Background: an optimization exercise with open tools, aiming at small area, a short achievable clock period and few clock cycles. Do not read the settings as production practice.
RTL that was checked went through simulation tests only; none was proved equivalent to the original.
Some runs may be left out. An edit can pass the tests and still lose a function that they never use.
Function not checked in runs 2 and 3: the RTL went through the layout flow alone.
Power is estimated from default activity; no workload was simulated.

--- flow/design.v ---
`timescale 1ns / 1ps
module mips_pipeline(
input clk,
input rst_n,
output [6:0] imem_addr,
input [31:0] imem_rdata,
output [6:0] dmem_addr,
output [31:0] dmem_wdata,
output dmem_we,
input [31:0] dmem_rdata,
output wb_en,
output [4:0] wb_addr,
output [31:0] wb_data
    );
wire RegWriteW;
wire Zero;
assign wb_en = RegWriteW;
assign wb_addr = RegWriteAddrW;
assign wb_data = RegWriteDataW;
wire [31:0] InstrF;
wire [31:0] InstrD;
wire [31:0] PCF;
wire [31:0] PCD;
wire [31:0] PCPlus4F;
wire [31:0] PCPlus4D;
wire [31:0] PCBranch;
wire [31:0] RegD1D;
wire [31:0]	RegD2D;
wire [31:0] RegD1E;
wire [31:0] RegD2E1;
wire [31:0] RegD2E;
wire [31:0] RegD2M;
wire [4:0]  ShamtD;
wire [4:0]  ShamtE;
wire [31:0] SignImmD;
wire [31:0] SignImmE;
wire [4:0]  RegWriteAddrE1;
wire [4:0]  RegWriteAddrE2;
wire [4:0]  RegWriteAddrM;
wire [4:0]  RegWriteAddrW;
wire [4:0]  RegWriteAddrE;
wire [31:0] ALUResE;
wire [31:0] ALUResM;
wire [31:0] ALUResW;
wire [31:0] DataMemDM;
wire [31:0] DataMemDW;
wire [31:0] RegWriteDataW;
wire RegWriteD;
wire RegWriteE;
wire RegWriteM;
wire MemtoRegD;
wire MemtoRegE;
wire MemtoRegM;
wire MemtoRegW;
wire MemWriteD;
wire MemWriteE;
wire MemWriteM;
wire ALUSrcAD;
wire ALUSrcAE;
wire ALUSrcBD;
wire ALUSrcBE;
wire RegDstD;
wire RegDstE;
wire [4:0] ALUopD;
wire [4:0] ALUopE;
wire PCSrcD;
wire PCSrcE;
wire BranchD;
wire BranchE;
wire JumpD;
wire JumpE;
wire JumpRD;
wire JumpRE;
wire JumpPredictF;
wire JumpPredictD;
wire JumpPredictE;
wire [4:0]  RegRsE;
wire [4:0]  RegRtE;
wire StallF;
wire StallD;
wire [1:0] ForwardAE;
wire [1:0] ForwardBE;
wire FlushD;
wire [1:0] ForwardDs;
wire [1:0] ForwardDt;
IF					u_IF(
.clk				(clk),
.rst_n			(rst_n),
.PCSrcD			(PCSrcD),
.PCBranch		(PCBranch),
.PCD				(PCD),
.PCPlus4F		(PCPlus4F),
.InstrF			(InstrF),
.PC				(PCF),
.imem_addr		(imem_addr),
.imem_rdata		(imem_rdata),
.JumpPredictF	(JumpPredictF),
.JumpPredictD	(JumpPredictD),
.StallF			(StallF)
);
IFID 				u_IFID(
.clk				(clk),
.rst_n			(rst_n),
.PCPlus4F		(PCPlus4F),
.InstrF			(InstrF),
.JumpPredictF	(JumpPredictF),
.PCF				(PCF),
.PCPlus4D		(PCPlus4D),
.InstrD			(InstrD),
.JumpPredictD	(JumpPredictD),
.PCD				(PCD),
.StallD			(StallD)
);
ID					u_ID(
.clk				(clk),
.rst_n			(rst_n),
.InstrD			(InstrD),
.RegWriteW		(RegWriteW),
.RegWriteAddrW	(RegWriteAddrW),
.RegWriteDataW	(RegWriteDataW),
.SignImmD		(SignImmD),
.RegD1D			(RegD1D),
.RegD2D			(RegD2D),
.ShamtD			(ShamtD)
);
IDEX				u_IDEX(
.clk					(clk),
.rst_n				(rst_n),
.PCPlus4D			(PCPlus4D),
.RegD1D				(RegD1D),
.RegD2D				(RegD2D),
.SignImmD			(SignImmD),
.ShamtD				(ShamtD),
.RegWriteAddrD1	(InstrD[20:16]),
.RegWriteAddrD2	(InstrD[15:11]),
.RegD1E				(RegD1E),		
.RegD2E1				(RegD2E1),		
.SignImmE			(SignImmE),
.ShamtE				(ShamtE),
.RegWriteAddrE1	(RegWriteAddrE1),
.RegWriteAddrE2	(RegWriteAddrE2),
.RegWriteD			(RegWriteD),
.MemtoRegD			(MemtoRegD),
.MemWriteD			(MemWriteD),
.ALUSrcAD			(ALUSrcAD),
.ALUSrcBD			(ALUSrcBD),
.RegDstD				(RegDstD),	
.ALUopD				(ALUopD),
.JumpD				(JumpD),
.JumpRD				(JumpRD),
.BranchD				(BranchD),
.PCSrcD				(PCSrcD),
.JumpPredictD		(JumpPredictD),
.RegWriteE			(RegWriteE),
.MemtoRegE			(MemtoRegE),
.MemWriteE			(MemWriteE),
.ALUSrcAE			(ALUSrcAE),
.ALUSrcBE			(ALUSrcBE),
.RegDstE				(RegDstE),
.ALUopE				(ALUopE),
.JumpE				(JumpE),
.JumpRE				(JumpRE),
.BranchE				(BranchE),
.PCSrcE				(PCSrcE),
.JumpPredictE		(JumpPredictE),
.RegRsD				(InstrD[25:21]),
.RegRtD				(InstrD[20:16]),
.RegRsE				(RegRsE),
.RegRtE				(RegRtE)
);
EX						u_EX(
.rst_n				(rst_n),
.RegD1E				(RegD1E),
.RegD2E1				(RegD2E1),
.SignImmE			(SignImmE),
.ShamtE				(ShamtE),
.RegWriteAddrE1 	(RegWriteAddrE1),
.RegWriteAddrE2	(RegWriteAddrE2),
.ALUSrcAE			(ALUSrcAE),
.ALUSrcBE			(ALUSrcBE),
.ALUopE				(ALUopE),
.RegDstE				(RegDstE),	
.Zero					(Zero),
.ALUResE				(ALUResE),
.RegWriteAddrE		(RegWriteAddrE),
.RegD2E				(RegD2E),
.ALUResM				(ALUResM),
.RegWriteDataW		(RegWriteDataW),
.DataMemDM			(DataMemDM),
.ForwardAE			(ForwardAE),
.ForwardBE			(ForwardBE)
);
EXMEM				u_EXMEM(
.clk					(clk),
.rst_n				(rst_n),
.ALUResE				(ALUResE),
.RegD2E				(RegD2E),
.RegWriteAddrE		(RegWriteAddrE),
.ALUResM				(ALUResM),
.RegD2M				(RegD2M),
.RegWriteAddrM		(RegWriteAddrM),
.RegWriteE			(RegWriteE),
.MemtoRegE			(MemtoRegE),
.MemWriteE			(MemWriteE),
.RegWriteM			(RegWriteM),
.MemtoRegM			(MemtoRegM),
.MemWriteM			(MemWriteM)
);
MEM				u_MEM(
.clk				(clk),
.rst_n			(rst_n),
.ALUResM			(ALUResM),
.RegD2M			(RegD2M),
.MemWriteM		(MemWriteM),
.DataMemDM		(DataMemDM),
.dmem_addr		(dmem_addr),
.dmem_wdata		(dmem_wdata),
.dmem_we			(dmem_we),
.dmem_rdata		(dmem_rdata)
);
MEMWB				u_MEMWB(
.clk					(clk),
.rst_n				(rst_n),
.DataMemDM			(DataMemDM),		 
.ALUResM				(ALUResM),
.RegWriteAddrM		(RegWriteAddrM),
.DataMemDW			(DataMemDW),
.ALUResW				(ALUResW),
.RegWriteAddrW		(RegWriteAddrW),
.MemtoRegM			(MemtoRegM),
.RegWriteM			(RegWriteM),
.MemtoRegW			(MemtoRegW),
.RegWriteW			(RegWriteW)
);
WB					u_WB(
.rst_n			(rst_n),
.MemtoRegW		(MemtoRegW),
.DataMemDW		(DataMemDW),
.ALUResW			(ALUResW),
.RegWriteDataW	(RegWriteDataW)
);
control			u_control(
.clk				(clk),
.rst_n			(rst_n),
.op				(InstrD[31:26]),
.funct			(InstrD[5:0]),
.SignImmD		(SignImmD),
.Zero				(Zero),
.RegAddrD1		(InstrD[25:21]),
.RegAddrD2		(InstrD[20:16]),
.RegD1D			(RegD1D),
.RegD2D			(RegD2D),
.ALUResM			(ALUResM),
.RegWriteDataW	(RegWriteDataW),
.PCPlus4D		(PCPlus4D),
.ALUopD			(ALUopD),
.ALUSrcAD		(ALUSrcAD),
.ALUSrcBD		(ALUSrcBD),
.RegDstD			(RegDstD),
.MemWriteD		(MemWriteD),
.MemtoRegD		(MemtoRegD),
.RegWriteD		(RegWriteD),
.JumpD			(JumpD),
.JumpRD			(JumpRD),
.BranchD			(BranchD),
.PCSrcD			(PCSrcD),
.PCBranch		(PCBranch),
.ForwardDs		(ForwardDs),
.ForwardDt		(ForwardDt),
.FlushD			(FlushD),
.ALUResE			(ALUResE)
);
HazardSignal		u_HazardSignal(
.rst_n				(rst_n),
.MemtoRegE			(MemtoRegE),
.MemtoRegW			(MemtoRegW),
.MemtoRegM			(MemtoRegM),
.RegWriteM			(RegWriteM),
.RegWriteD			(RegWriteD),
.RegWriteE			(RegWriteE),
.RegWriteW			(RegWriteW),
.RegDstD				(RegDstD),
.JumpE				(JumpE),
.JumpRE				(JumpRE),
.BranchE				(BranchE),
.PCSrcE				(PCSrcE),
.JumpPredictE		(JumpPredictE),
.RegRsE				(RegRsE),
.RegRtE				(RegRtE),
.RegRsD				(InstrD[25:21]),
.RegRtD				(InstrD[20:16]),
.RegWriteAddrE		(RegWriteAddrE),
.RegWriteAddrM		(RegWriteAddrM),
.RegWriteAddrW		(RegWriteAddrW),
.StallF				(StallF),
.StallD				(StallD),
.ForwardAE			(ForwardAE),
.ForwardBE			(ForwardBE),
.FlushD				(FlushD),
.ForwardDs			(ForwardDs),
.ForwardDt			(ForwardDt)
);
endmodule
`timescale 1ns / 1ps
module IF(
input clk,
input rst_n,
input PCSrcD,
input [31:0] PCBranch,
input [31:0] PCD,
output reg [31:0] PCPlus4F,
output [31:0] InstrF,
output reg [31:0] PC,
output [6:0] imem_addr,
input [31:0] imem_rdata,
output reg JumpPredictF,
input JumpPredictD,
input StallF
    );
reg [31:0] nPC;
reg [31:0] JPC;
reg [31:0] JPCStore;
assign imem_addr = PC[8:2];
assign InstrF = imem_rdata;
always@(posedge clk or negedge rst_n) begin
	if(~rst_n) begin
		PC <= 0;
	end
	else begin
		if(StallF)
			PC <= PC;
		else
			PC <= nPC;
	end
end
always@(*) begin
	if(~rst_n) begin
		PCPlus4F <= 0; 
	end
	else begin
		PCPlus4F <= PC + 32'd4;
	end
end
always@(*) begin
	if(~rst_n) begin
		nPC <= 0;
		JumpPredictF <= 0;
	end
	else if(PC == JPC && PC != 0) begin
		nPC <= JPCStore;
		JumpPredictF <= 1;
	end
	else if(StallF) begin
		nPC <= PC;
		JumpPredictF <= 0;
	end
	else begin
		if(~JumpPredictD && PCSrcD) begin
			nPC <= PCBranch;
			JumpPredictF <= 0;
		end
		else if(JumpPredictD && ~PCSrcD) begin
			nPC <= PCD + 32'd4;
			JumpPredictF <= 0;
		end
		else begin
			nPC <= PCPlus4F;
			JumpPredictF <= 0;
		end
	end
end
always@(negedge clk or negedge rst_n) begin
	if(~rst_n) begin
		JPCStore <= 0; JPC <= 0;
	end
	else begin
		if(~JumpPredictD && PCSrcD) begin
			JPCStore <= PCBranch;
			JPC <= PCD;
		end
		else begin
			JPCStore <= JPCStore;
			JPC <= JPC;
		end
	end
end
endmodule
`timescale 1ns / 1ps
module IFID(
input clk,
input rst_n,
input [31:0] InstrF,
input [31:0] PCPlus4F,
input JumpPredictF,
input [31:0] PCF,
output reg [31:0] InstrD,
output reg [31:0] PCPlus4D,
output reg JumpPredictD,
output reg [31:0] PCD,
input StallD
    );
always@(posedge clk or negedge rst_n) begin
	if(~rst_n) begin
		InstrD <= 0; PCPlus4D <= 0; JumpPredictD <= 0; PCD <= 0;
	end
	else begin
		if(StallD) begin
			InstrD <= InstrD;
			PCPlus4D <= PCPlus4D;
			JumpPredictD <= JumpPredictD;
			PCD <= PCD;
		end
		else begin
			InstrD <= InstrF;
			PCPlus4D <= PCPlus4F;
			JumpPredictD <= JumpPredictF;
			PCD <= PCF;
		end
	end
end
endmodule
`timescale 1ns / 1ps
module ID(
input clk,
input rst_n,
input [31:0] InstrD,
input RegWriteW,
input [4:0] RegWriteAddrW,
input [31:0] RegWriteDataW,
output [31:0] SignImmD,
output [31:0] RegD1D,
output [31:0] RegD2D,
output [4:0] ShamtD
    );
SignExtend		u_SignExtend(		 
.Imm				(InstrD[15:0]),
.SignImm			(SignImmD)
);
RegFile			u_RegFile(
.clk				(clk),
.rst_n			(rst_n),
.r1_addr			(InstrD[25:21]),
.r2_addr			(InstrD[20:16]),
.r3_addr			(RegWriteAddrW),
.r3_wr			(RegWriteW),
.din				(RegWriteDataW),
.r1_dout			(RegD1D),
.r2_dout			(RegD2D)
);
assign ShamtD = InstrD[10:6];
endmodule
`timescale 1ns / 1ps
module RegFile(
    input clk,
    input rst_n,
    input [4:0] r1_addr,
    input [4:0] r2_addr,
    input [4:0] r3_addr,
    input [31:0] din,
    input r3_wr,
    output reg [31:0] r1_dout,
    output reg [31:0] r2_dout
);
reg [31:0] Reg[0:31];
integer i;
always@(*) begin
  r1_dout = Reg[r1_addr];
  r2_dout = Reg[r2_addr];
end
always@(negedge clk or negedge rst_n) begin
	if(~rst_n) begin
		for(i=0;i<32;i=i+1)
			Reg[i] <= 0;
	end
	else begin
		if(r3_wr == 1'b1 && r3_addr != 5'd0)
			Reg[r3_addr] <= din;
	end
end
endmodule
`timescale 1ns / 1ps
module SignExtend(
input signed [15:0] Imm,
output reg [31:0] SignImm
    );
always@(*) begin
	if(Imm[15:15] == 1)
		SignImm = {16'b1111111111111111,Imm};
	else
		SignImm = {16'b0,Imm};
end
endmodule
`timescale 1ns / 1ps
module control(
input clk,
input rst_n,
input [5:0] op,
input [5:0] funct,
input Zero,
input [31:0] RegD1D,
input [31:0] RegD2D,
input [4:0] RegAddrD1,
input [4:0] RegAddrD2,
input [31:0] SignImmD,
input [31:0] PCPlus4D,
input [31:0] ALUResE,
input [31:0] ALUResM,
input [31:0] RegWriteDataW,
output reg [4:0] ALUopD,
output reg ALUSrcAD,
output reg ALUSrcBD,
output reg RegDstD,
output reg MemWriteD,
output reg MemtoRegD,
output reg RegWriteD,
output reg JumpD,
output reg JumpRD,
output reg BranchD,
output reg PCSrcD,
output reg [31:0] PCBranch,
input [1:0] ForwardDs,
input [1:0] ForwardDt,
input FlushD
    );
reg [31:0] Compares;
reg [31:0] Comparet;
reg [2:0] BranchOp;
reg ConditionD;
always@(*) begin
	if(~rst_n) begin
		Compares <= 0; Comparet <= 0;
	end
	else begin
		case(ForwardDs)
		2'b00: Compares <= RegD1D;
		2'b01: Compares <= ALUResE;
		2'b10: Compares <= ALUResM;
		2'b11: Compares <= RegWriteDataW;
		endcase
		case(ForwardDt)
		2'b00: Comparet <= RegD2D;
		2'b01: Comparet <= ALUResE;
		2'b10: Comparet <= ALUResM;
		2'b11: Comparet <= RegWriteDataW;
		endcase
	end
end
always@(*) begin    
	if(~rst_n) begin
		MemtoRegD <= 0; MemWriteD <= 0; BranchD <= 0; JumpD <= 0; BranchOp <= 0;
		RegWriteD <= 0; ALUopD <= 0; ALUSrcAD <= 0; ALUSrcBD <= 0; RegDstD <= 0; JumpRD <= 0;
	end
	else if(FlushD) begin
		MemtoRegD <= 0; MemWriteD <= 0; BranchD <= 0; JumpD <= 0; BranchOp <= 0;
		RegWriteD <= 0; ALUopD <= 0; ALUSrcAD <= 0; ALUSrcBD <= 0; RegDstD <= 0; JumpRD <= 0;
	end
	else begin
		case(op)
		6'b000000: begin 
			case(funct)
			6'b100000: begin	 
				MemtoRegD <= 0; MemWriteD <= 0; BranchD <= 0; JumpD <= 0; BranchOp <= 0;
				RegWriteD <= 1; ALUopD <= 5'h1; ALUSrcAD <= 0; ALUSrcBD <= 0; RegDstD <= 1; JumpRD <= 0;
			end
			6'b100001: begin  
				MemtoRegD <= 0; MemWriteD <= 0; BranchD <= 0; JumpD <= 0; BranchOp <= 0;
				RegWriteD <= 1; ALUopD <= 5'h1; ALUSrcAD <= 0; ALUSrcBD <= 0; RegDstD <= 1; JumpRD <= 0;
			end
			6'b100010: begin   
				MemtoRegD <= 0; MemWriteD <= 0; BranchD <= 0; JumpD <= 0; BranchOp <= 0;
				RegWriteD <= 1; ALUopD <= 5'h2; ALUSrcAD <= 0; ALUSrcBD <= 0; RegDstD <= 1; JumpRD <= 0;
			end
			6'b100011: begin  
				MemtoRegD <= 0; MemWriteD <= 0; BranchD <= 0; JumpD <= 0; BranchOp <= 0;
				RegWriteD <= 1; ALUopD <= 5'h2; ALUSrcAD <= 0; ALUSrcBD <= 0; RegDstD <= 1; JumpRD <= 0;
			end
			6'b100100: begin  
				MemtoRegD <= 0; MemWriteD <= 0; BranchD <= 0; JumpD <= 0; BranchOp <= 0;
				RegWriteD <= 1; ALUopD <= 5'h3; ALUSrcAD <= 0; ALUSrcBD <= 0; RegDstD <= 1; JumpRD <= 0;
			end
			6'b100110: begin  
				MemtoRegD <= 0; MemWriteD <= 0; BranchD <= 0; JumpD <= 0; BranchOp <= 0;
				RegWriteD <= 1; ALUopD <= 5'h5; ALUSrcAD <= 0; ALUSrcBD <= 0; RegDstD <= 1; JumpRD <= 0;
			end
			6'b100101: begin  
				MemtoRegD <= 0; MemWriteD <= 0; BranchD <= 0; JumpD <= 0; BranchOp <= 0;
				RegWriteD <= 1; ALUopD <= 5'h4;ALUSrcAD <= 0; ALUSrcBD <= 0; RegDstD <= 1; JumpRD <= 0;
			end
			6'b100111: begin  
				MemtoRegD <= 0; MemWriteD <= 0; BranchD <= 0; JumpD <= 0; BranchOp <= 0;
				RegWriteD <= 1; ALUopD <= 5'h6; ALUSrcAD <= 0; ALUSrcBD <= 0; RegDstD <= 1; JumpRD <= 0;
			end
			6'b001000: begin  
				MemtoRegD <= 0; MemWriteD <= 0; BranchD <= 0; JumpD <= 0; BranchOp <= 3'h2;
				RegWriteD <= 0; ALUopD <= 5'h7; ALUSrcAD <= 0; ALUSrcBD <= 0; RegDstD <= 0; JumpRD <= 1;
			end
			6'b000000: begin  
				MemtoRegD <= 0; MemWriteD <= 0; BranchD <= 0; JumpD <= 0; BranchOp <= 0;
				RegWriteD <= 1; ALUopD <= 5'h9; ALUSrcAD <= 1; ALUSrcBD <= 0; RegDstD <= 1; JumpRD <= 0;
			end
			6'b000100: begin  
				MemtoRegD <= 0; MemWriteD <= 0; BranchD <= 0; JumpD <= 0; BranchOp <= 0;
				RegWriteD <= 1; ALUopD <= 5'h9; ALUSrcAD <= 0; ALUSrcBD <= 0; RegDstD <= 1; JumpRD <= 0;
			end
			6'b000010: begin  
				MemtoRegD <= 0; MemWriteD <= 0; BranchD <= 0; JumpD <= 0; BranchOp <= 0;
				RegWriteD <= 1; ALUopD <= 5'h10; ALUSrcAD <= 1; ALUSrcBD <= 0; RegDstD <= 1; JumpRD <= 0;
			end
			6'b000110: begin  
				MemtoRegD <= 0; MemWriteD <= 0; BranchD <= 0; JumpD <= 0; BranchOp <= 0;
				RegWriteD <= 1; ALUopD <= 5'h10; ALUSrcAD <= 0; ALUSrcBD <= 0; RegDstD <= 1; JumpRD <= 0;
			end
			default: begin
				MemtoRegD <= 0; MemWriteD <= 0; BranchD <= 0; JumpD <= 0; BranchOp <= 0;
				RegWriteD <= 0; ALUopD <= 5'h7; ALUSrcAD <= 0; ALUSrcBD <= 0; RegDstD <= 1; JumpRD <= 0;
			end
			endcase
		end
		6'b001000: begin  
			MemtoRegD <= 0; MemWriteD <= 0; BranchD <= 0; JumpD <= 0; BranchOp <= 0;
			RegWriteD <= 1; ALUopD <= 5'h1;ALUSrcAD <= 0; ALUSrcBD <= 1;; RegDstD <= 0; JumpRD <= 0;
		end
		6'b001100: begin  
			MemtoRegD <= 0; MemWriteD <= 0; BranchD <= 0; JumpD <= 0; BranchOp <= 0;
			RegWriteD <= 1; ALUopD <= 5'h3; ALUSrcAD <= 0; ALUSrcBD <= 1; RegDstD <= 0; JumpRD <= 0;
		end
		6'b100011: begin  
			MemtoRegD <= 1; MemWriteD <= 0; BranchD <= 0; JumpD <= 0; BranchOp <= 0;
			RegWriteD <= 1; ALUopD <= 5'h1; ALUSrcAD <= 0; ALUSrcBD <= 1; RegDstD <= 0; JumpRD <= 0;
		end
		6'b101011: begin  
			MemtoRegD <= 1; MemWriteD <= 1; BranchD <= 0; JumpD <= 0; BranchOp <= 0;
			RegWriteD <= 0; ALUopD <= 5'h1; ALUSrcAD <= 0; ALUSrcBD <= 1; RegDstD <= 0;JumpRD <= 0;
		end
		6'b000111: begin  
			MemtoRegD <= 0; MemWriteD <= 0; BranchD <= 1;JumpD <= 0; BranchOp <= 3'h1;
			RegWriteD <= 0; ALUopD <= 5'h7; ALUSrcAD <= 0; ALUSrcBD <= 0; RegDstD <= 0; JumpRD <= 0;
		end
		6'b000101: begin  
			MemtoRegD <= 0; MemWriteD <= 0; BranchD <= 1; JumpD <= 0; BranchOp <= 3'h4;
			RegWriteD <= 0; ALUopD <= 5'h7; ALUSrcAD <= 0; ALUSrcBD <= 0; RegDstD <= 0; JumpRD <= 0;
		end
		6'b000100: begin  
			MemtoRegD <= 0; MemWriteD <= 0; BranchD <= 1; JumpD <= 0; BranchOp <= 3'h5;
			RegWriteD <= 0; ALUopD <= 5'h7; ALUSrcAD <= 0; ALUSrcBD <= 0; RegDstD <= 0; JumpRD <= 0;
		end
		6'b000001: begin
			case(RegAddrD2)
			5'b00000: begin  
				MemtoRegD <= 0; MemWriteD <= 0; BranchD <= 1; JumpD <= 0; BranchOp <= 3'h3;
				RegWriteD <= 0; ALUopD <= 5'h7; ALUSrcAD <= 0; ALUSrcBD <= 0; RegDstD <= 0; JumpRD <= 0;
			end
			5'b00001: begin  
				MemtoRegD <= 0; MemWriteD <= 0; BranchD <= 1; JumpD <= 0; BranchOp <= 3'h6;
				RegWriteD <= 0; ALUopD <= 5'h7; ALUSrcAD <= 0; ALUSrcBD <= 0; RegDstD <= 0; JumpRD <= 0;
			end
			default: begin
				MemtoRegD <= 0; MemWriteD <= 0; BranchD <= 0; JumpD <= 0; BranchOp <= 3'h6;
				RegWriteD <= 0; ALUopD <= 5'h7; ALUSrcAD <= 0; ALUSrcBD <= 0; RegDstD <= 0; JumpRD <= 0;
			end
			endcase
		end
		6'b000010: begin  
			MemtoRegD <= 0; MemWriteD <= 0; BranchD <= 0; JumpD <= 1; BranchOp <= 3'h2;
			RegWriteD <= 0; ALUopD <= 5'h7; ALUSrcAD <= 0; ALUSrcBD <= 0; RegDstD <= 0; JumpRD <= 0;
		end
		6'b001101: begin  
			MemtoRegD <= 0; MemWriteD <= 0; BranchD <= 0; JumpD <= 0; BranchOp <= 0;
			RegWriteD <= 1; ALUopD <= 5'h4; ALUSrcAD <= 0; ALUSrcBD <= 1; RegDstD <= 0; JumpRD <= 0;
		end
		6'b001111: begin  
			MemtoRegD <= 0; MemWriteD <= 0; BranchD <= 0; JumpD <= 0; BranchOp <= 0;
			RegWriteD <= 1; ALUopD <= 5'h8; ALUSrcAD <= 0; ALUSrcBD <= 1; RegDstD <= 0; JumpRD <= 0;
		end
		6'b000000: begin  
			MemtoRegD <= 0; MemWriteD <= 0; BranchD <= 0; JumpD <= 0; BranchOp <= 0;
			RegWriteD <= 0; ALUopD <= 5'h0; ALUSrcAD <= 0; ALUSrcBD <= 0; RegDstD <= 0; JumpRD <= 0;
		end
		default: begin
			MemtoRegD <= 0; MemWriteD <= 0; BranchD <= 0; JumpD <= 0; BranchOp <= 0;
			RegWriteD <= 0; ALUopD <= 5'h0; ALUSrcAD <= 0; ALUSrcBD <= 0; RegDstD <= 0; JumpRD <= 0;
		end
		endcase
	end
end
always@(*) begin
	if(~rst_n) begin
		ConditionD <= 0;
	end
	else begin
		case(BranchOp)
			3'h0: ConditionD <= 0;
			3'h1: begin									 
				if(Compares[31:31] == 0 && Compares > 0)
					ConditionD <= 1;
				else
					ConditionD <= 0;
			end
			3'h2: ConditionD <= 1;					 
			3'h3: begin									 
				if(Compares[31:31] == 1)
					ConditionD <= 1;
				else
					ConditionD <= 0;
			end
			3'h4: begin									 
				if(Compares != Comparet) 
					ConditionD <= 1;
				else
					ConditionD <= 0;
			end
			3'h5: begin									 
				if(Compares == Comparet)
					ConditionD <= 1;
				else
					ConditionD <= 0;
			end
			3'h6: begin									 
				if(Compares[31:31] == 0)
					ConditionD <= 1;
				else
					ConditionD <= 0;
			end
			default: ConditionD <= 0;
		endcase
	end
end
always@(*) begin
	PCSrcD <= ConditionD;
end
always@(*) begin
	if(~rst_n) begin
		PCBranch <= 0;
	end
	else begin
		if(JumpD == 1)
			PCBranch <= (SignImmD << 2);
		else if(JumpRD == 1)
			PCBranch <= Compares;
		else 
			PCBranch <= PCPlus4D + (SignImmD << 2);
	end
end
endmodule
`timescale 1ns / 1ps
module IDEX(
input clk,
input rst_n,
input [31:0] PCPlus4D,
input [31:0] RegD1D,
input [31:0] RegD2D,
input [31:0] SignImmD,
input [4:0]  ShamtD,
input [4:0]  RegWriteAddrD1,
input [4:0]  RegWriteAddrD2,
output reg [31:0] RegD1E,
output reg [31:0] RegD2E1,
output reg [31:0] SignImmE,
output reg [4:0]  ShamtE,
output reg [4:0]  RegWriteAddrE1,
output reg [4:0]  RegWriteAddrE2,
input RegWriteD,
input MemtoRegD,
input MemWriteD,
input ALUSrcAD,
input ALUSrcBD,
input RegDstD,
input [4:0] ALUopD,
input JumpD,
input JumpRD,
input BranchD,
input PCSrcD,
input JumpPredictD,
output reg RegWriteE,
output reg MemtoRegE,
output reg MemWriteE,
output reg ALUSrcAE,
output reg ALUSrcBE,
output reg RegDstE,
output reg [4:0] ALUopE,
output reg JumpE,
output reg JumpRE,
output reg BranchE,
output reg PCSrcE,
output reg JumpPredictE,
input [4:0] RegRsD,
input [4:0] RegRtD,
output reg [4:0] RegRsE,
output reg [4:0] RegRtE
    );
always@(posedge clk or negedge rst_n) begin
	if(~rst_n) begin
		RegD1E <= 0; RegD2E1 <= 0; ShamtE <= 0; PCSrcE <= 0;
		SignImmE <= 0; RegWriteAddrE1 <= 0; RegWriteAddrE2 <= 0;
		RegWriteE <= 0; MemtoRegE <= 0; MemWriteE <= 0; JumpPredictE <= 0;
		RegDstE <= 0; ALUopE <= 0; ALUSrcAE <= 0; ALUSrcBE <= 0;
		RegRsE <= 0; RegRtE <= 0; JumpE <= 0; JumpRE <= 0; BranchE <= 0;
	end
	else begin
		RegD1E <= RegD1D;
		RegD2E1 <= RegD2D;
		SignImmE <= SignImmD;
		ShamtE <= ShamtD;
		RegWriteAddrE1 <= RegWriteAddrD1;
		RegWriteAddrE2 <= RegWriteAddrD2;
		RegWriteE <= RegWriteD;
		MemtoRegE <= MemtoRegD;
		MemWriteE <= MemWriteD;
		ALUSrcAE <= ALUSrcAD;
		ALUSrcBE <= ALUSrcBD;
		RegDstE <= RegDstD;
		ALUopE <= ALUopD;
		RegRsE <= RegRsD;
		RegRtE <= RegRtD;
		JumpE <= JumpD;
		JumpRE <= JumpRD;
		BranchE <= BranchD;
		PCSrcE <= PCSrcD;
		JumpPredictE <= JumpPredictD;
	end
end
endmodule
`timescale 1ns / 1ps
module EX(
input rst_n,
input [31:0] RegD1E,
input [31:0] RegD2E1,
input [31:0] SignImmE,
input [4:0]  ShamtE,
input [4:0] RegWriteAddrE1,
input [4:0] RegWriteAddrE2,
input ALUSrcAE,
input ALUSrcBE,
input [4:0] ALUopE,
input RegDstE,
output Zero,
output [31:0] ALUResE,
output reg [4:0] RegWriteAddrE,
output reg [31:0] RegD2E,
input [31:0] ALUResM,
input [31:0] RegWriteDataW,
input [31:0] DataMemDM,
input [1:0] ForwardAE,
input [1:0] ForwardBE
    );
reg [31:0] ALUR2;
reg [31:0] ALUR1;
reg [31:0] ALUR2t;
reg [31:0] ALUR1t;
ALU				u_ALU(
.alu_a			(ALUR1),
.alu_b			(ALUR2),
.alu_op			(ALUopE),
.zero				(Zero),
.alu_out			(ALUResE)
);
always@(*) begin
	case(ForwardAE)
	2'b00: ALUR1t = RegD1E;
	2'b01: ALUR1t = RegWriteDataW;
	2'b10: ALUR1t = ALUResM;
	2'b11: ALUR1t = DataMemDM;
	endcase
	case(ForwardBE)
	2'b00: ALUR2t = RegD2E1;
	2'b01: ALUR2t = RegWriteDataW;
	2'b10: ALUR2t = ALUResM;
	2'b11: ALUR2t = DataMemDM;
	endcase
end
always@(*) begin
	if(~rst_n) begin
		ALUR2 <= 0; ALUR1<= 0;
		RegD2E <= 0;
		RegWriteAddrE <= 0;
	end
	else begin
		if(ALUSrcBE == 1)
			ALUR2 <= SignImmE;
		else
			ALUR2 <= ALUR2t;
		if(ALUSrcAE == 1)
			ALUR1 <= ShamtE;
		else
			ALUR1 <= ALUR1t;
		RegD2E <= ALUR2t;
		if(RegDstE == 1)
			RegWriteAddrE <= RegWriteAddrE2;
		else
			RegWriteAddrE <= RegWriteAddrE1;
	end
end
endmodule
`timescale 1ns / 1ps
module ALU(
input signed [31:0] alu_a,
input signed [31:0] alu_b,
input [4:0] alu_op,
output reg [31:0] alu_out,
output reg zero
);
parameter A_NOP = 5'h0, A_ADD = 5'h1, A_SUB = 5'h2;
parameter A_AND = 5'h3, A_OR = 5'h4, A_XOR = 5'h5;
parameter A_NOR = 5'h6, A_ZERO = 5'h7, A_LShift16 = 5'h8;
parameter A_SLL = 5'h9, A_SRL = 5'h10;
always@(*) begin
	case(alu_op)
	A_ADD: alu_out = alu_a + alu_b;
	A_SUB: alu_out = alu_a - alu_b;
	A_AND: alu_out = alu_a & alu_b;
	A_OR : alu_out = alu_a | alu_b;
	A_XOR: alu_out = alu_a ^ alu_b;
	A_NOR: alu_out = ~(alu_a | alu_b);
	A_ZERO: alu_out = 0;
	A_LShift16: alu_out = alu_b << 16;
	A_SLL: alu_out = alu_b << alu_a[4:0];
	A_SRL: alu_out = alu_b >> alu_a[4:0];
	default: alu_out = 0;
	endcase
end
always@(*) begin
	if(alu_out == 0)
		zero = 1'b1;
	else
		zero = 1'b0;
end
endmodule
`timescale 1ns / 1ps
module EXMEM(
input clk,
input rst_n,
input [31:0] ALUResE,
input [31:0] RegD2E,
input [4:0] RegWriteAddrE,
output reg [31:0] ALUResM,
output reg [31:0] RegD2M,
output reg [4:0] RegWriteAddrM,
input RegWriteE,
input MemtoRegE,
input MemWriteE,
output reg RegWriteM,
output reg MemtoRegM,
output reg MemWriteM
    );
always@(posedge clk or negedge rst_n) begin
	if(~rst_n) begin
		ALUResM <= 0; RegD2M <= 0; RegWriteAddrM <= 0;
		RegWriteM <= 0; MemtoRegM <= 0; MemWriteM <= 0;
	end
	else begin
		ALUResM <= ALUResE;
		RegD2M <= RegD2E;
		RegWriteAddrM <= RegWriteAddrE;
		RegWriteM <= RegWriteE;
		MemtoRegM <= MemtoRegE;
		MemWriteM <= MemWriteE;
	end
end	
endmodule
`timescale 1ns / 1ps
module MEM(
input clk,
input rst_n,
input [31:0] ALUResM,
input [31:0] RegD2M,
input MemWriteM,
output [31:0] DataMemDM,
output [6:0] dmem_addr,
output [31:0] dmem_wdata,
output dmem_we,
input [31:0] dmem_rdata
    );
reg [6:0] DataAddrChoice;
assign dmem_addr = DataAddrChoice;
assign dmem_wdata = RegD2M;
assign dmem_we = MemWriteM;
assign DataMemDM = dmem_rdata;
always@(*) begin
	if(~rst_n) begin
		DataAddrChoice <= 0;
	end
	else
		DataAddrChoice <= ALUResM[8:2];
end
endmodule
`timescale 1ns / 1ps
module MEMWB(
input clk,
input rst_n,
input [31:0] DataMemDM,
input [31:0] ALUResM,
input [4:0] RegWriteAddrM,
output reg [31:0] DataMemDW,
output reg [31:0] ALUResW,
output reg [4:0] RegWriteAddrW,
input MemtoRegM,
input RegWriteM,
output reg MemtoRegW,
output reg RegWriteW
);
always@(posedge clk or negedge rst_n) begin
	if(~rst_n) begin
		DataMemDW <= 0; ALUResW <= 0; RegWriteAddrW <= 0; MemtoRegW <= 0; RegWriteW <= 0;
	end
	else begin
		DataMemDW <= DataMemDM;
		ALUResW <= ALUResM;
		RegWriteAddrW <= RegWriteAddrM;
		MemtoRegW <= MemtoRegM;
		RegWriteW <= RegWriteM;
	end
end
endmodule
`timescale 1ns / 1ps
module WB(
input rst_n,
input MemtoRegW,
input [31:0] DataMemDW,
input [31:0] ALUResW,
output reg [31:0] RegWriteDataW
    );
always@(*) begin
	if(~rst_n) begin
		RegWriteDataW <= 0;
	end
	else begin
		if(MemtoRegW == 1)
			RegWriteDataW <= DataMemDW;
		else
			RegWriteDataW <= ALUResW;
	end
end
endmodule
`timescale 1ns / 1ps
module HazardSignal(
input rst_n,
input BranchE,
input MemtoRegE,
input MemtoRegM,
input MemtoRegW,
input RegWriteM,
input RegWriteD,
input RegWriteE,
input RegWriteW,
input RegDstD,
input JumpE,
input JumpRE,
input PCSrcE,
input JumpPredictE,
input [4:0] RegRsE,
input [4:0] RegRtE,
input [4:0] RegRsD,
input [4:0] RegRtD,
input [4:0] RegWriteAddrE,
input [4:0] RegWriteAddrM,
input [4:0] RegWriteAddrW,
output reg StallF,
output reg StallD,
output reg [1:0] ForwardAE,
output reg [1:0] ForwardBE,
output reg FlushD,
output reg [1:0] ForwardDs,		 
output reg [1:0] ForwardDt
    );
always@(*) begin
	if(~rst_n) begin
		StallF = 0; StallD = 0; FlushD = 0;
		ForwardAE = 0; ForwardBE = 0;
		ForwardDt = 0; ForwardDs = 0;
	end
	else begin
		StallF = 0; StallD = 0; FlushD = 0;
		ForwardAE = 0; ForwardBE = 0;
		ForwardDt = 0; ForwardDs = 0;
		if(RegWriteW) begin		 
			if(RegWriteAddrW) begin
				if(RegWriteAddrW == RegRsE)
					ForwardAE = 2'b01;
				if(RegWriteAddrW == RegRtE)
					ForwardBE = 2'b01;
				if(RegWriteAddrW == RegRsD)
					ForwardDs = 2'b11;
				if(RegWriteAddrW == RegRtD)
					ForwardDt = 2'b11;
			end
		end
		if(RegWriteM & ~MemtoRegM) begin	 
			if(RegWriteAddrM) begin
				if(RegWriteAddrM == RegRsE)
					ForwardAE = 2'b10;
				if(RegWriteAddrM == RegRtE)
					ForwardBE = 2'b10;
				if(RegWriteAddrM == RegRsD)
					ForwardDs = 2'b10;
				if(RegWriteAddrM == RegRtD)
					ForwardDt = 2'b10;
			end		
		end
		if(RegWriteE & ~MemtoRegE) begin  
			if(RegWriteAddrE) begin
				if(RegWriteAddrE == RegRsD)
					ForwardDs = 2'b01;
				if(RegWriteAddrE == RegRtD)
					ForwardDt = 2'b01;
			end
		end
		if(RegWriteM & MemtoRegM) begin		 
			if(RegWriteAddrM) begin
				if(RegWriteAddrM == RegRsE)
					ForwardAE = 2'b11;
				if(RegWriteAddrM == RegRtE)
					ForwardBE = 2'b11;
			end
		end
		if(BranchE || JumpE || JumpRE) begin
			if((PCSrcE && ~JumpPredictE) || (~PCSrcE && JumpPredictE))
				FlushD = 1;
			else 
				FlushD = 0;
		end
	end
end
endmodule
--- flow/config.mk ---
export PLATFORM = sky130hd
export DESIGN_NAME = mips_pipeline
export DESIGN_NICKNAME = mips_pipeline
export VERILOG_FILES = /design/flow/design.v
export SDC_FILE = /design/flow/constraint.sdc
export NUM_CORES = 4
export LEC_CHECK = 0
export CAP_MARGIN = 20
export CORE_MARGIN = 2
export CORE_UTILIZATION = 30
export PLACE_DENSITY = 0.5
export SLEW_MARGIN = 20
--- flow/constraint.sdc ---
create_clock -name core_clock -period 24.0 [get_ports {clk}]
set_input_delay 4.8000 -clock core_clock [delete_from_list [all_inputs] [get_ports {clk}]]
set_output_delay 4.8000 -clock core_clock [all_outputs]
set_load 0.01 [all_outputs]
--- flow/run.sh ---
#!/bin/bash
# synth_recipe.tcl (not shown) runs the flow's synth.tcl, then flattens the netlist and writes it again
# the make line also repeats each setting of config.mk as NAME=value (left out here)
make -C /OpenROAD-flow-scripts/flow DESIGN_CONFIG=/design/flow/config.mk WORK_HOME=/design/flow/orfs CLKGATE_MAP_FILE= SYNTH_SCRIPT=/design/flow/synth_recipe.tcl finish
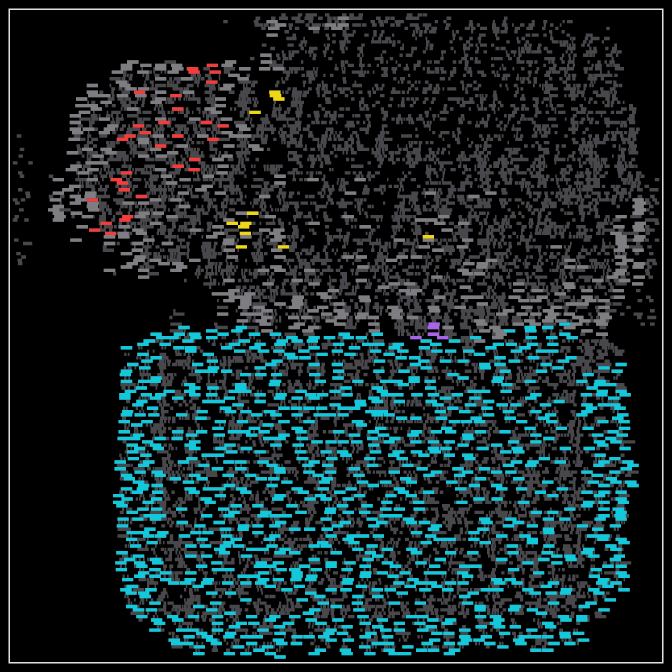
*Where the registers sit, run 1*
legend:
  cyan:
    netlist_name: u_ID.u_RegFile.Reg
    flops: 1024
  yellow:
    netlist_name: u_IDEX.SignImmE
    flops: 12
  purple:
    netlist_name: u_EXMEM.RegWriteAddrM
    flops: 5
  red:
    netlist_name: u_IF.PC
    flops: 32
    where: north-west
not coloured: 393
utilization after layout: 0.369
Seq. cell area: 36700 um^2

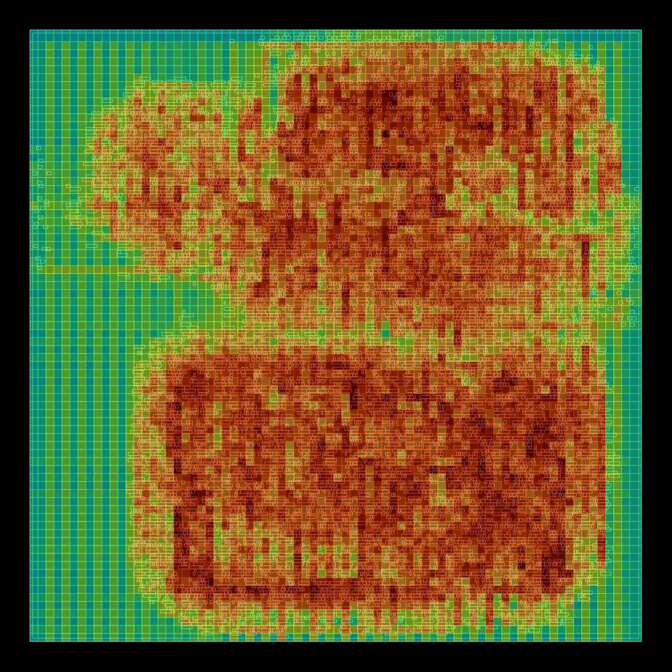
*Routing congestion map, run 1*
Tot GR Track Use: 0.370
met1 usage in global routing: 0.486
global-route layer with the greatest usage: met2
GRT met2 Usage: 0.499

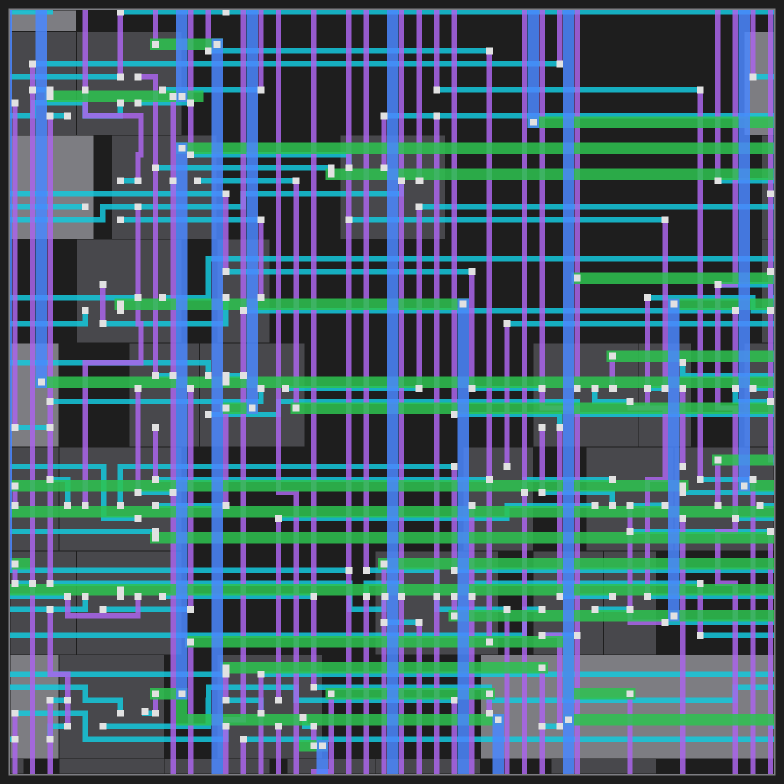
*Zoomed window, run 1*
Window x 122 to 142, y 122 to 142 um. Cells in grey, sequential cells in the stronger grey; small squares are vias.
legend:
  blue:
    layer: met4
  green:
    layer: met3
  purple:
    layer: met2
  cyan:
    layer: met1
cells with their middle in the window: 22
sequential cells in the window: 1
netlist names of flops here include: u_ID.u_RegFile.Reg (1)
most frequent: a22oi_1 (10), nand2_1 (3), a221oi_1 (2)

[run 1: what timing repair did]
item                       in CTS  in global routing
gates resized for setup        10                 58
buffers inserted                0                  9
setup endpoints to repair      64                 64
pin swaps                       0                 30
cloned                          0                  3
[run 1: critical path, delay by kind of cell]
| kind | cells | cell delay (ns) |
|---|---|---|
| AOI/OAI and AO/OA | 11 | 2.59 |
| xor gates and xnor gates | 1 | 0.14 |
| adders and majority gates | 1 | 0.32 |
| buffers and inverters | 8 | 1.09 |
| and+or+nand+nor | 19 | 3.20 |
[run 1: where the power goes]
part | total, uW | leakage [uW] | switching, uW | internal [uW]
clock network | 2850 | 0.00294 | 1170 | 1680
registers | 3000 | 0.0149 | 282 | 2720
logic | 2270 | 0.0272 | 1460 | 815
[run 1: area by class of cell]
cell class	count	area [um^2]	share of cell area
Clock buffer	252	5150	0.0510
Inverter	170	643	0.00638
Timing Repair Buffer	1288	10400	0.103
Multi-Input combinational cell	7122	42500	0.422
Clock inverter	64	817	0.00810
Sequential cell	1466	36700	0.364
Tap cell	3589	4490	0.0445
Antenna cell	40	100	0.000993
==> impl_summary.txt, run 1 <==
----------------------------------------------------
[Run status]
  Result of the run ... timing/DRC/antenna clean

[Floorplan]
  DIE HEIGHT ... about 530 um
  Floorplan die width ... roughly 530 um
  Overall die area ... between 200000 and 300000 um^2
  Starting density of the core ... 0.301

[Route]
  Number of nets still failing antenna checks after routing ... 0
  Routed metal-1 wirelength ... between 200000 and 250000 um
  Routed wl met2 ... between 200000 and 250000 um
  Per-cell via count in the routed design ... ~6.5
  Post-detailed-route DRC marker count ... 0
  Count of TritonRoute iterations in the first routing pass ... 13
  Starting DRT DRC Count ... ~16000
  Number of vias after detailed routing ... between 90000 and 100k
  Avg WL per Cell ... around 38 um
  Metal3 WL ... approximately 75000 um
  Final routed wirelength across all metal layers ... 533000 um

[Synth]
  Share of the synthesized area in the top cell type ... 0.331
  Library cell with the largest summed area after synthesis ... sky130_fd_sc_hd__dfrtn_1
  Area of the mapped netlist ... about 82000 um^2
  Netlist cell types ... between 100 and 150
  Adder-cell share of the synthesized area ... 0.0204
  Xor and xnor fraction of the mapped netlist area ... 0.0233
  Average size of a mapped cell ... 8.55 um^2
  Compound-gate portion of the synthesized area ... 0.270
  Share of synthesized flip-flops with an asynchronous set or reset ... 1.00
  Multiplexer area fraction after synthesis ... 0.0128
  Largest family of logic cells by synthesized area ... compound AO/OA/AOI/OAI gates
  Sequential fraction of the synthesis area ... 0.446
  Most frequent cell after synthesis ... sky130_fd_sc_hd__nand2_1
  Share of synthesized cell area in and, or, nand and nor gates ... 0.177
  Prevailing post-synth register cell ... sky130_fd_sc_hd__dfrtn_1
  Cell count after synthesis ... 9624
  Top cells by area, synth ... sky130_fd_sc_hd__dfrtn_1, sky130_fd_sc_hd__dfrtp_1, sky130_fd_sc_hd__o21ai_0, sky130_fd_sc_hd__nand2_1, sky130_fd_sc_hd__a22oi_1

[Setup path]
  Depth of the worst register-to-register path ... 38
  Category of the critical setup timing path ... in2reg
  Worst endpoint required time ... ~13 ns
  Endpoint arrival time on the critical path ... 12.19 ns
  Terminus of the critical flop-to-flop path ... u_IF.JPCStore[31]
  Crit end category ... register
  Worst setup path startpoint ... rst_n
  Cell type with the highest occurrence count on the critical path ... sky130_fd_sc_hd__nand2_1
  Maximum fanout count along the critical path ... 12
  Max incr delay on CP ... roughly 0.5 ns

[Place]
  Buffers added on ports ... 150
  Instance area at placement ... between 90000 and 100000 um^2
  HPWL Detailed ... approximately 360000 um
  Routability Congestion ... 1.11
  Pre-CTS WS ... -1.17 ns
  Count of placed standard cells including taps ... 13621

[STA]
  Worst Setup Slack, final ... between 0.4 and 0.5 ns
  Accumulated negative setup slack ... 0 ns
  Max Transition Viols Final ... 0
  Final Setup Violations ... 0
  Worst Hold Slack ... roughly 0.35 ns
  Final hold violations ... 0
  Maximum clock skew at final layout ... about 0.11 ns
  Worst-margin pin slew ... 1.32 ns

[CTS]
  Clock Latency Late Sink ... approximately 0.87 ns
  Number of CTS-inserted buffers ... about 180
  CTS tree ... built
  Clock buffer depth ... 4
  Sink count of the clock tree ... 1466
  H-tree levels ... 4
  Clock Tree Root ... sky130_fd_sc_hd__clkbuf_16

[Cells and area]
  Number of flip-flops in the largest register ... between 1000 and 1500
  Finished Cell Area ... about 100000 um^2
  Number of nets in the layout ... ~10000
  Synthesis-to-layout area growth ... 22.6%
  Most frequent cells in the layout ... sky130_fd_sc_hd__nand2_1, sky130_fd_sc_hd__o21ai_0, sky130_fd_sc_hd__buf_4, sky130_fd_sc_hd__dfrtn_1, sky130_fd_sc_hd__a22oi_1
  Fraction of final layout cells with drive strength greater than 1 ... 0.167
  Most common cell after layout, fill and taps aside ... sky130_fd_sc_hd__nand2_1
  Number of fillers in the final layout ... around 28000

[Pwr]
  Maximum vdd drop ... a little under 60 uV
  Power Dens Cells ... between 80 and 90 nW/um^2
  Leakage component of the power ... roughly 0.045 uW

[Global route]
  Global route overflow ... 0
  Number of global-route vias before repair ... between 80000 and 90000
  Global-route wire length before repair ... 721000 um
  Routing usage on met3 ... 0.142
  Pin count of the biggest net entering global routing ... about 160

[Min path]
  Start point of the worst hold path ... u_ID.u_RegFile.Reg[0][0]
  Worst min path class ... reg2reg
  Count of cells along the worst hold path ... 0
  Endpoint, Worst Hold ... u_ID.u_RegFile.Reg[0][0]

[Job]
  Maximum capacitance violations ... 0

----------------------------------------------------
Testbench counts for the RTL of run 1, summed over its fixed seeds: cycles 29,124.
### Routed metal, one colour a layer, run 1

Two of the layers only.
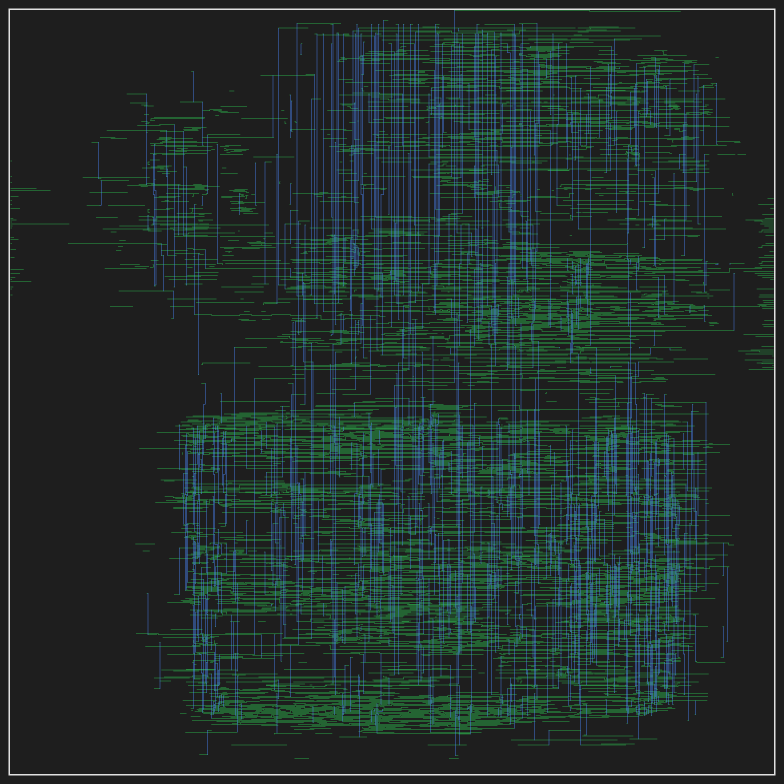

## Run 2: files that changed since run 1, shown whole
==> flow/design.v <==
module mips_pipeline(
input clk,
input rst_n,
output [6:0] imem_addr,
input [31:0] imem_rdata,
output [6:0] dmem_addr,
output [31:0] dmem_wdata,
output dmem_we,
input [31:0] dmem_rdata,
output wb_en,
output [4:0] wb_addr,
output [31:0] wb_data
    );
parameter BTB_N = 4;
reg  [6:0]  pc_f;           
reg  [31:0] ir;             
reg  [6:0]  pc_e;           
reg         v_e;            
reg         m_we;           
reg         m_load;         
reg         m_store;        
reg  [4:0]  m_rd;
reg  [31:0] m_res;          
reg  [6:0]  m_addr;         
reg         w_en;
reg  [4:0]  w_rd;
reg  [31:0] w_data;
reg  [31:0] rf [1:31];
reg  [31:1] rf_v;           
wire [5:0] op = ir[31:26];
wire [4:0] rs = ir[25:21];
wire [4:0] rt = ir[20:16];
wire [4:0] rd = ir[15:11];
wire [4:0] sa = ir[10:6];
wire [5:0] fn = ir[5:0];
wire [31:0] simm = {{16{ir[15]}}, ir[15:0]};
wire op_r    = (op == 6'h00);
wire op_jr   = op_r & fn[3];
wire op_sh   = op_r & ~fn[5] & ~fn[3];    
wire op_shv  = op_sh & fn[2];             
wire op_addi = (op == 6'h08);
wire op_andi = (op == 6'h0C);
wire op_ori  = (op == 6'h0D);
wire op_lui  = (op == 6'h0F);
wire op_lw   = (op == 6'h23);
wire op_sw   = (op == 6'h2B);
wire op_beq  = (op == 6'h04);
wire op_bne  = (op == 6'h05);
wire op_bgtz = (op == 6'h07);
wire op_bz   = (op == 6'h01);             
wire op_j    = (op == 6'h02);
wire wr_rt   = op_addi | op_andi | op_ori | op_lui | op_lw;
wire wr_rd   = op_r & ~op_jr;
wire [4:0] dst = op_r ? rd : rt;
wire use_rs  = ~(op_j | op_lui | (op_sh & ~op_shv));
wire use_rt  = op_r | op_beq | op_bne | op_sw;
wire [31:0] rf_rs = (rs != 5'd0 && rf_v[rs]) ? rf[rs] : 32'd0;
wire [31:0] rf_rt = (rt != 5'd0 && rf_v[rt]) ? rf[rt] : 32'd0;
wire fwd_rs = m_we & ~m_load & (m_rd == rs) & (rs != 5'd0);
wire fwd_rt = m_we & ~m_load & (m_rd == rt) & (rt != 5'd0);
wire [31:0] a  = fwd_rs ? m_res : rf_rs;
wire [31:0] bt = fwd_rt ? m_res : rf_rt;
wire stall = v_e & m_we & m_load & (m_rd != 5'd0) &
             ((use_rs & (m_rd == rs)) | (use_rt & (m_rd == rt)));
wire [31:0] b = op_r ? bt : simm;
wire sub = op_r & fn[1];
wire [31:0] sum = a + (sub ? ~b : b) + {31'd0, sub};
wire [1:0] lsel = op_r ? fn[1:0] : {1'b0, op_ori};
reg  [31:0] logic_r;
always @(*) begin
	case (lsel)
	2'd0: logic_r = a & b;
	2'd1: logic_r = a | b;
	2'd2: logic_r = a ^ b;
	default: logic_r = ~(a | b);
	endcase
end
wire [4:0]  shamt = op_lui ? 5'd16 : (op_shv ? a[4:0] : sa);
wire        shr   = op_sh & fn[1];
wire [31:0] shifted = shr ? (b >> shamt) : (b << shamt);
wire is_logic = (op_r & fn[5] & fn[2]) | op_andi | op_ori;
wire is_shift = op_sh | op_lui;
wire [31:0] result = op_sw ? bt : is_shift ? shifted : is_logic ? logic_r : sum;
wire eq    = (a == bt);
wire azero = (a == 32'd0);
wire cond  = (op_beq & eq) | (op_bne & ~eq) | (op_bgtz & ~a[31] & ~azero) |
             (op_bz & (rt[0] ^ a[31]));
wire [6:0] pc_seq = pc_e + 7'd1;
wire [6:0] pc_br  = pc_seq + ir[6:0];
wire [6:0] pc_next = op_j ? ir[6:0] : op_jr ? a[8:2] : cond ? pc_br : pc_seq;
wire go = v_e & ~stall;
wire redirect = go & (pc_next != pc_f);
reg  [6:0] btb_tag [0:BTB_N-1];
reg  [6:0] btb_tgt [0:BTB_N-1];
reg  [BTB_N-1:0] btb_v;
reg  [$clog2(BTB_N)-1:0] btb_ptr;
reg  [6:0] pred;
integer k;
always @(*) begin
	pred = pc_f + 7'd1;
	for (k = 0; k < BTB_N; k = k + 1)
		if (btb_v[k] && btb_tag[k] == pc_f) pred = btb_tgt[k];
end
reg btb_hit_e;
reg [$clog2(BTB_N)-1:0] btb_idx_e;
always @(*) begin
	btb_hit_e = 1'b0; btb_idx_e = btb_ptr;
	for (k = 0; k < BTB_N; k = k + 1)
		if (btb_v[k] && btb_tag[k] == pc_e) begin btb_hit_e = 1'b1; btb_idx_e = k; end
end
wire jumped = (pc_next != pc_seq);
always @(posedge clk or negedge rst_n) begin
	if (!rst_n) begin
		btb_v <= 0; btb_ptr <= 0;
	end else if (go) begin
		if (jumped) begin
			btb_v[btb_idx_e] <= 1'b1;
			if (!btb_hit_e) btb_ptr <= btb_ptr + 1'b1;
		end else if (btb_hit_e) begin
			btb_v[btb_idx_e] <= 1'b0;
		end
	end
end
always @(posedge clk) begin
	if (go && jumped) begin
		btb_tag[btb_idx_e] <= pc_e;
		btb_tgt[btb_idx_e] <= pc_next;
	end
end
assign imem_addr = pc_f;
always @(posedge clk or negedge rst_n) begin
	if (!rst_n) begin
		pc_f <= 7'd0; v_e <= 1'b0;
	end else if (redirect) begin
		pc_f <= pc_next; v_e <= 1'b0;
	end else if (!stall) begin
		pc_f <= pred; v_e <= 1'b1;
	end
end
always @(posedge clk) begin
	if (!stall) begin
		ir <= imem_rdata; pc_e <= pc_f;
	end
end
always @(posedge clk or negedge rst_n) begin
	if (!rst_n) begin
		m_we <= 1'b0; m_store <= 1'b0;
	end else begin
		m_we <= go & (wr_rt | wr_rd);
		m_store <= go & op_sw;
	end
end
always @(posedge clk) begin
	m_load <= op_lw;
	m_rd <= dst;
	m_res <= result;
	m_addr <= sum[8:2];
end
assign dmem_addr = m_addr;
assign dmem_wdata = m_res;
assign dmem_we = m_store;
wire [31:0] wr_data = m_load ? dmem_rdata : m_res;
always @(posedge clk) begin
	if (m_we && m_rd != 5'd0) rf[m_rd] <= wr_data;
end
always @(posedge clk or negedge rst_n) begin
	if (!rst_n) rf_v <= 31'd0;
	else if (m_we && m_rd != 5'd0) rf_v[m_rd] <= 1'b1;
end
always @(posedge clk or negedge rst_n) begin
	if (!rst_n) w_en <= 1'b0;
	else w_en <= m_we;
end
always @(posedge clk) begin
	w_rd <= m_rd;
	w_data <= wr_data;
end
assign wb_en = w_en;
assign wb_addr = w_rd;
assign wb_data = w_data;
endmodule
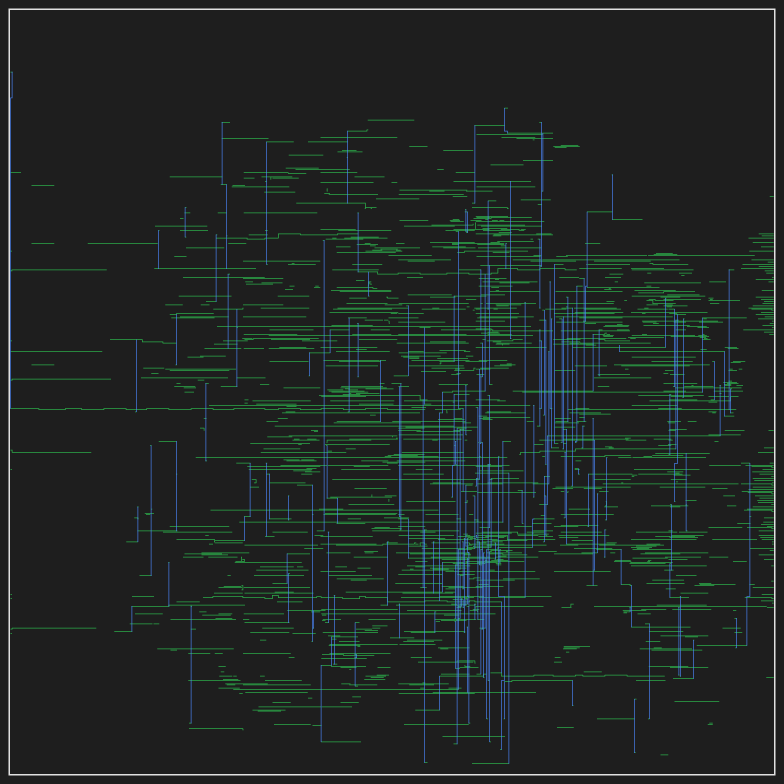
*Routed metal, one colour a layer, run 2*
Two of the layers only.
legend:
  blue:
    layer: met4
    wire_length: 9380 um
  green:
    layer: met3
    wire_length: 22.3 mm
Avg WL per Cell: 32.5 um
number of vias after detailed routing: 47762
final routed wirelength across all metal layers: 264000 um

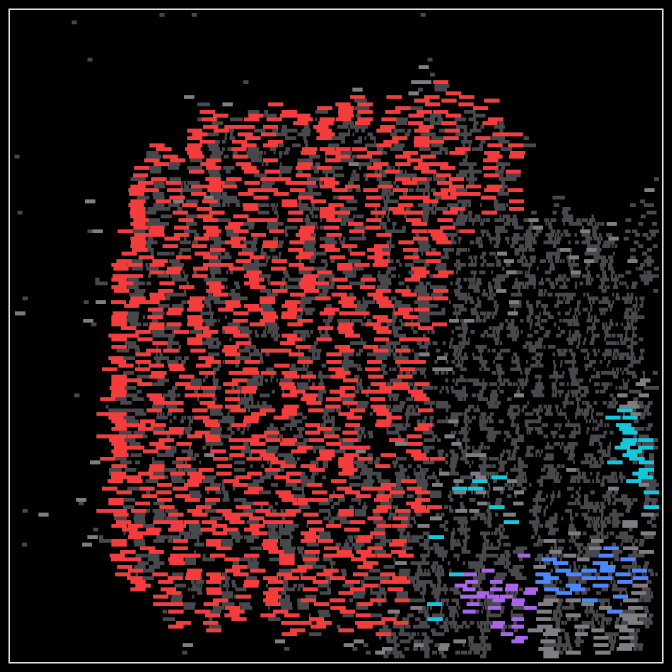
*Where the registers sit, run 2*
legend:
  blue:
    netlist_name: btb_tgt
    flops: 28
    where: south-east
  red:
    netlist_name: rf
    flops: 992
  cyan:
    netlist_name: ir
    flops: 32
  purple:
    netlist_name: rf_v
    flops: 31
    where: south-east
not coloured: 144

==> run 2 against run 1 <==
Clock skew decreased by 0.065 ns. Die area decreased by 19%. Synthesized cell count decreased by 48%. Final cell count shrank 42%. Combinational power shrank 52%. Via count fell by 47%. Utilization decreased by 2.3 points. Global-route usage shrank 14 points. Critical endpoint is now btb_tgt[3][0]. Highest routed layer unchanged.
==> impl_summary.txt, run 2 <==
----------------------------------------------------
[Setup path]
  Crit end category ... register
  Cell type with the highest occurrence count on the critical path ... sky130_fd_sc_hd__a211oi_1
  Cell class contributing the biggest share of worst-path delay ... compound AO/OA/AOI/OAI gates
  Endpoint arrival time on the critical path ... between 9 and 10 ns
  Terminus of the critical flop-to-flop path ... btb_tgt[3][0]
  Buffer and inverter count on the worst path ... 4
  Worst endpoint required time ... 24.39 ns
  Category of the critical setup timing path ... reg2reg
  Max incr delay on CP ... between 0.8 and 0.9 ns
  Critical path depth ... 20
  Maximum fanout count along the critical path ... a little under 80
  Depth of the worst register-to-register path ... 20

[STA]
  Maximum clock skew at final layout ... around 0.044 ns
  Worst-margin pin slew ... between 1 and 1.5 ns
  Worst Setup Slack, final ... 14.83 ns
  Accumulated negative setup slack ... 0 ns
  Final Setup Violations ... 0
  Max Transition Viols Final ... 0
  Worst Hold Slack ... around 0.47 ns
  Final hold violations ... 0
  Max_slew headroom ... 0.113

[Route]
  Routed metal-1 wirelength ... ~110000 um
  Number of nets still failing antenna checks after routing ... 0
  Routed wl met2 ... about 120000 um
  Metal3 WL ... about 22000 um
  Count of TritonRoute iterations in the first routing pass ... 8
  Starting DRT DRC Count ... roughly 6800
  Post-detailed-route DRC marker count ... 0

[Cells and area]
  Area occupied by multi-input gates ... around 30000 um^2
  Sequential portion of the cell area ... 0.465
  Number of nets in the layout ... approximately 5200
  Most frequent cells in the layout ... sky130_fd_sc_hd__edfxtp_1, sky130_fd_sc_hd__mux4_2, sky130_fd_sc_hd__nand2_1, sky130_fd_sc_hd__mux2i_1, sky130_fd_sc_hd__nor2_1
  Most common cell after layout, fill and taps aside ... sky130_fd_sc_hd__edfxtp_1
  Seq. cell area ... about 36000 um^2
  Bufs w/o clock ... 299
  Total number of multi-input combinational cells ... approximately 3200
  Finished Cell Area ... 76800 um^2
  Top class by area ... flip-flops and latches
  Fraction of final layout cells with drive strength greater than 1 ... 0.196
  Synthesis-to-layout area growth ... 15.1%
  Relative area of clock buffers and inverters in the final design ... 0.0635
  Count of inverters other than clock inverters in the layout ... about 120
  Number of fillers in the final layout ... about 21000
  Proportion of final cell area spent on non-clock buffers ... 0.0348
  Number of flip-flops in the largest register ... between 900 and 1000
  Multi-input logic portion of the cell area ... 0.382
  Number of clock buffers in the layout ... about 170

[Synth]
  Share of synthesized cell area in and, or, nand and nor gates ... 0.0749
  Average size of a mapped cell ... ~13 um^2
  Share of synthesized flip-flops with an asynchronous set or reset ... 0.0391
  Library cell with the largest summed area after synthesis ... sky130_fd_sc_hd__edfxtp_1
  Most frequent cell after synthesis ... sky130_fd_sc_hd__edfxtp_1
  Multiplexer area fraction after synthesis ... 0.210
  Share of the synthesized area in the top cell type ... 0.489
  Largest family of logic cells by synthesized area ... multiplexers
  Compound-gate portion of the synthesized area ... 0.105
  Sequential fraction of the synthesis area ... 0.535
  Cell count after synthesis ... 4961
  Top cells by area, synth ... sky130_fd_sc_hd__edfxtp_1, sky130_fd_sc_hd__mux4_2, sky130_fd_sc_hd__mux2i_1, sky130_fd_sc_hd__dfxtp_1, sky130_fd_sc_hd__nand2_1
  Area of the mapped netlist ... around 67000 um^2
  Netlist cell types ... 100
  Adder-cell share of the synthesized area ... 0.0224
  Prevailing post-synth register cell ... sky130_fd_sc_hd__edfxtp_1

[Place]
  HPWL Detailed ... 165000 um
  Count of placed standard cells including taps ... 7868
  Routability Congestion ... between 0.9 and 1
  Pre-CTS WS ... between 10 and 15 ns
  Buffers added on ports ... 150
  Instance area at placement ... between 70000 and 80000 um^2

[CTS]
  CTS tree ... built
  Sink count of the clock tree ... between 1000 and 1500
  Number of CTS-inserted buffers ... 141
  Clock buffer depth ... 3
  Clock Latency Late Sink ... roughly 0.80 ns
  H-tree levels ... 4
  # resized after CTS ... 0
  CTS Hold Buffers Added ... 0
  Setup Fix Bufs, Post-CTS ... 0

[Global route]
  Pin count of the biggest net entering global routing ... 98
  Global-route layer with the greatest usage ... met2
  Global-route wire length before repair ... about 370000 um
  Number of global-route vias before repair ... ~46000
  Global route overflow ... 0

[Pwr]
  Reported net switching power ... ~1700 uW
  Flop pwr share ... 0.433
  Highest-power group ... sequential cells
  Fraction of power spent switching nets ... 0.292
  P_int ... roughly 4200 uW
  Clk pwr share ... 0.383
  Maximum vdd drop ... ~74 uV
  Power drawn by the clock network ... roughly 2300 uW
  Share of total power in combinational logic ... 0.184
  Power attributed to sequential cells ... ~2600 uW
  Power Dens Cells ... slightly below 80 nW/um^2
  Leakage component of the power ... between 0.02 and 0.03 uW

[Min path]
  Worst min path class ... reg2reg

[Run status]
  Result of the run ... timing/DRC/antenna clean

[Floorplan]
  Number of tap cells inserted ... about 3000
  Overall die area ... 226000 um^2
  Starting density of the core ... 0.301
  Floorplan die width ... 476 um
  DIE HEIGHT ... 476 um

[Job]
  Maximum capacitance violations ... 0

----------------------------------------------------
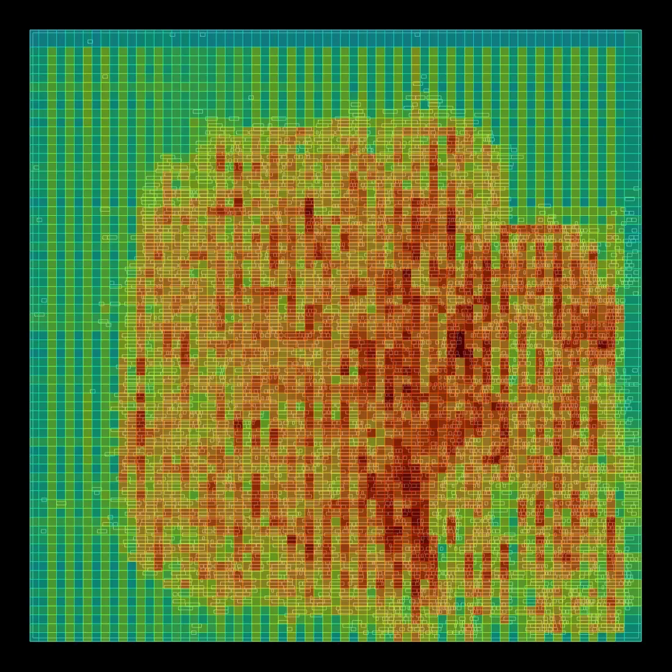
*Routing congestion map, run 2*
Tot GR Track Use: 0.229
GRT met2 Usage: 0.361
routing usage on met3: 0.0370
utilization after layout: 0.346
met1 usage in global routing: 0.320

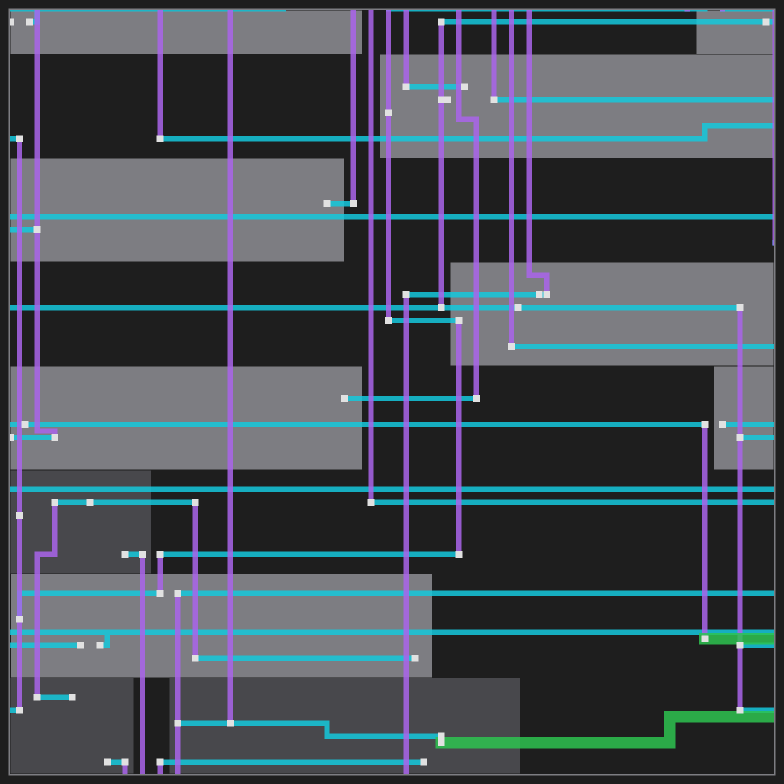
*Zoomed window, run 2*
Window x 109 to 129, y 109 to 129 um. Cells in grey, sequential cells in the stronger grey; small squares are vias.
legend:
  purple:
    layer: met2
  green:
    layer: met3
  cyan:
    layer: met1
most frequent: edfxtp_1 (5), clkbuf_16 (1)
cells with their middle in the window: 6
netlist names of flops here include: rf (5)
sequential cells in the window: 5

[run 2: changes by cell type in the layout (fill, tap and decap cells not counted), moves of 166 or more]
cell / before / now
sky130_fd_sc_hd__nand3_1: 228 / 62
sky130_fd_sc_hd__o21ai_0: 1335 / 199
sky130_fd_sc_hd__a22oi_1: 775 / 28
sky130_fd_sc_hd__buf_4: 1110 / 143
sky130_fd_sc_hd__mux4_2: 1 / 443
sky130_fd_sc_hd__edfxtp_1: 0 / 1087
sky130_fd_sc_hd__dfrtp_1: 372 / 48
sky130_fd_sc_hd__mux2i_1: 59 / 311
sky130_fd_sc_hd__nor2_1: 476 / 279
sky130_fd_sc_hd__dfrtn_1: 1088 / 0
sky130_fd_sc_hd__nand2_1: 1679 / 394
[run 2: how the worst min path moves through the flow]
stage	start	end	cells after the start
floorplan	m_rd[3]	w_rd[3]	0
global placement	btb_ptr[1]	btb_ptr[1]	1
detailed placement	btb_ptr[1]	btb_ptr[1]	1
CTS	btb_ptr[1]	btb_ptr[1]	1
global route	btb_ptr[1]	btb_ptr[1]	1
finish	btb_ptr[1]	btb_ptr[1]	1
### Cell sizes after repair, run 2

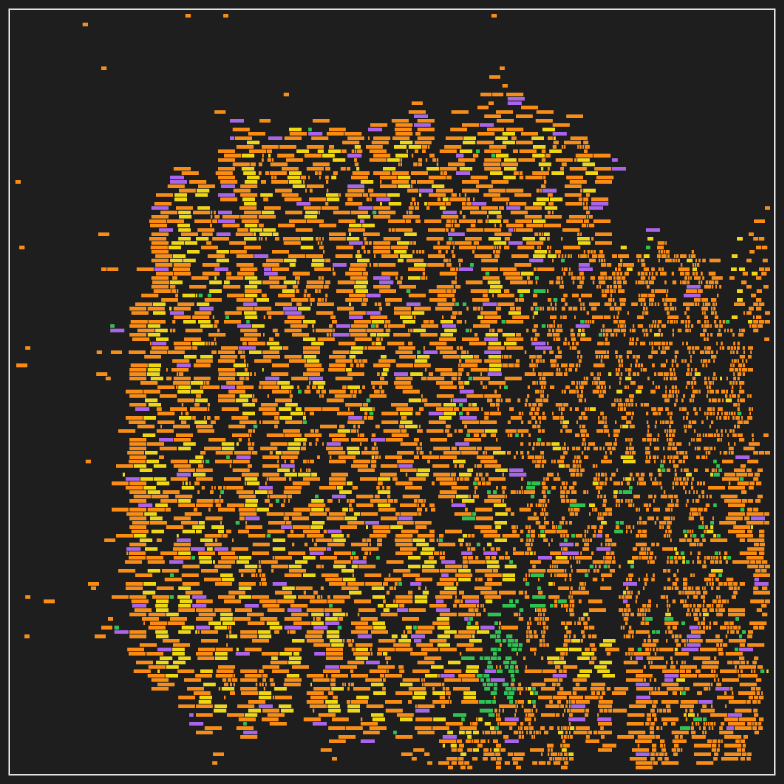

## Run 3: files that changed since run 2, shown whole
==> flow/design.v <==
module mips_pipeline(
input clk,
input rst_n,
output [6:0] imem_addr,
input [31:0] imem_rdata,
output [6:0] dmem_addr,
output [31:0] dmem_wdata,
output dmem_we,
input [31:0] dmem_rdata,
output wb_en,
output [4:0] wb_addr,
output [31:0] wb_data
    );
parameter BTB_N = 0;        
parameter STATIC = 1;       
reg  [6:0]  pc_f;           
reg  [31:0] ir;             
reg  [31:1] s_rs, s_rt;     
reg  [6:0]  pc_e;           
reg         v_e;            
reg         m_we;           
reg         m_load;         
reg         m_store;        
reg  [4:0]  m_rd;
reg  [31:0] m_res;          
reg  [6:0]  m_addr;         
reg         w_en;
reg  [4:0]  w_rd;
reg  [31:0] w_data;
reg  [31:0] rf [1:31];
reg  [31:1] rf_v;           
integer i;
function [6:0] spred(input [31:0] w, input [6:0] pc);
	reg [5:0] o;
	begin
		o = w[31:26];
		if (o == 6'h02)
			spred = w[6:0];
		else if (w[15] && (o == 6'h04 || o == 6'h05 || o == 6'h07 || o == 6'h01))
			spred = pc + 7'd1 + w[6:0];
		else
			spred = pc + 7'd1;
	end
endfunction
wire [5:0] op = ir[31:26];
wire [4:0] rs = ir[25:21];
wire [4:0] rt = ir[20:16];
wire [4:0] rd = ir[15:11];
wire [4:0] sa = ir[10:6];
wire [5:0] fn = ir[5:0];
wire [31:0] simm = {{16{ir[15]}}, ir[15:0]};
wire op_r    = (op == 6'h00);
wire op_jr   = op_r & fn[3];
wire op_sh   = op_r & ~fn[5] & ~fn[3];    
wire op_shv  = op_sh & fn[2];             
wire op_addi = (op == 6'h08);
wire op_andi = (op == 6'h0C);
wire op_ori  = (op == 6'h0D);
wire op_lui  = (op == 6'h0F);
wire op_lw   = (op == 6'h23);
wire op_sw   = (op == 6'h2B);
wire op_beq  = (op == 6'h04);
wire op_bne  = (op == 6'h05);
wire op_bgtz = (op == 6'h07);
wire op_bz   = (op == 6'h01);             
wire op_j    = (op == 6'h02);
wire wr_rt   = op_addi | op_andi | op_ori | op_lui | op_lw;
wire wr_rd   = op_r & ~op_jr;
wire [4:0] dst = op_r ? rd : rt;
wire use_rs  = ~(op_j | op_lui | (op_sh & ~op_shv));
wire use_rt  = op_r | op_beq | op_bne | op_sw;
reg  [31:0] rf_rs, rf_rt;
always @(*) begin
	rf_rs = 32'd0; rf_rt = 32'd0;
	for (i = 1; i < 32; i = i + 1) begin
		rf_rs = rf_rs | ({32{s_rs[i]}} & rf[i]);
		rf_rt = rf_rt | ({32{s_rt[i]}} & rf[i]);
	end
end
wire v_rs = |(s_rs & rf_v);
wire v_rt = |(s_rt & rf_v);
wire fwd_rs = m_we & (m_rd == rs);
wire fwd_rt = m_we & (m_rd == rt);
wire [31:0] a  = ({32{fwd_rs}} & m_res) | ({32{~fwd_rs & v_rs}} & rf_rs);
wire [31:0] bt = ({32{fwd_rt}} & m_res) | ({32{~fwd_rt & v_rt}} & rf_rt);
wire replay = m_load & ((fwd_rs & use_rs) | (fwd_rt & use_rt));
wire [31:0] b = op_r ? bt : simm;
wire sub = op_r & fn[1];
wire [31:0] sum = a + (sub ? ~b : b) + {31'd0, sub};
wire [1:0] lsel = op_r ? fn[1:0] : {1'b0, op_ori};
reg  [31:0] logic_r;
always @(*) begin
	case (lsel)
	2'd0: logic_r = a & b;
	2'd1: logic_r = a | b;
	2'd2: logic_r = a ^ b;
	default: logic_r = ~(a | b);
	endcase
end
wire [4:0]  shamt = op_lui ? 5'd16 : (op_shv ? a[4:0] : sa);
wire        shr   = op_sh & fn[1];
wire [31:0] shifted = shr ? (b >> shamt) : (b << shamt);
wire is_logic = (op_r & fn[5] & fn[2]) | op_andi | op_ori;
wire is_shift = op_sh | op_lui;
wire [31:0] result = op_sw ? bt : is_shift ? shifted : is_logic ? logic_r : sum;
wire eq    = (a == bt);
wire azero = (a == 32'd0);
wire cond  = (op_beq & eq) | (op_bne & ~eq) | (op_bgtz & ~a[31] & ~azero) |
             (op_bz & (rt[0] ^ a[31]));
wire [6:0] pc_seq = pc_e + 7'd1;
wire [6:0] pc_br  = pc_seq + ir[6:0];
wire [6:0] pc_next = op_j ? ir[6:0] : op_jr ? a[8:2] : cond ? pc_br : pc_seq;
wire go = v_e & ~replay;
wire redirect = v_e & (replay | (pc_next != pc_f));
wire [6:0] pc_redir = replay ? pc_e : pc_next;
wire [6:0] pred_s = STATIC ? spred(imem_rdata, pc_f) : pc_f + 7'd1;
reg  [6:0] pred;
generate if (BTB_N > 0) begin : g_btb
	localparam IW = (BTB_N > 1) ? $clog2(BTB_N) : 1;
	reg  [6:0] btb_tag [0:BTB_N-1];
	reg  [6:0] btb_tgt [0:BTB_N-1];
	reg  [BTB_N-1:0] btb_v;
	reg  [IW-1:0] btb_ptr;
	integer k;
	always @(*) begin
		pred = pred_s;
		for (k = 0; k < BTB_N; k = k + 1)
			if (btb_v[k] && btb_tag[k] == pc_f) pred = btb_tgt[k];
	end
	reg        u_go, u_hit, u_ins;
	reg  [IW-1:0] u_idx;
	reg  [6:0] u_pc, u_tgt;
	reg        hit_e;
	reg  [IW-1:0] idx_e;
	always @(*) begin
		hit_e = 1'b0; idx_e = btb_ptr;
		for (k = 0; k < BTB_N; k = k + 1)
			if (btb_v[k] && btb_tag[k] == pc_e) begin hit_e = 1'b1; idx_e = k; end
	end
	wire [6:0] spred_e = STATIC ? spred(ir, pc_e) : pc_seq;
	always @(posedge clk or negedge rst_n) begin
		if (!rst_n) u_go <= 1'b0;
		else u_go <= go;
	end
	always @(posedge clk) begin
		u_hit <= hit_e; u_idx <= idx_e; u_pc <= pc_e; u_tgt <= pc_next;
		u_ins <= (pc_next != spred_e);
	end
	always @(posedge clk or negedge rst_n) begin
		if (!rst_n) begin
			btb_v <= 0; btb_ptr <= 0;
		end else if (u_go) begin
			if (u_ins) begin
				btb_v[u_idx] <= 1'b1;
				if (!u_hit) btb_ptr <= btb_ptr + 1'b1;
			end else if (u_hit) begin
				btb_v[u_idx] <= 1'b0;
			end
		end
	end
	always @(posedge clk) begin
		if (u_go && u_ins) begin
			btb_tag[u_idx] <= u_pc;
			btb_tgt[u_idx] <= u_tgt;
		end
	end
end else begin : g_nobtb
	always @(*) pred = pred_s;
end endgenerate
assign imem_addr = pc_f;
always @(posedge clk or negedge rst_n) begin
	if (!rst_n) begin
		pc_f <= 7'd0; v_e <= 1'b0;
	end else if (redirect) begin
		pc_f <= pc_redir; v_e <= 1'b0;
	end else begin
		pc_f <= pred; v_e <= 1'b1;
	end
end
always @(posedge clk) begin
	ir <= imem_rdata; pc_e <= pc_f;
	for (i = 1; i < 32; i = i + 1) begin
		s_rs[i] <= (imem_rdata[25:21] == i);
		s_rt[i] <= (imem_rdata[20:16] == i);
	end
end
always @(posedge clk or negedge rst_n) begin
	if (!rst_n) begin
		m_we <= 1'b0; m_store <= 1'b0;
	end else begin
		m_we <= go & (wr_rt | wr_rd) & (dst != 5'd0);
		m_store <= go & op_sw;
	end
end
always @(posedge clk) begin
	m_load <= op_lw;
	m_rd <= dst;
	m_res <= result;
	m_addr <= sum[8:2];
end
assign dmem_addr = m_addr;
assign dmem_wdata = m_res;
assign dmem_we = m_store;
wire [31:0] wr_data = m_load ? dmem_rdata : m_res;
always @(posedge clk) begin
	if (m_we) rf[m_rd] <= wr_data;
end
always @(posedge clk or negedge rst_n) begin
	if (!rst_n) rf_v <= 31'd0;
	else if (m_we) rf_v[m_rd] <= 1'b1;
end
always @(posedge clk or negedge rst_n) begin
	if (!rst_n) w_en <= 1'b0;
	else w_en <= m_we;
end
always @(posedge clk) begin
	w_rd <= m_rd;
	w_data <= wr_data;
end
assign wb_en = w_en;
assign wb_addr = w_rd;
assign wb_data = w_data;
endmodule
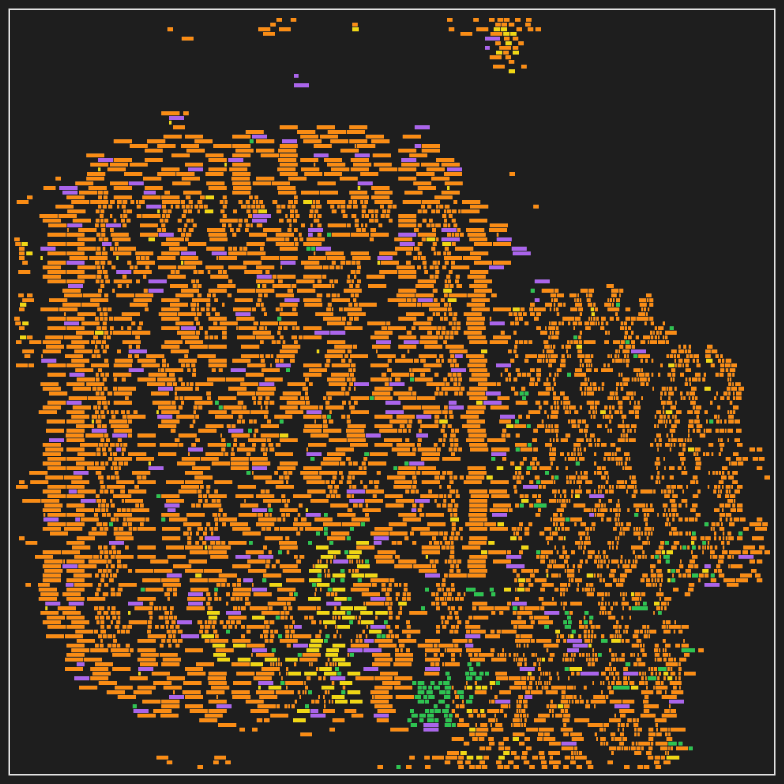
*Cell sizes after repair, run 3*
legend:
  yellow:
    size: drive 2
    cells: 177
    most_used: dfxtp_2
  green:
    size: drive 3 to 4
    cells: 197
    most_used: buf_4
  purple:
    size: drive 6 and up
    cells: 182
    most_used: clkbuf_16
  orange:
    size: drive 1 or less
    cells: 4379
    most_used: edfxtp_1

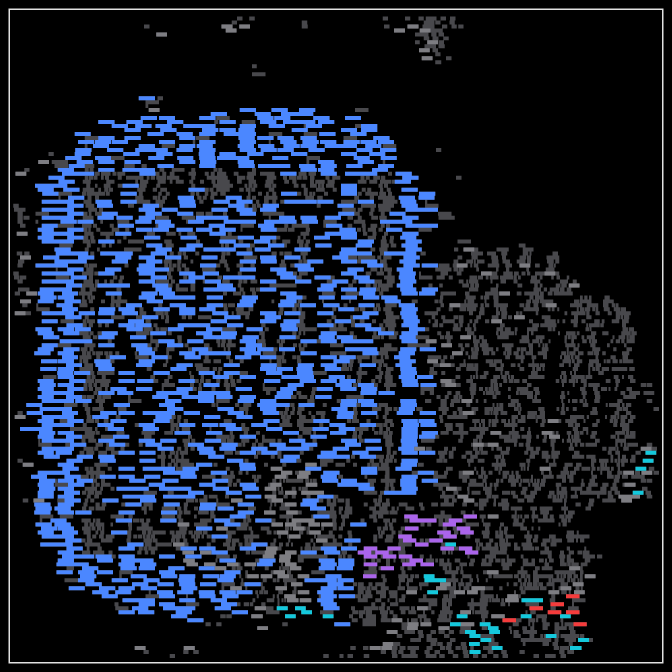
*Where the registers sit, run 3*
legend:
  purple:
    netlist_name: rf_v
    flops: 31
  blue:
    netlist_name: rf
    flops: 992
  cyan:
    netlist_name: ir
    flops: 32
  red:
    netlist_name: pc_f
    flops: 7
    where: south-east
not coloured: 155

==> run 3 against run 2 <==
Register-to-register slack gained 1.3 ns. Utilization rose by 0.29 points. Synthesized cell count shrank 4.0%. Critical endpoint is now m_res[30]. Largest cell class unchanged.
==> impl_summary.txt, run 3 <==
----------------------------------------------------
[CTS]
  Clock Tree Root ... sky130_fd_sc_hd__clkbuf_16
  Setup Fix Bufs, Post-CTS ... 0
  Clock Latency Late Sink ... between 0.8 and 0.9 ns
  H-tree levels ... 4
  Sink count of the clock tree ... 1217
  CTS tree ... built
  CTS Hold Buffers Added ... 0

[Cells and area]
  Number of fillers in the final layout ... between 15000 and 20000
  Final cell count without fillers ... around 7500
  Most common cell after layout, fill and taps aside ... sky130_fd_sc_hd__edfxtp_1
  Number of nets in the layout ... 5009
  Most frequent cells in the layout ... sky130_fd_sc_hd__edfxtp_1, sky130_fd_sc_hd__a22oi_1, sky130_fd_sc_hd__nand2_1, sky130_fd_sc_hd__nand3_1, sky130_fd_sc_hd__mux2i_1
  Area occupied by multi-input gates ... approximately 22000 um^2
  Synthesis-to-layout area growth ... 15.5%
  Number of flip-flops in the largest register ... slightly below 1000
  Finished Cell Area ... 67400 um^2
  Fraction of final layout cells with drive strength greater than 1 ... 0.113
  Seq. cell area ... about 35000 um^2

[Synth]
  Sequential fraction of the synthesis area ... 0.591
  Average size of a mapped cell ... around 12 um^2
  Library cell with the largest summed area after synthesis ... sky130_fd_sc_hd__edfxtp_1
  Share of synthesized flip-flops with an asynchronous set or reset ... 0.0345
  Netlist cell types ... 86
  Top cells by area, synth ... sky130_fd_sc_hd__edfxtp_1, sky130_fd_sc_hd__a22oi_1, sky130_fd_sc_hd__dfxtp_1, sky130_fd_sc_hd__mux2i_1, sky130_fd_sc_hd__ha_1
  Cell count after synthesis ... approximately 4800
  Post-synth EDFFs ... 992
  Prevailing post-synth register cell ... sky130_fd_sc_hd__edfxtp_1
  Area of the mapped netlist ... approximately 60000 um^2
  Most frequent cell after synthesis ... sky130_fd_sc_hd__edfxtp_1

[STA]
  Worst Hold Slack ... 0.507 ns
  Max_slew headroom ... 0.225
  Accumulated negative setup slack ... 0 ns
  Maximum frequency from static timing analysis ... around 130 MHz
  Final hold violations ... 0
  Worst Setup Slack, final ... 16.17 ns
  Max Transition Viols Final ... 0

[Setup path]
  Depth of the worst register-to-register path ... 24
  Worst setup path startpoint ... s_rt[16]
  Category of the critical setup timing path ... reg2reg
  Maximum fanout count along the critical path ... 19
  Cell class contributing the biggest share of worst-path delay ... compound AO/OA/AOI/OAI gates
  Worst endpoint required time ... 24.73 ns
  Terminus of the critical flop-to-flop path ... m_res[30]
  Crit end category ... register
  Cell type with the highest occurrence count on the critical path ... sky130_fd_sc_hd__o21ai_0
  Critical path depth ... 24
  Endpoint arrival time on the critical path ... ~8.6 ns

[Floorplan]
  Floorplan die width ... 445 um
  Starting density of the core ... 0.302
  DIE HEIGHT ... 445 um

[Job]
  Maximum capacitance violations ... 0

[Place]
  Routability Congestion ... around 0.96
  Instance area at placement ... between 60000 and 70000 um^2
  Count of placed standard cells including taps ... approximately 7000
  Pre-CTS WS ... between 15 and 20 ns
  HPWL Detailed ... between 150000 and 200000 um
  Buffers added on ports ... 150

[Min path]
  Start point of the worst hold path ... ir[11]
  Worst min path class ... reg2reg
  Endpoint, Worst Hold ... m_rd[0]

[Route]
  Count of TritonRoute iterations in the first routing pass ... 13
  Routed wl met2 ... between 100000 and 150000 um
  Per-cell via count in the routed design ... ~6.7
  Metal3 WL ... 43800 um
  Starting DRT DRC Count ... ~11000
  Number of vias after detailed routing ... roughly 50000
  Final routed wirelength across all metal layers ... roughly 300000 um
  Post-detailed-route DRC marker count ... 0
  Routed metal-1 wirelength ... about 110000 um

[Global route]
  Number of global-route vias before repair ... 47558
  Global-route layer with the greatest usage ... met2
  Global route overflow ... 0
  Global-route wire length before repair ... about 400000 um
  GRT met2 Usage ... 0.438
  Pin count of the biggest net entering global routing ... 91
  Routing usage on met3 ... 0.117

[Pwr]
  Leakage component of the power ... roughly 0.023 uW
  P_int ... 3900 uW
  Highest-power group ... sequential cells
  Power Dens Cells ... a little over 80 nW/um^2
  Flop pwr share ... 0.452
  Share of total power in combinational logic ... 0.146
  Maximum vdd drop ... ~68 uV
  Reported net switching power ... approximately 1600 uW
  Power attributed to sequential cells ... around 2500 uW
  Reported combinational group power ... approximately 800 uW
  Clk pwr share ... 0.402

[Run status]
  Result of the run ... timing/DRC/antenna clean

----------------------------------------------------
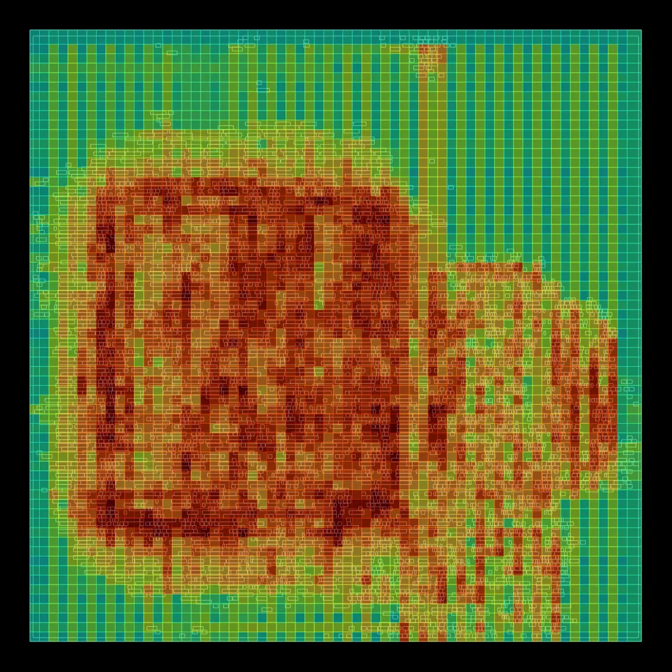
*Routing congestion map, run 3*
Avg WL per Cell: 40.2 um
met1 usage in global routing: 0.360
Tot GR Track Use: 0.293
utilization after layout: 0.349

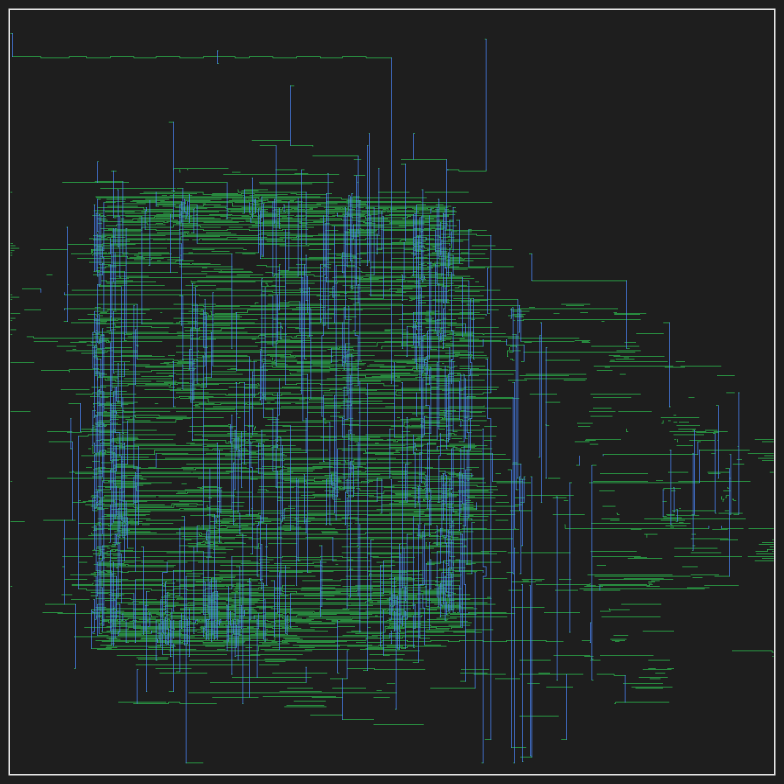
*Routed metal, one colour a layer, run 3*
Two of the layers only.
legend:
  green:
    layer: met3
    wire_length: 43.8 mm
  blue:
    layer: met4
    wire_length: 20.8 mm

==> run 3: cell types whose count changed after synthesis, moves of 95 or more <==
| cell | before | now |
|---|---|---|
| sky130_fd_sc_hd__nand3_1 | 62 | 212 |
| sky130_fd_sc_hd__nand2_1 | 396 | 253 |
| sky130_fd_sc_hd__mux2i_1 | 311 | 166 |
| sky130_fd_sc_hd__mux4_2 | 443 | 0 |
| sky130_fd_sc_hd__edfxtp_1 | 1087 | 992 |
| sky130_fd_sc_hd__nor2_1 | 313 | 183 |
| sky130_fd_sc_hd__a22oi_1 | 28 | 800 |
==> run 3: cell type report <==
type,count,area share
inverter,105,0.00585
clock inverter,79,0.0135
clock buffer,176,0.0556
antenna,8,0.000297
tap,2526,0.0469
sequential,1217,0.513
multi-input combinational,3063,0.326
timing repair buffer,295,0.0384
==> run 3: cell families after synthesis <==
kind of cell	synth area share
AO/OA/AOI/OAI	0.205
XOR/XNOR	0.0141
adder cells (fa/ha/maj)	0.0268
buffers and inverters	0.0365
flip-flops	0.591
multiplexers	0.0373
AND/OR/NAND/NOR	0.0894
### Zoomed window, run 3

Window x 101 to 121, y 101 to 121 um. Cells in grey, sequential cells in the stronger grey; small squares are vias.
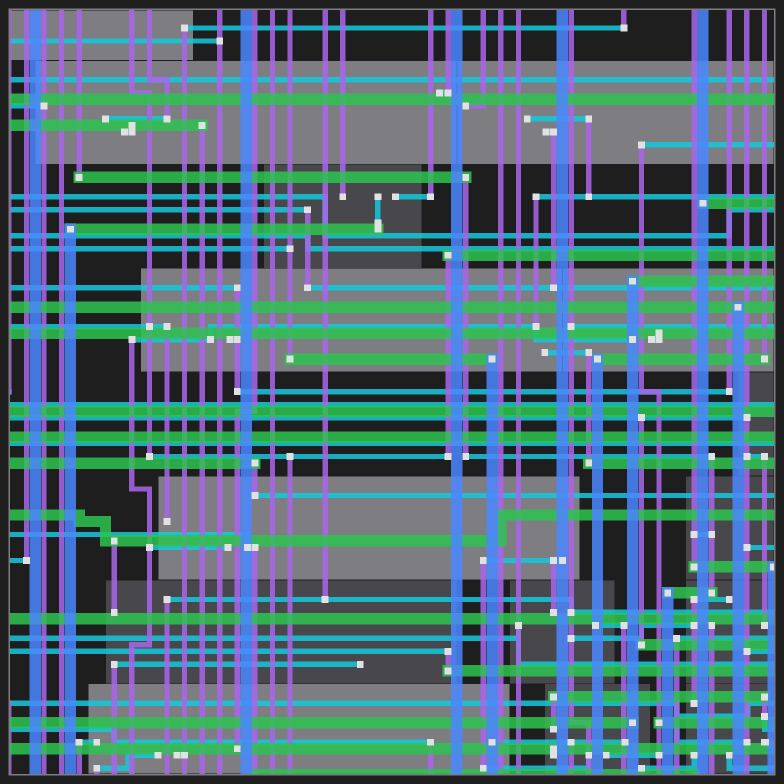

--- run 4 (changed files replaced; the others as in run 3) ---
==> flow/design.v <==
module mips_pipeline(
input clk,
input rst_n,
output [6:0] imem_addr,
input [31:0] imem_rdata,
output [6:0] dmem_addr,
output [31:0] dmem_wdata,
output dmem_we,
input [31:0] dmem_rdata,
output wb_en,
output [4:0] wb_addr,
output [31:0] wb_data
    );
reg  [6:0]  pc_f;           
reg  [31:0] ir;             
reg  [31:1] s_rs, s_rt;     
reg  [6:0]  pc_e;           
reg         fwd_rs, fwd_rt; 
reg         v_e;            
reg         m_we;           
reg         m_load;         
reg         m_store;        
reg  [4:0]  m_rd;
reg  [31:0] m_res;          
reg  [31:0] m_sd;           
reg  [6:0]  m_addr;         
reg         w_en;
reg  [4:0]  w_rd;
reg  [31:0] w_data;
reg  [31:0] rf [1:31];
reg  [31:1] rf_v;           
integer i;
wire [5:0] op = ir[31:26];
wire [4:0] rs = ir[25:21];
wire [4:0] rt = ir[20:16];
wire [4:0] rd = ir[15:11];
wire [5:0] fn = ir[5:0];
wire op_r    = (op == 6'h00);
wire op_jr   = op_r & fn[3];
wire op_sh   = op_r & ~fn[5] & ~fn[3];    
wire op_shv  = op_sh & fn[2];             
wire op_lui  = (op == 6'h0F);
wire op_lw   = (op == 6'h23);
wire op_sw   = (op == 6'h2B);
wire op_beq  = (op == 6'h04);
wire op_bne  = (op == 6'h05);
wire op_j    = (op == 6'h02);
wire wr_rt   = (op == 6'h08) | (op == 6'h0C) | (op == 6'h0D) | op_lui | op_lw;
wire wr_rd   = op_r & ~op_jr;
wire [4:0] dst = op_r ? rd : rt;
wire use_rs  = ~(op_j | op_lui | (op_sh & ~op_shv));
wire use_rt  = op_r | op_beq | op_bne | op_sw;
wire wr_any  = (wr_rt | wr_rd) & (dst != 5'd0);
wire [32*31-1:0] rf_flat;
genvar gi;
generate for (gi = 1; gi < 32; gi = gi + 1) begin : g_rf
	assign rf_flat[32*(gi-1) +: 32] = rf[gi];
end endgenerate
wire [31:0] a, bt;
operand u_rs(.sel(s_rs), .vld(rf_v), .rfd(rf_flat), .fwd(fwd_rs & m_we), .fv(m_res), .o(a));
operand u_rt(.sel(s_rt), .vld(rf_v), .rfd(rf_flat), .fwd(fwd_rt & m_we), .fv(m_res), .o(bt));
wire replay = m_we & m_load & ((fwd_rs & use_rs) | (fwd_rt & use_rt));
wire go = v_e & ~replay;
wire [31:0] result;
wire [6:0]  addr;
alu u_alu(.ir(ir), .a(a), .bt(bt), .result(result), .addr(addr));
wire redirect;
wire [6:0] pc_redir;
branch u_br(.ir(ir), .a(a), .bt(bt), .pc_e(pc_e), .pc_f(pc_f), .v_e(v_e),
            .replay(replay), .redirect(redirect), .pc_redir(pc_redir));
wire [6:0] pred;
predict u_pred(.w(imem_rdata), .pc(pc_f), .pred(pred));
assign imem_addr = pc_f;
always @(posedge clk or negedge rst_n) begin
	if (!rst_n) begin
		pc_f <= 7'd0; v_e <= 1'b0;
	end else if (redirect) begin
		pc_f <= pc_redir; v_e <= 1'b0;
	end else begin
		pc_f <= pred; v_e <= 1'b1;
	end
end
always @(posedge clk) begin
	ir <= imem_rdata; pc_e <= pc_f;
	fwd_rs <= (imem_rdata[25:21] == dst) & wr_any;
	fwd_rt <= (imem_rdata[20:16] == dst) & wr_any;
	for (i = 1; i < 32; i = i + 1) begin
		s_rs[i] <= (imem_rdata[25:21] == i);
		s_rt[i] <= (imem_rdata[20:16] == i);
	end
end
always @(posedge clk or negedge rst_n) begin
	if (!rst_n) begin
		m_we <= 1'b0; m_store <= 1'b0;
	end else begin
		m_we <= go & wr_any;
		m_store <= go & op_sw;
	end
end
always @(posedge clk) begin
	m_load <= op_lw;
	m_rd <= dst;
	m_res <= result;
	m_sd <= bt;
	m_addr <= addr;
end
assign dmem_addr = m_addr;
assign dmem_wdata = m_sd;
assign dmem_we = m_store;
wire [31:0] wr_data = m_load ? dmem_rdata : m_res;
always @(posedge clk) begin
	if (m_we) rf[m_rd] <= wr_data;
end
always @(posedge clk or negedge rst_n) begin
	if (!rst_n) rf_v <= 31'd0;
	else if (m_we) rf_v[m_rd] <= 1'b1;
end
always @(posedge clk or negedge rst_n) begin
	if (!rst_n) w_en <= 1'b0;
	else w_en <= m_we;
end
always @(posedge clk) begin
	w_rd <= m_rd;
	w_data <= wr_data;
end
assign wb_en = w_en;
assign wb_addr = w_rd;
assign wb_data = w_data;
endmodule
module operand(
input [31:1] sel,
input [31:1] vld,
input [32*31-1:0] rfd,
input fwd,
input [31:0] fv,
output [31:0] o
);
reg [31:0] r;
reg v;
integer i;
always @(*) begin
	r = 32'd0; v = 1'b0;
	for (i = 1; i < 32; i = i + 1) begin
		r = r | ({32{sel[i]}} & rfd[32*(i-1) +: 32]);
		v = v | (sel[i] & vld[i]);
	end
end
assign o = ({32{fwd}} & fv) | ({32{~fwd & v}} & r);
endmodule
module alu(
input [31:0] ir,
input [31:0] a,
input [31:0] bt,
output [31:0] result,
output [6:0] addr
);
wire [5:0] op = ir[31:26];
wire [5:0] fn = ir[5:0];
wire op_r   = (op == 6'h00);
wire op_sh  = op_r & ~fn[5] & ~fn[3];
wire op_shv = op_sh & fn[2];
wire op_lui = (op == 6'h0F);
wire op_ori = (op == 6'h0D);
wire [31:0] simm = {{16{ir[15]}}, ir[15:0]};
wire [31:0] b = op_r ? bt : simm;
wire sub = op_r & fn[1];
wire [31:0] sum;
adder32 u_add(.x(a), .y(sub ? ~b : b), .cin(sub), .s(sum));
assign addr = sum[8:2];
wire [1:0] lsel = op_r ? fn[1:0] : {1'b0, op_ori};
reg  [31:0] logic_r;
always @(*) begin
	case (lsel)
	2'd0: logic_r = a & b;
	2'd1: logic_r = a | b;
	2'd2: logic_r = a ^ b;
	default: logic_r = ~(a | b);
	endcase
end
wire [4:0]  shamt = op_lui ? 5'd16 : (op_shv ? a[4:0] : ir[10:6]);
wire        shr   = op_sh & fn[1];
function [31:0] rev(input [31:0] x);
	integer k;
	for (k = 0; k < 32; k = k + 1) rev[k] = x[31-k];
endfunction
wire [31:0] sh_in = shr ? rev(b) : b;
wire [31:0] sh_out = sh_in << shamt;
wire [31:0] shifted = shr ? rev(sh_out) : sh_out;
wire is_logic = (op_r & fn[5] & fn[2]) | (op == 6'h0C) | op_ori;
wire is_shift = op_sh | op_lui;
assign result = is_shift ? shifted : is_logic ? logic_r : sum;
endmodule
module adder32(input [31:0] x, input [31:0] y, input cin, output [31:0] s);
reg [31:0] g, p, pp;
integer l, j;
always @(*) begin
	g = x & y; p = x ^ y; pp = p;
	g[0] = g[0] | (p[0] & cin);
	for (l = 1; l < 32; l = l * 2)
		for (j = 31; j >= l; j = j - 1) begin
			g[j] = g[j] | (pp[j] & g[j-l]);
			pp[j] = pp[j] & pp[j-l];
		end
end
assign s = p ^ {g[30:0], cin};
endmodule
module branch(
input [31:0] ir,
input [31:0] a,
input [31:0] bt,
input [6:0] pc_e,
input [6:0] pc_f,
input v_e,
input replay,
output redirect,
output [6:0] pc_redir
);
wire [5:0] op = ir[31:26];
wire op_r    = (op == 6'h00);
wire op_jr   = op_r & ir[3];
wire op_beq  = (op == 6'h04);
wire op_bne  = (op == 6'h05);
wire op_bgtz = (op == 6'h07);
wire op_bz   = (op == 6'h01);
wire op_j    = (op == 6'h02);
wire is_b    = op_beq | op_bne | op_bgtz | op_bz;
wire [6:0] pc_seq = pc_e + 7'd1;
wire [6:0] pc_br  = pc_seq + ir[6:0];
wire mis_seq = (pc_seq != pc_f);
wire mis_br  = (pc_br != pc_f);
wire mis_j   = (ir[6:0] != pc_f);
wire mis_jr  = (a[8:2] != pc_f);
wire eq    = (a == bt);
wire azero = (a == 32'd0);
wire cond  = (op_beq & eq) | (op_bne & ~eq) | (op_bgtz & ~a[31] & ~azero) |
             (op_bz & (ir[16] ^ a[31]));
assign redirect = v_e & (replay | (op_j & mis_j) | (op_jr & mis_jr) |
                         (is_b & (cond ? mis_br : mis_seq)) |
                         (~op_j & ~op_jr & ~is_b & mis_seq));
assign pc_redir = replay ? pc_e : op_j ? ir[6:0] : op_jr ? a[8:2] :
                  (is_b & cond) ? pc_br : pc_seq;
endmodule
module predict(input [31:0] w, input [6:0] pc, output [6:0] pred);
wire [5:0] o = w[31:26];
wire br = (o == 6'h04) | (o == 6'h05) | (o == 6'h07) | (o == 6'h01);
assign pred = (o == 6'h02) ? w[6:0] :
              (br & w[15]) ? pc + 7'd1 + w[6:0] : pc + 7'd1;
endmodule
==> flow/config.mk <==
export PLATFORM = sky130hd
export DESIGN_NAME = mips_pipeline
export DESIGN_NICKNAME = mips_pipeline
export VERILOG_FILES = /design/flow/design.v
export SDC_FILE = /design/flow/constraint.sdc
export NUM_CORES = 4
export LEC_CHECK = 0
export CAP_MARGIN = 20
export CORE_MARGIN = 2
export CORE_UTILIZATION = 60
export PLACE_DENSITY = 0.75
export SLEW_MARGIN = 20
export SYNTH_HIERARCHICAL = 1
export SYNTH_MINIMUM_KEEP_SIZE = 0
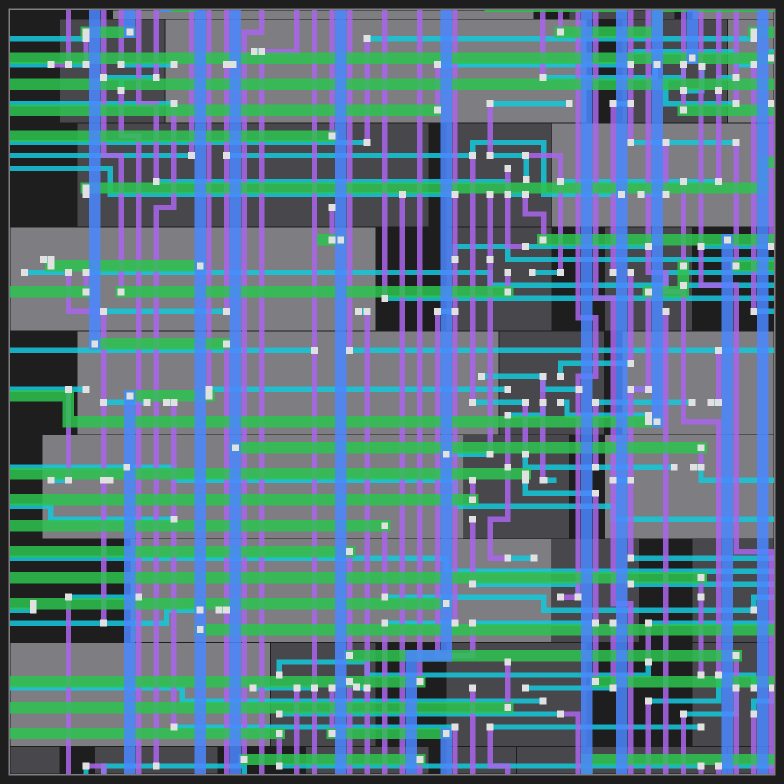
*Zoomed window, run 4*
Window x 70 to 90, y 70 to 90 um. Cells in grey, sequential cells in the stronger grey; small squares are vias.
legend:
  green:
    layer: met3
  blue:
    layer: met4
  cyan:
    layer: met1
  purple:
    layer: met2
most frequent: a22oi_1 (7), edfxtp_1 (7)
netlist names of flops here include: rf (7)
sequential cells in the window: 7
cells with their middle in the window: 20

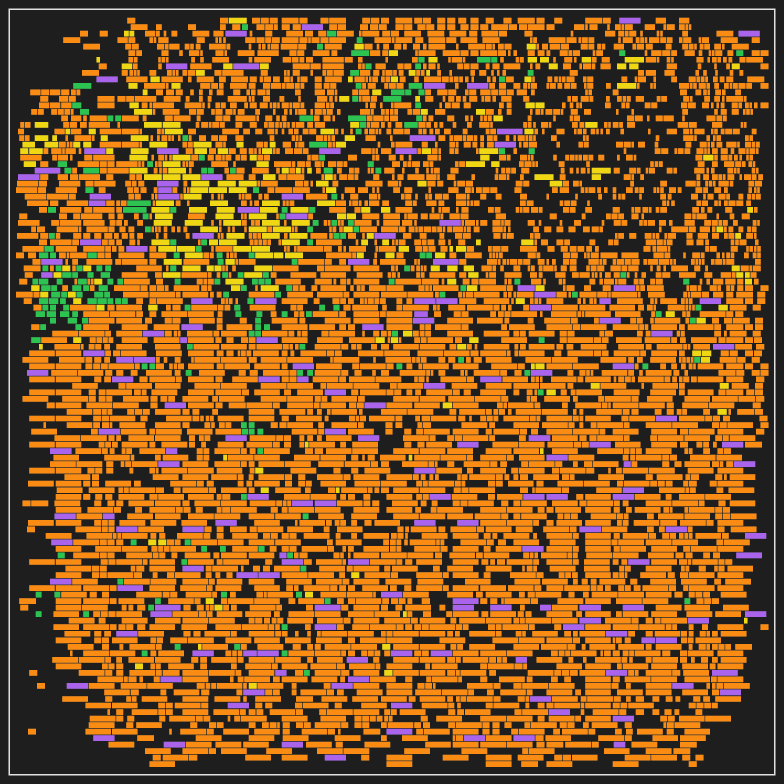
*Cell sizes after repair, run 4*
legend:
  yellow:
    size: drive 2
    cells: 234
    most_used: dfxtp_2
  orange:
    size: drive 1 or less
    cells: 4319
    most_used: edfxtp_1
  purple:
    size: drive 6 and up
    cells: 166
    most_used: clkbuf_16
  green:
    size: drive 3 to 4
    cells: 218
    most_used: buf_4
Worst Setup Slack, final: 16.85 ns
bufs w/o clock: 315
synthesis-to-layout area growth: 12.8%
Finished Cell Area: 67000 um^2

==> run 4 against run 3 <==
Setup slack gained 0.68 ns. Sequential power is essentially flat. Utilization grew 33 points. Synthesized cell count shrank 0.65%. Worst hold slack lost 0.040 ns. Critical path depth shrank 5. Synthesized area grew 1.7%. Sequential share of layout area grew 1.2 points. Total power shrank 2.4%. Critical endpoint is now m_res[31]. Largest power group unchanged.
==> impl_summary.txt, run 4 <==
----------------------------------------------------
[CTS]
  Clock buffer depth ... 3
  # resized after CTS ... 0
  Clock Pin Slew Worst Setup and Hold Paths ... 0.06 ns
  H-tree levels ... 4
  Number of CTS-inserted buffers ... approximately 130
  Clock Latency Late Sink ... roughly 0.8 ns
  CTS Hold Buffers Added ... 0
  CTS tree ... built
  Sink count of the clock tree ... around 1200
  Setup Fix Bufs, Post-CTS ... 0

[Route]
  Number of vias after detailed routing ... 52410
  Starting DRT DRC Count ... between 10000 and 15000
  Avg WL per Cell ... between 40 and 50 um
  Count of TritonRoute iterations in the first routing pass ... 22
  Final routed wirelength across all metal layers ... roughly 270000 um
  Per-cell via count in the routed design ... 8.40
  Post-detailed-route DRC marker count ... 0
  Number of nets still failing antenna checks after routing ... 0

[Cells and area]
  Fraction of final layout cells with drive strength greater than 1 ... 0.125
  Most common cell after layout, fill and taps aside ... sky130_fd_sc_hd__edfxtp_1
  Number of nets in the layout ... 5021
  Number of flip-flops in the largest register ... just under 1000
  Most frequent cells in the layout ... sky130_fd_sc_hd__edfxtp_1, sky130_fd_sc_hd__a22oi_1, sky130_fd_sc_hd__a221oi_1, sky130_fd_sc_hd__a22o_1, sky130_fd_sc_hd__nand2_1
  Number of fillers in the final layout ... between 6000 and 7000
  Final cell count without fillers ... approximately 6200

[Setup path]
  Category of the critical setup timing path ... reg2reg
  Maximum fanout count along the critical path ... 19
  Max incr delay on CP ... ~1.1 ns
  Cell type with the highest occurrence count on the critical path ... sky130_fd_sc_hd__o21ai_0
  Worst endpoint required time ... 24.57 ns
  Endpoint arrival time on the critical path ... between 7 and 8 ns
  Depth of the worst register-to-register path ... 19
  Buffer and inverter count on the worst path ... 2

[Global route]
  Global-route wire length before repair ... roughly 360000 um
  Global route overflow ... 0
  Number of global-route vias before repair ... between 40000 and 50000
  Pin count of the biggest net entering global routing ... 65

[Job]
  Maximum capacitance violations ... 0

[Floorplan]
  Starting density of the core ... 0.604
  Overall die area ... 101000 um^2
  DIE HEIGHT ... ~320 um
  Floorplan die width ... about 320 um

[Synth]
  Average size of a mapped cell ... about 13 um^2
  Cell count after synthesis ... 4730
  Area of the mapped netlist ... slightly below 60000 um^2

[STA]
  Worst-margin pin slew ... approximately 1.4 ns
  Setup repair after global routing missed its margin ... no
  Max_slew headroom ... 0.0876
  Final Setup Violations ... 0
  Final hold violations ... 0
  Maximum frequency from static timing analysis ... ~140 MHz
  Max Transition Viols Final ... 0
  Accumulated negative setup slack ... 0 ns
  Maximum clock skew at final layout ... roughly 0.035 ns
  Worst Hold Slack ... about 0.47 ns

[Pwr]
  Share of total power in combinational logic ... 0.142
  P_int ... roughly 3900 uW
  Reported combinational group power ... roughly 760 uW
  Reported net switching power ... around 1500 uW
  Power drawn by the clock network ... 2080 uW
  Leakage component of the power ... 0.0226 uW
  Highest-power group ... sequential cells
  Clk pwr share ... 0.391
  Maximum vdd drop ... 88.1 uV
  Fraction of power spent switching nets ... 0.274
  Flop pwr share ... 0.467

[Place]
  Buffers added on ports ... 150
  Routability Congestion ... 1.12
  HPWL Detailed ... 153000 um
  Pre-CTS WS ... roughly 17 ns

[Run status]
  Result of the run ... timing/DRC/antenna clean

[Min path]
  Worst min path class ... reg2reg
  Count of cells along the worst hold path ... 0

----------------------------------------------------
Testbench counts for the RTL of run 4, summed over its fixed seeds: cycles 26,801.
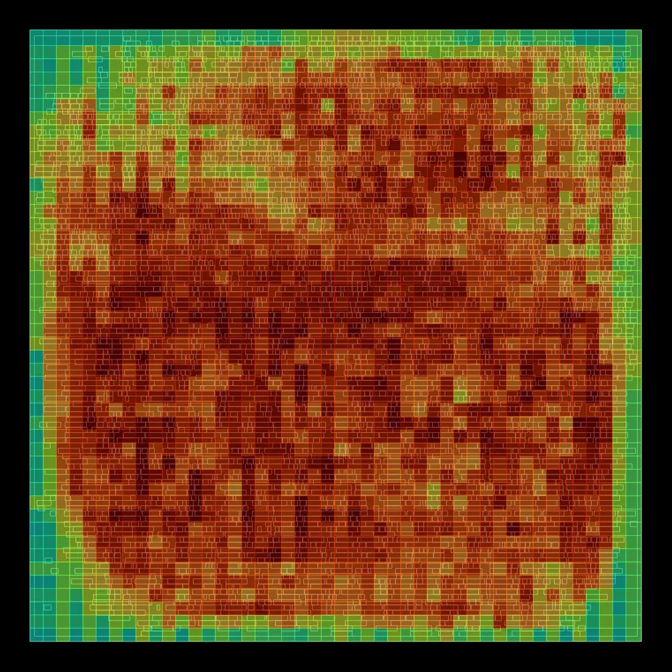
*Routing congestion map, run 4*
met1 usage in global routing: 0.626
utilization after layout: 0.682
Tot GR Track Use: 0.512
routing usage on met3: 0.277

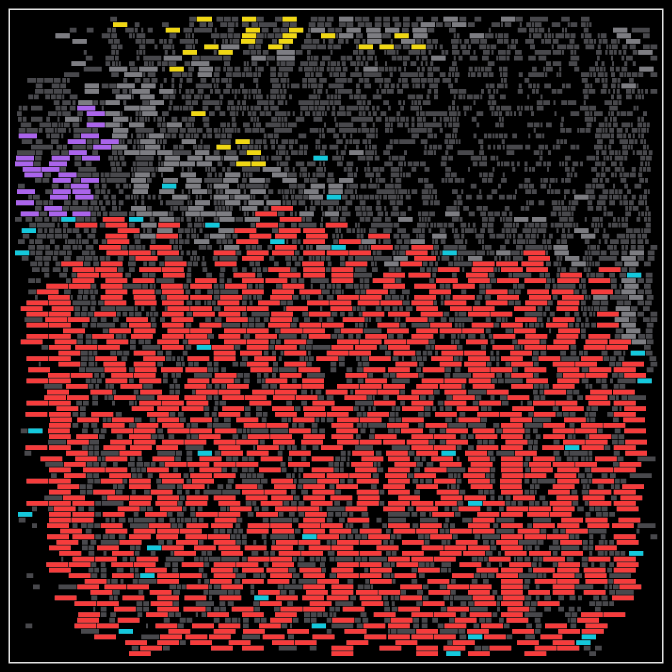
*Where the registers sit, run 4*
legend:
  purple:
    netlist_name: rf_v
    flops: 31
    where: north-west
  cyan:
    netlist_name: w_data
    flops: 32
    where: all over the die
  yellow:
    netlist_name: ir
    flops: 27
  red:
    netlist_name: rf
    flops: 992
not coloured: 164
sequential portion of the cell area: 0.525
power attributed to sequential cells: 2490 uW
Seq. cell area: 35200 um^2

run 4: layout make-up:
cell class	instances	area, um^2	area share
antenna	12	30.0	0.000448
clock inverter	62	714	0.0107
timing repair buffer	315	2740	0.0409
tap	1287	1610	0.0240
inverter	95	357	0.00532
multi-input combinational	3040	22700	0.340
sequential	1246	35200	0.525
clock buffer	179	3630	0.0542
run 4: final timing paths:
| check | startpoint | end | slack (ns) |
|---|---|---|---|
| max | s_rt[25] | m_res[31] | 16.85 |
| min | m_rd[1] | w_rd[1] | 0.47 |
| max reg2reg | s_rt[25] | m_res[31] | 16.85 |
| min reg2reg | m_rd[1] | w_rd[1] | 0.47 |
| max in group asynchronous | rst_n | rf_v[27] | 19.57 |
| min in group asynchronous | rst_n | m_we | 4.02 |
run 4: routing by layer:
layer | GRT usage | up-vias | part of all wire
met1 | 0.626 | 24508 | 0.31
met5 | 0.0336 | - | 0.0021
li1 | - | 19656 | -
met4 | 0.389 | 25 | 0.10
met2 | 0.670 | 6339 | 0.38
met3 | 0.277 | 1882 | 0.20
### Routed metal, one colour a layer, run 4

Two of the layers only.
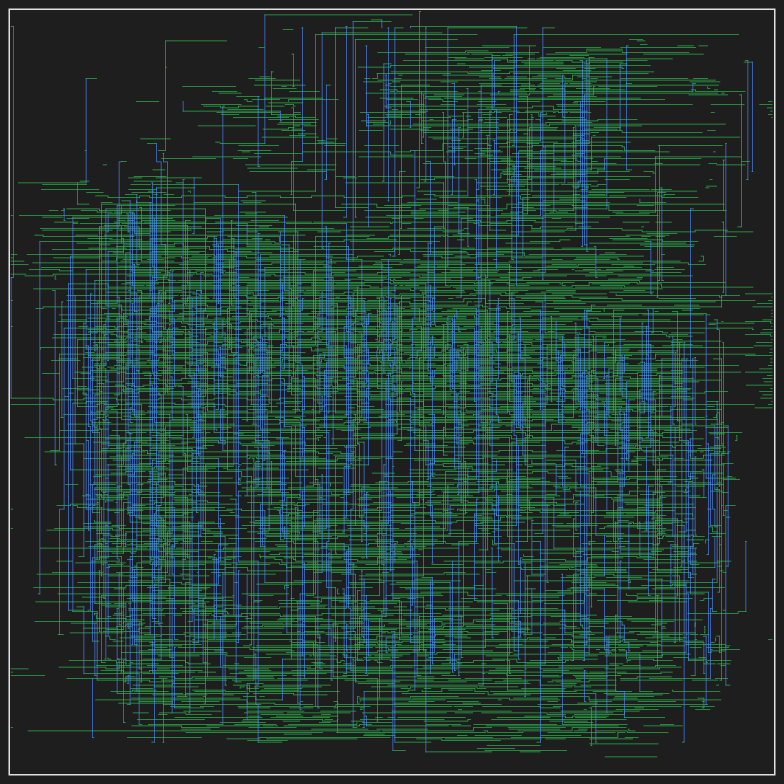

==> run 5, diff against run 4 <==
--- a/flow/design.v
+++ b/flow/design.v
@@ -13,4 +13,5 @@
     );
 reg  [6:0]  pc_f;           
+reg  [6:0]  pc_on;          
 reg  [31:0] ir;             
 reg  [31:1] s_rs, s_rt;     
@@ -69,15 +70,21 @@
 branch u_br(.ir(ir), .a(a), .bt(bt), .pc_e(pc_e), .pc_f(pc_f), .v_e(v_e),
             .replay(replay), .redirect(redirect), .pc_redir(pc_redir));
-wire [6:0] pred;
-predict u_pred(.w(imem_rdata), .pc(pc_f), .pred(pred));
-assign imem_addr = pc_f;
+wire e_addsub = v_e & ((op_r & fn[5] & ~fn[2]) | (op == 6'h08));
+wire jr_fwd = e_addsub & ~imem_rdata[31] & ~imem_rdata[29] & ~imem_rdata[28] &
+              ~imem_rdata[27] & ~imem_rdata[26] & imem_rdata[3] & ~imem_rdata[5];
+wire [6:0] npc;
+nextpc u_npc(.w(imem_rdata), .pc(pc_f), .jr_fwd(jr_fwd), .jr_tgt(addr),
+             .redirect(redirect), .pc_redir(pc_redir), .npc(npc));
+assign imem_addr = ~pc_on;
 always @(posedge clk or negedge rst_n) begin
 	if (!rst_n) begin
 		pc_f <= 7'd0; v_e <= 1'b0;
-	end else if (redirect) begin
-		pc_f <= pc_redir; v_e <= 1'b0;
 	end else begin
-		pc_f <= pred; v_e <= 1'b1;
-	end
+		pc_f <= npc; v_e <= ~redirect;
+	end
+end
+always @(posedge clk or negedge rst_n) begin
+	if (!rst_n) pc_on <= 7'h7f;
+	else pc_on <= ~npc;
 end
 always @(posedge clk) begin
@@ -241,8 +248,35 @@
                   (is_b & cond) ? pc_br : pc_seq;
 endmodule
-module predict(input [31:0] w, input [6:0] pc, output [6:0] pred);
+module nextpc(
+input [31:0] w,
+input [6:0] pc,
+input jr_fwd,
+input [6:0] jr_tgt,
+input redirect,
+input [6:0] pc_redir,
+output [6:0] npc
+);
 wire [5:0] o = w[31:26];
-wire br = (o == 6'h04) | (o == 6'h05) | (o == 6'h07) | (o == 6'h01);
-assign pred = (o == 6'h02) ? w[6:0] :
-              (br & w[15]) ? pc + 7'd1 + w[6:0] : pc + 7'd1;
-endmodule
+wire lo = ~o[5] & ~o[3];
+wire j  = lo & o[1] & ~o[2];
+wire bb = lo & (o[2] | o[0]) & w[15];
+wire [6:0] seq = pc + 7'd1;
+reg [6:0] g, p, pp;
+integer l, k;
+always @(*) begin
+	g = seq & w[6:0]; p = seq ^ w[6:0]; pp = p;
+	for (l = 1; l < 7; l = l * 2)
+		for (k = 6; k >= l; k = k - 1) begin
+			g[k] = g[k] | (pp[k] & g[k-l]);
+			pp[k] = pp[k] & pp[k-l];
+		end
+end
+wire [6:0] tgt = p ^ {g[5:0], 1'b0};
+wire s_r  = redirect;
+wire s_jr = ~redirect & jr_fwd;
+wire s_j  = ~redirect & ~jr_fwd & j;
+wire s_t  = ~redirect & ~jr_fwd & ~j & bb;
+wire s_s  = ~redirect & ~jr_fwd & ~j & ~bb;
+assign npc = ({7{s_r}} & pc_redir) | ({7{s_jr}} & jr_tgt) | ({7{s_j}} & w[6:0]) |
+             ({7{s_t}} & tgt) | ({7{s_s}} & seq);
+endmodule
==> flow/flow/run.sh (new file) <==
#!/bin/bash
# Own flow: the standard flow, with every port buffer a buf_2 instead of
# the cell buffer_ports picks by default (a delay cell, slow and larger).
set -euo pipefail
export BUFFER_PORTS_ARGS="-buffer_cell sky130_fd_sc_hd__buf_2"
bash standard.sh synth > synth.log 2>&1
bash standard.sh > layout.log 2>&1
==> flow/standard.sh (new file) <==
#!/bin/bash
# synth_recipe.tcl (not shown) runs the flow's synth.tcl, then flattens the netlist and writes it again
# the make line also repeats each setting of config.mk as NAME=value (left out here)
make -C /OpenROAD-flow-scripts/flow DESIGN_CONFIG=/design/flow/config.mk WORK_HOME=/design/flow/orfs CLKGATE_MAP_FILE= SYNTH_SCRIPT=/design/flow/synth_recipe.tcl "${@:-finish}"
--- a/flow/config.mk
+++ b/flow/config.mk
@@ -8,7 +8,9 @@
 export CAP_MARGIN = 20
 export CORE_MARGIN = 2
-export CORE_UTILIZATION = 60
-export PLACE_DENSITY = 0.75
-export SLEW_MARGIN = 20
+export CORE_UTILIZATION = 45
+export CTS_CLUSTER_DIAMETER = 60
+export CTS_CLUSTER_SIZE = 30
+export PLACE_DENSITY = 0.6
+export SLEW_MARGIN = 40
 export SYNTH_HIERARCHICAL = 1
 export SYNTH_MINIMUM_KEEP_SIZE = 0
removed: flow/run.sh
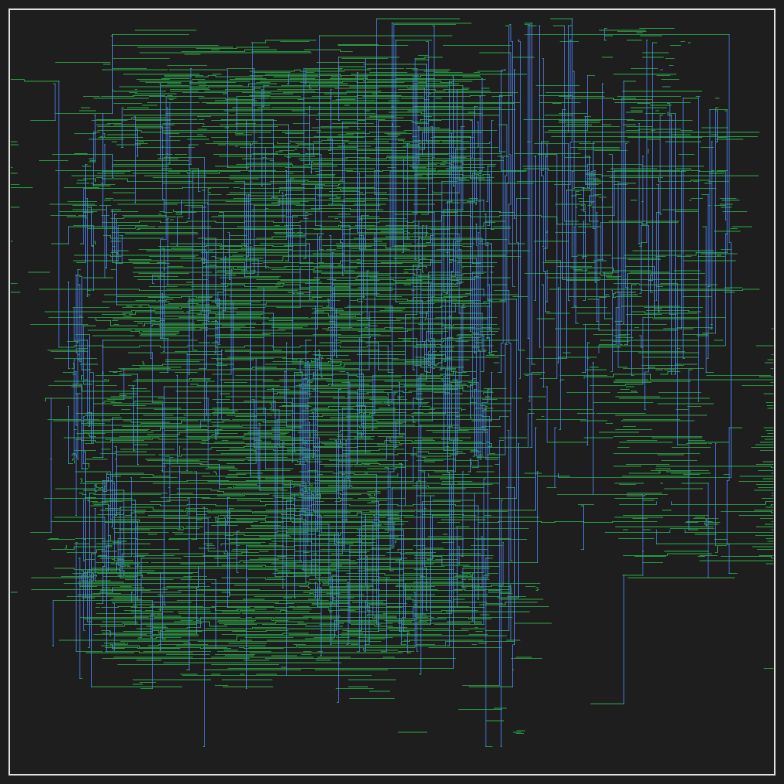
*Routed metal, one colour a layer, run 5*
Two of the layers only.
legend:
  blue:
    layer: met4
    wire_length: 23.6 mm
  green:
    layer: met3
    wire_length: 46.7 mm
final routed wirelength across all metal layers: 283000 um
Avg WL per Cell: 42.3 um
number of vias after detailed routing: 50853
Tot GR Track Use: 0.407

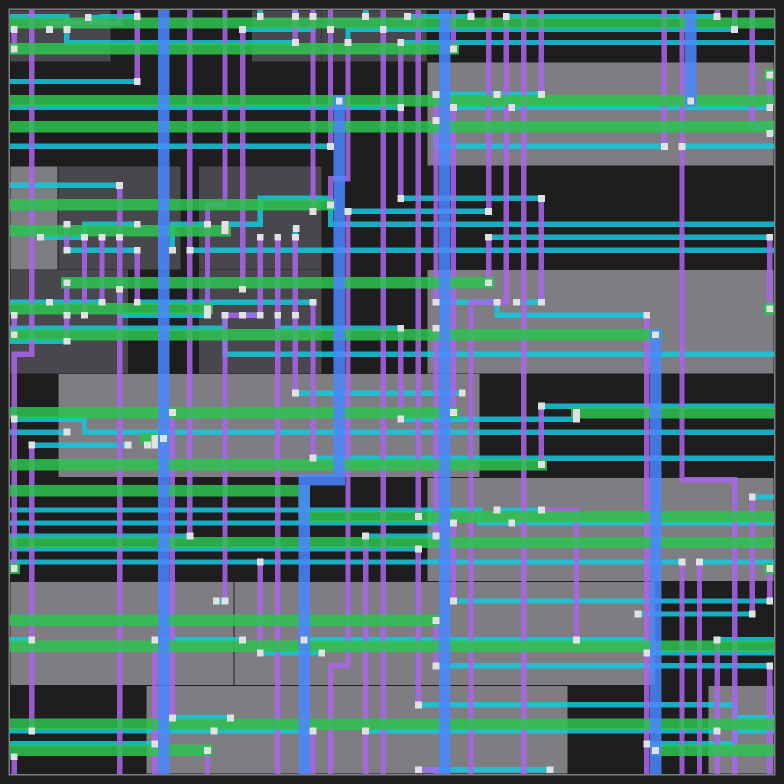
*Zoomed window, run 5*
Window x 82 to 102, y 82 to 102 um. Cells in grey, sequential cells in the stronger grey; small squares are vias.
legend:
  green:
    layer: met3
  cyan:
    layer: met1
  purple:
    layer: met2
  blue:
    layer: met4
sequential cells in the window: 7
most frequent: edfxtp_1 (7), a22o_1 (2), a221oi_1 (2)
netlist names of flops here include: rf (7)
cells with their middle in the window: 11

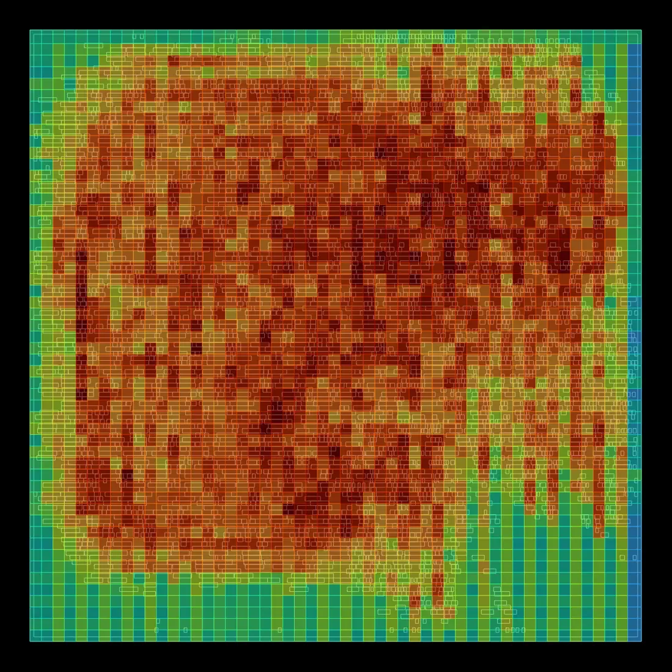
*Routing congestion map, run 5*
met1 usage in global routing: 0.512
utilization after layout: 0.509
GRT met2 Usage: 0.579
routing usage on met3: 0.163

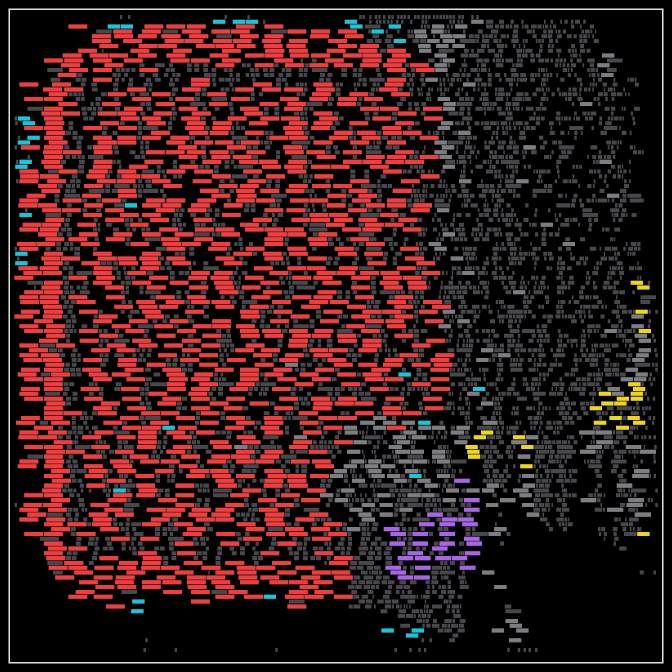
*Where the registers sit, run 5*
legend:
  purple:
    netlist_name: rf_v
    flops: 31
  red:
    netlist_name: rf
    flops: 992
  yellow:
    netlist_name: ir
    flops: 27
  cyan:
    netlist_name: w_data
    flops: 32

==> run 5 against run 4 <==
Critical endpoint is now pc_on[4]. Clock power down 8%. Register-to-register slack better by 0.60 ns. Routed wire length up 5.9%.
==> impl_summary.txt, run 5 <==
----------------------------------------------------
[Run status]
  Result of the run ... timing/DRC/antenna clean

[Synth]
  Number of nets in the synthesized netlist ... 4918
  Count of synthesis-stage warnings from yosys ... 11
  Cell count after synthesis ... 4728
  Average size of a mapped cell ... between 10 and 15 um^2
  Area of the mapped netlist ... 59300 um^2

[Setup path]
  Internal reg-to-reg setup slack ... ~17 ns
  Maximum fanout count along the critical path ... 26
  Terminus of the critical flop-to-flop path ... pc_on[4]
  Worst endpoint required time ... around 25 ns
  Worst setup path startpoint ... s_rs[12]
  Worst reg2reg startpoint ... s_rs[12]
  Critical path startpoint category ... register
  Depth of the worst register-to-register path ... 17
  Endpoint of the worst setup timing path ... pc_on[4]
  Crit end category ... register
  Endpoint arrival time on the critical path ... between 7 and 8 ns
  Category of the critical setup timing path ... reg2reg

[CTS]
  Setup Fix Bufs, Post-CTS ... 0
  Clock Pin Slew Worst Setup and Hold Paths ... about 0.070 ns
  Clock Tree Root ... sky130_fd_sc_hd__clkbuf_16
  CTS tree ... built
  # resized after CTS ... 0
  CTS Hold Buffers Added ... 0
  Sink count of the clock tree ... about 1300
  Number of CTS-inserted buffers ... approximately 100
  H-tree levels ... 3
  Clock Latency Late Sink ... between 0.7 and 0.8 ns
  Clock buffer depth ... 3

[Min path]
  Endpoint, Worst Hold ... rf_v[30]
  Start point of the worst hold path ... rf_v[30]
  Count of cells along the worst hold path ... 1
  Worst min path class ... reg2reg

[Place]
  Instance area at placement ... ~63000 um^2
  Pre-CTS WS ... between 15 and 20 ns
  Buffers added on ports ... 150
  HPWL Detailed ... 167000 um
  Count of placed standard cells including taps ... 6469
  Routability Congestion ... 0.987

[Cells and area]
  Number of nets in the layout ... 5012
  Proportion of final cell area spent on non-clock buffers ... 0.0334
  Bufs w/o clock ... 330
  Most frequent cells in the layout ... sky130_fd_sc_hd__edfxtp_1, sky130_fd_sc_hd__a22oi_1, sky130_fd_sc_hd__a22o_1, sky130_fd_sc_hd__a221oi_1, sky130_fd_sc_hd__nand2_1
  Most common cell after layout, fill and taps aside ... sky130_fd_sc_hd__edfxtp_1
  Relative area of clock buffers and inverters in the final design ... 0.0577
  Area occupied by multi-input gates ... ~23000 um^2
  Count of inverters other than clock inverters in the layout ... roughly 120
  Number of flip-flops in the largest register ... around 1000
  Sequential portion of the cell area ... 0.530
  Total number of multi-input combinational cells ... around 3000
  Top class by area ... flip-flops and latches
  Seq. cell area ... approximately 35000 um^2
  Sequential cell count of the final layout ... around 1300
  ANT cells ... 17
  Final cell count without fillers ... approximately 6700
  Synthesis-to-layout area growth ... 12.6%
  Multi-input logic portion of the cell area ... 0.339
  Number of clock buffers in the layout ... roughly 120
  Fraction of final layout cells with drive strength greater than 1 ... 0.165
  Number of fillers in the final layout ... between 10000 and 15000
  Finished Cell Area ... 66800 um^2

[Route]
  Starting DRT DRC Count ... around 11000
  Routed metal-1 wirelength ... 96200 um
  Metal3 WL ... 46700 um
  Routed wl met2 ... 116000 um
  Post-detailed-route DRC marker count ... 0
  Number of nets still failing antenna checks after routing ... 0
  Per-cell via count in the routed design ... between 7 and 8
  Count of TritonRoute iterations in the first routing pass ... 11
  Max layer used ... met5

[Job]
  Maximum capacitance violations ... 0

[Floorplan]
  Number of tap cells inserted ... between 1500 and 2000
  Starting density of the core ... 0.452
  Floorplan die width ... ~370 um
  Overall die area ... around 130000 um^2
  DIE HEIGHT ... ~370 um

[STA]
  Worst Hold Slack ... between 0.4 and 0.5 ns
  Accumulated negative setup slack ... 0 ns
  Max Transition Viols Final ... 0
  Maximum clock skew at final layout ... 0.0596 ns
  Final Setup Violations ... 0
  Worst-margin pin slew ... 0.989 ns
  Setup repair after global routing missed its margin ... no
  Max_slew headroom ... 0.341
  Tmin final ... roughly 6.6 ns
  Maximum frequency from static timing analysis ... 153 MHz
  Final hold violations ... 0
  Worst Setup Slack, final ... roughly 17 ns

[Global route]
  Global-route layer with the greatest usage ... met2
  Global route overflow ... 0
  Global-route wire length before repair ... 382000 um
  Pin count of the biggest net entering global routing ... slightly below 70
  Number of global-route vias before repair ... 46735

[Pwr]
  Maximum vdd drop ... 66.3 uV
  Leakage component of the power ... 0.0224 uW
  Power Dens Cells ... ~77 nW/um^2

----------------------------------------------------
Testbench counts for the RTL of run 5, summed over its fixed seeds: cycles 26,140.
==> run 5: where the power goes <==
group          leakage, uW  internal (uW)  switching (uW)  total, uW
Clock              0.00184            939             967       1910
Sequential          0.0114           2430            78.0       2510
Combinational      0.00916            239             486        725
==> run 5: critical path: stages, from the launching register on <==
cell and delay [ns]:
sky130_fd_sc_hd__dfxtp_2 0.50, sky130_fd_sc_hd__buf_4 0.44, sky130_fd_sc_hd__a22o_1 0.31, sky130_fd_sc_hd__a221oi_1 0.25, sky130_fd_sc_hd__nand3_1 0.16, sky130_fd_sc_hd__nor3_1 0.72
sky130_fd_sc_hd__o21ai_0 0.50, sky130_fd_sc_hd__xnor2_1 0.71, sky130_fd_sc_hd__nand4_1 0.19, sky130_fd_sc_hd__nor4_2 0.41, sky130_fd_sc_hd__a21oi_1 0.19, sky130_fd_sc_hd__nor3_4 0.61
sky130_fd_sc_hd__o311ai_1 0.17, sky130_fd_sc_hd__buf_4 0.21, sky130_fd_sc_hd__nor3b_4 0.25, sky130_fd_sc_hd__nand2_1 0.20, sky130_fd_sc_hd__o311ai_1 0.46, sky130_fd_sc_hd__inv_1 0.09

-- separate check: timing with driven ports --
How much do the figures lean on ideal ports? The routed layouts below were timed once more, with nothing changed but the port constraints.
Step 1 assumes that a clkbuf_16 drives the clock port and a buf_2 every other input.
Step 2, shift: input delay + t, output delay - t, t = (earliest + latest rising clock arrival at the registers) / 2. This alone moves slack from input paths to output paths.
Three values: no drivers, after step 1, after step 2; two values: the first two.
run | shift t [ns] | setup slack, ns | worst register clock-pin slew, ns
run 2 | 0.862 | 14.832 / 14.832 / 14.832 | 0.07 / 0.07
run 3 | 0.885 | 16.166 / 16.166 / 16.166 | 0.07 / 0.07
run 4 | 0.845 | 16.845 / 16.845 / 16.728 | 0.07 / 0.07
run 5 | 0.838 | 17.450 / 17.450 / 17.142 | 0.09 / 0.09
After both steps setup and hold are still met in every run listed. For run 5, which loses most, drivers alone change the setup slack by 0.000 ns; drivers and shift together by -0.308 ns.
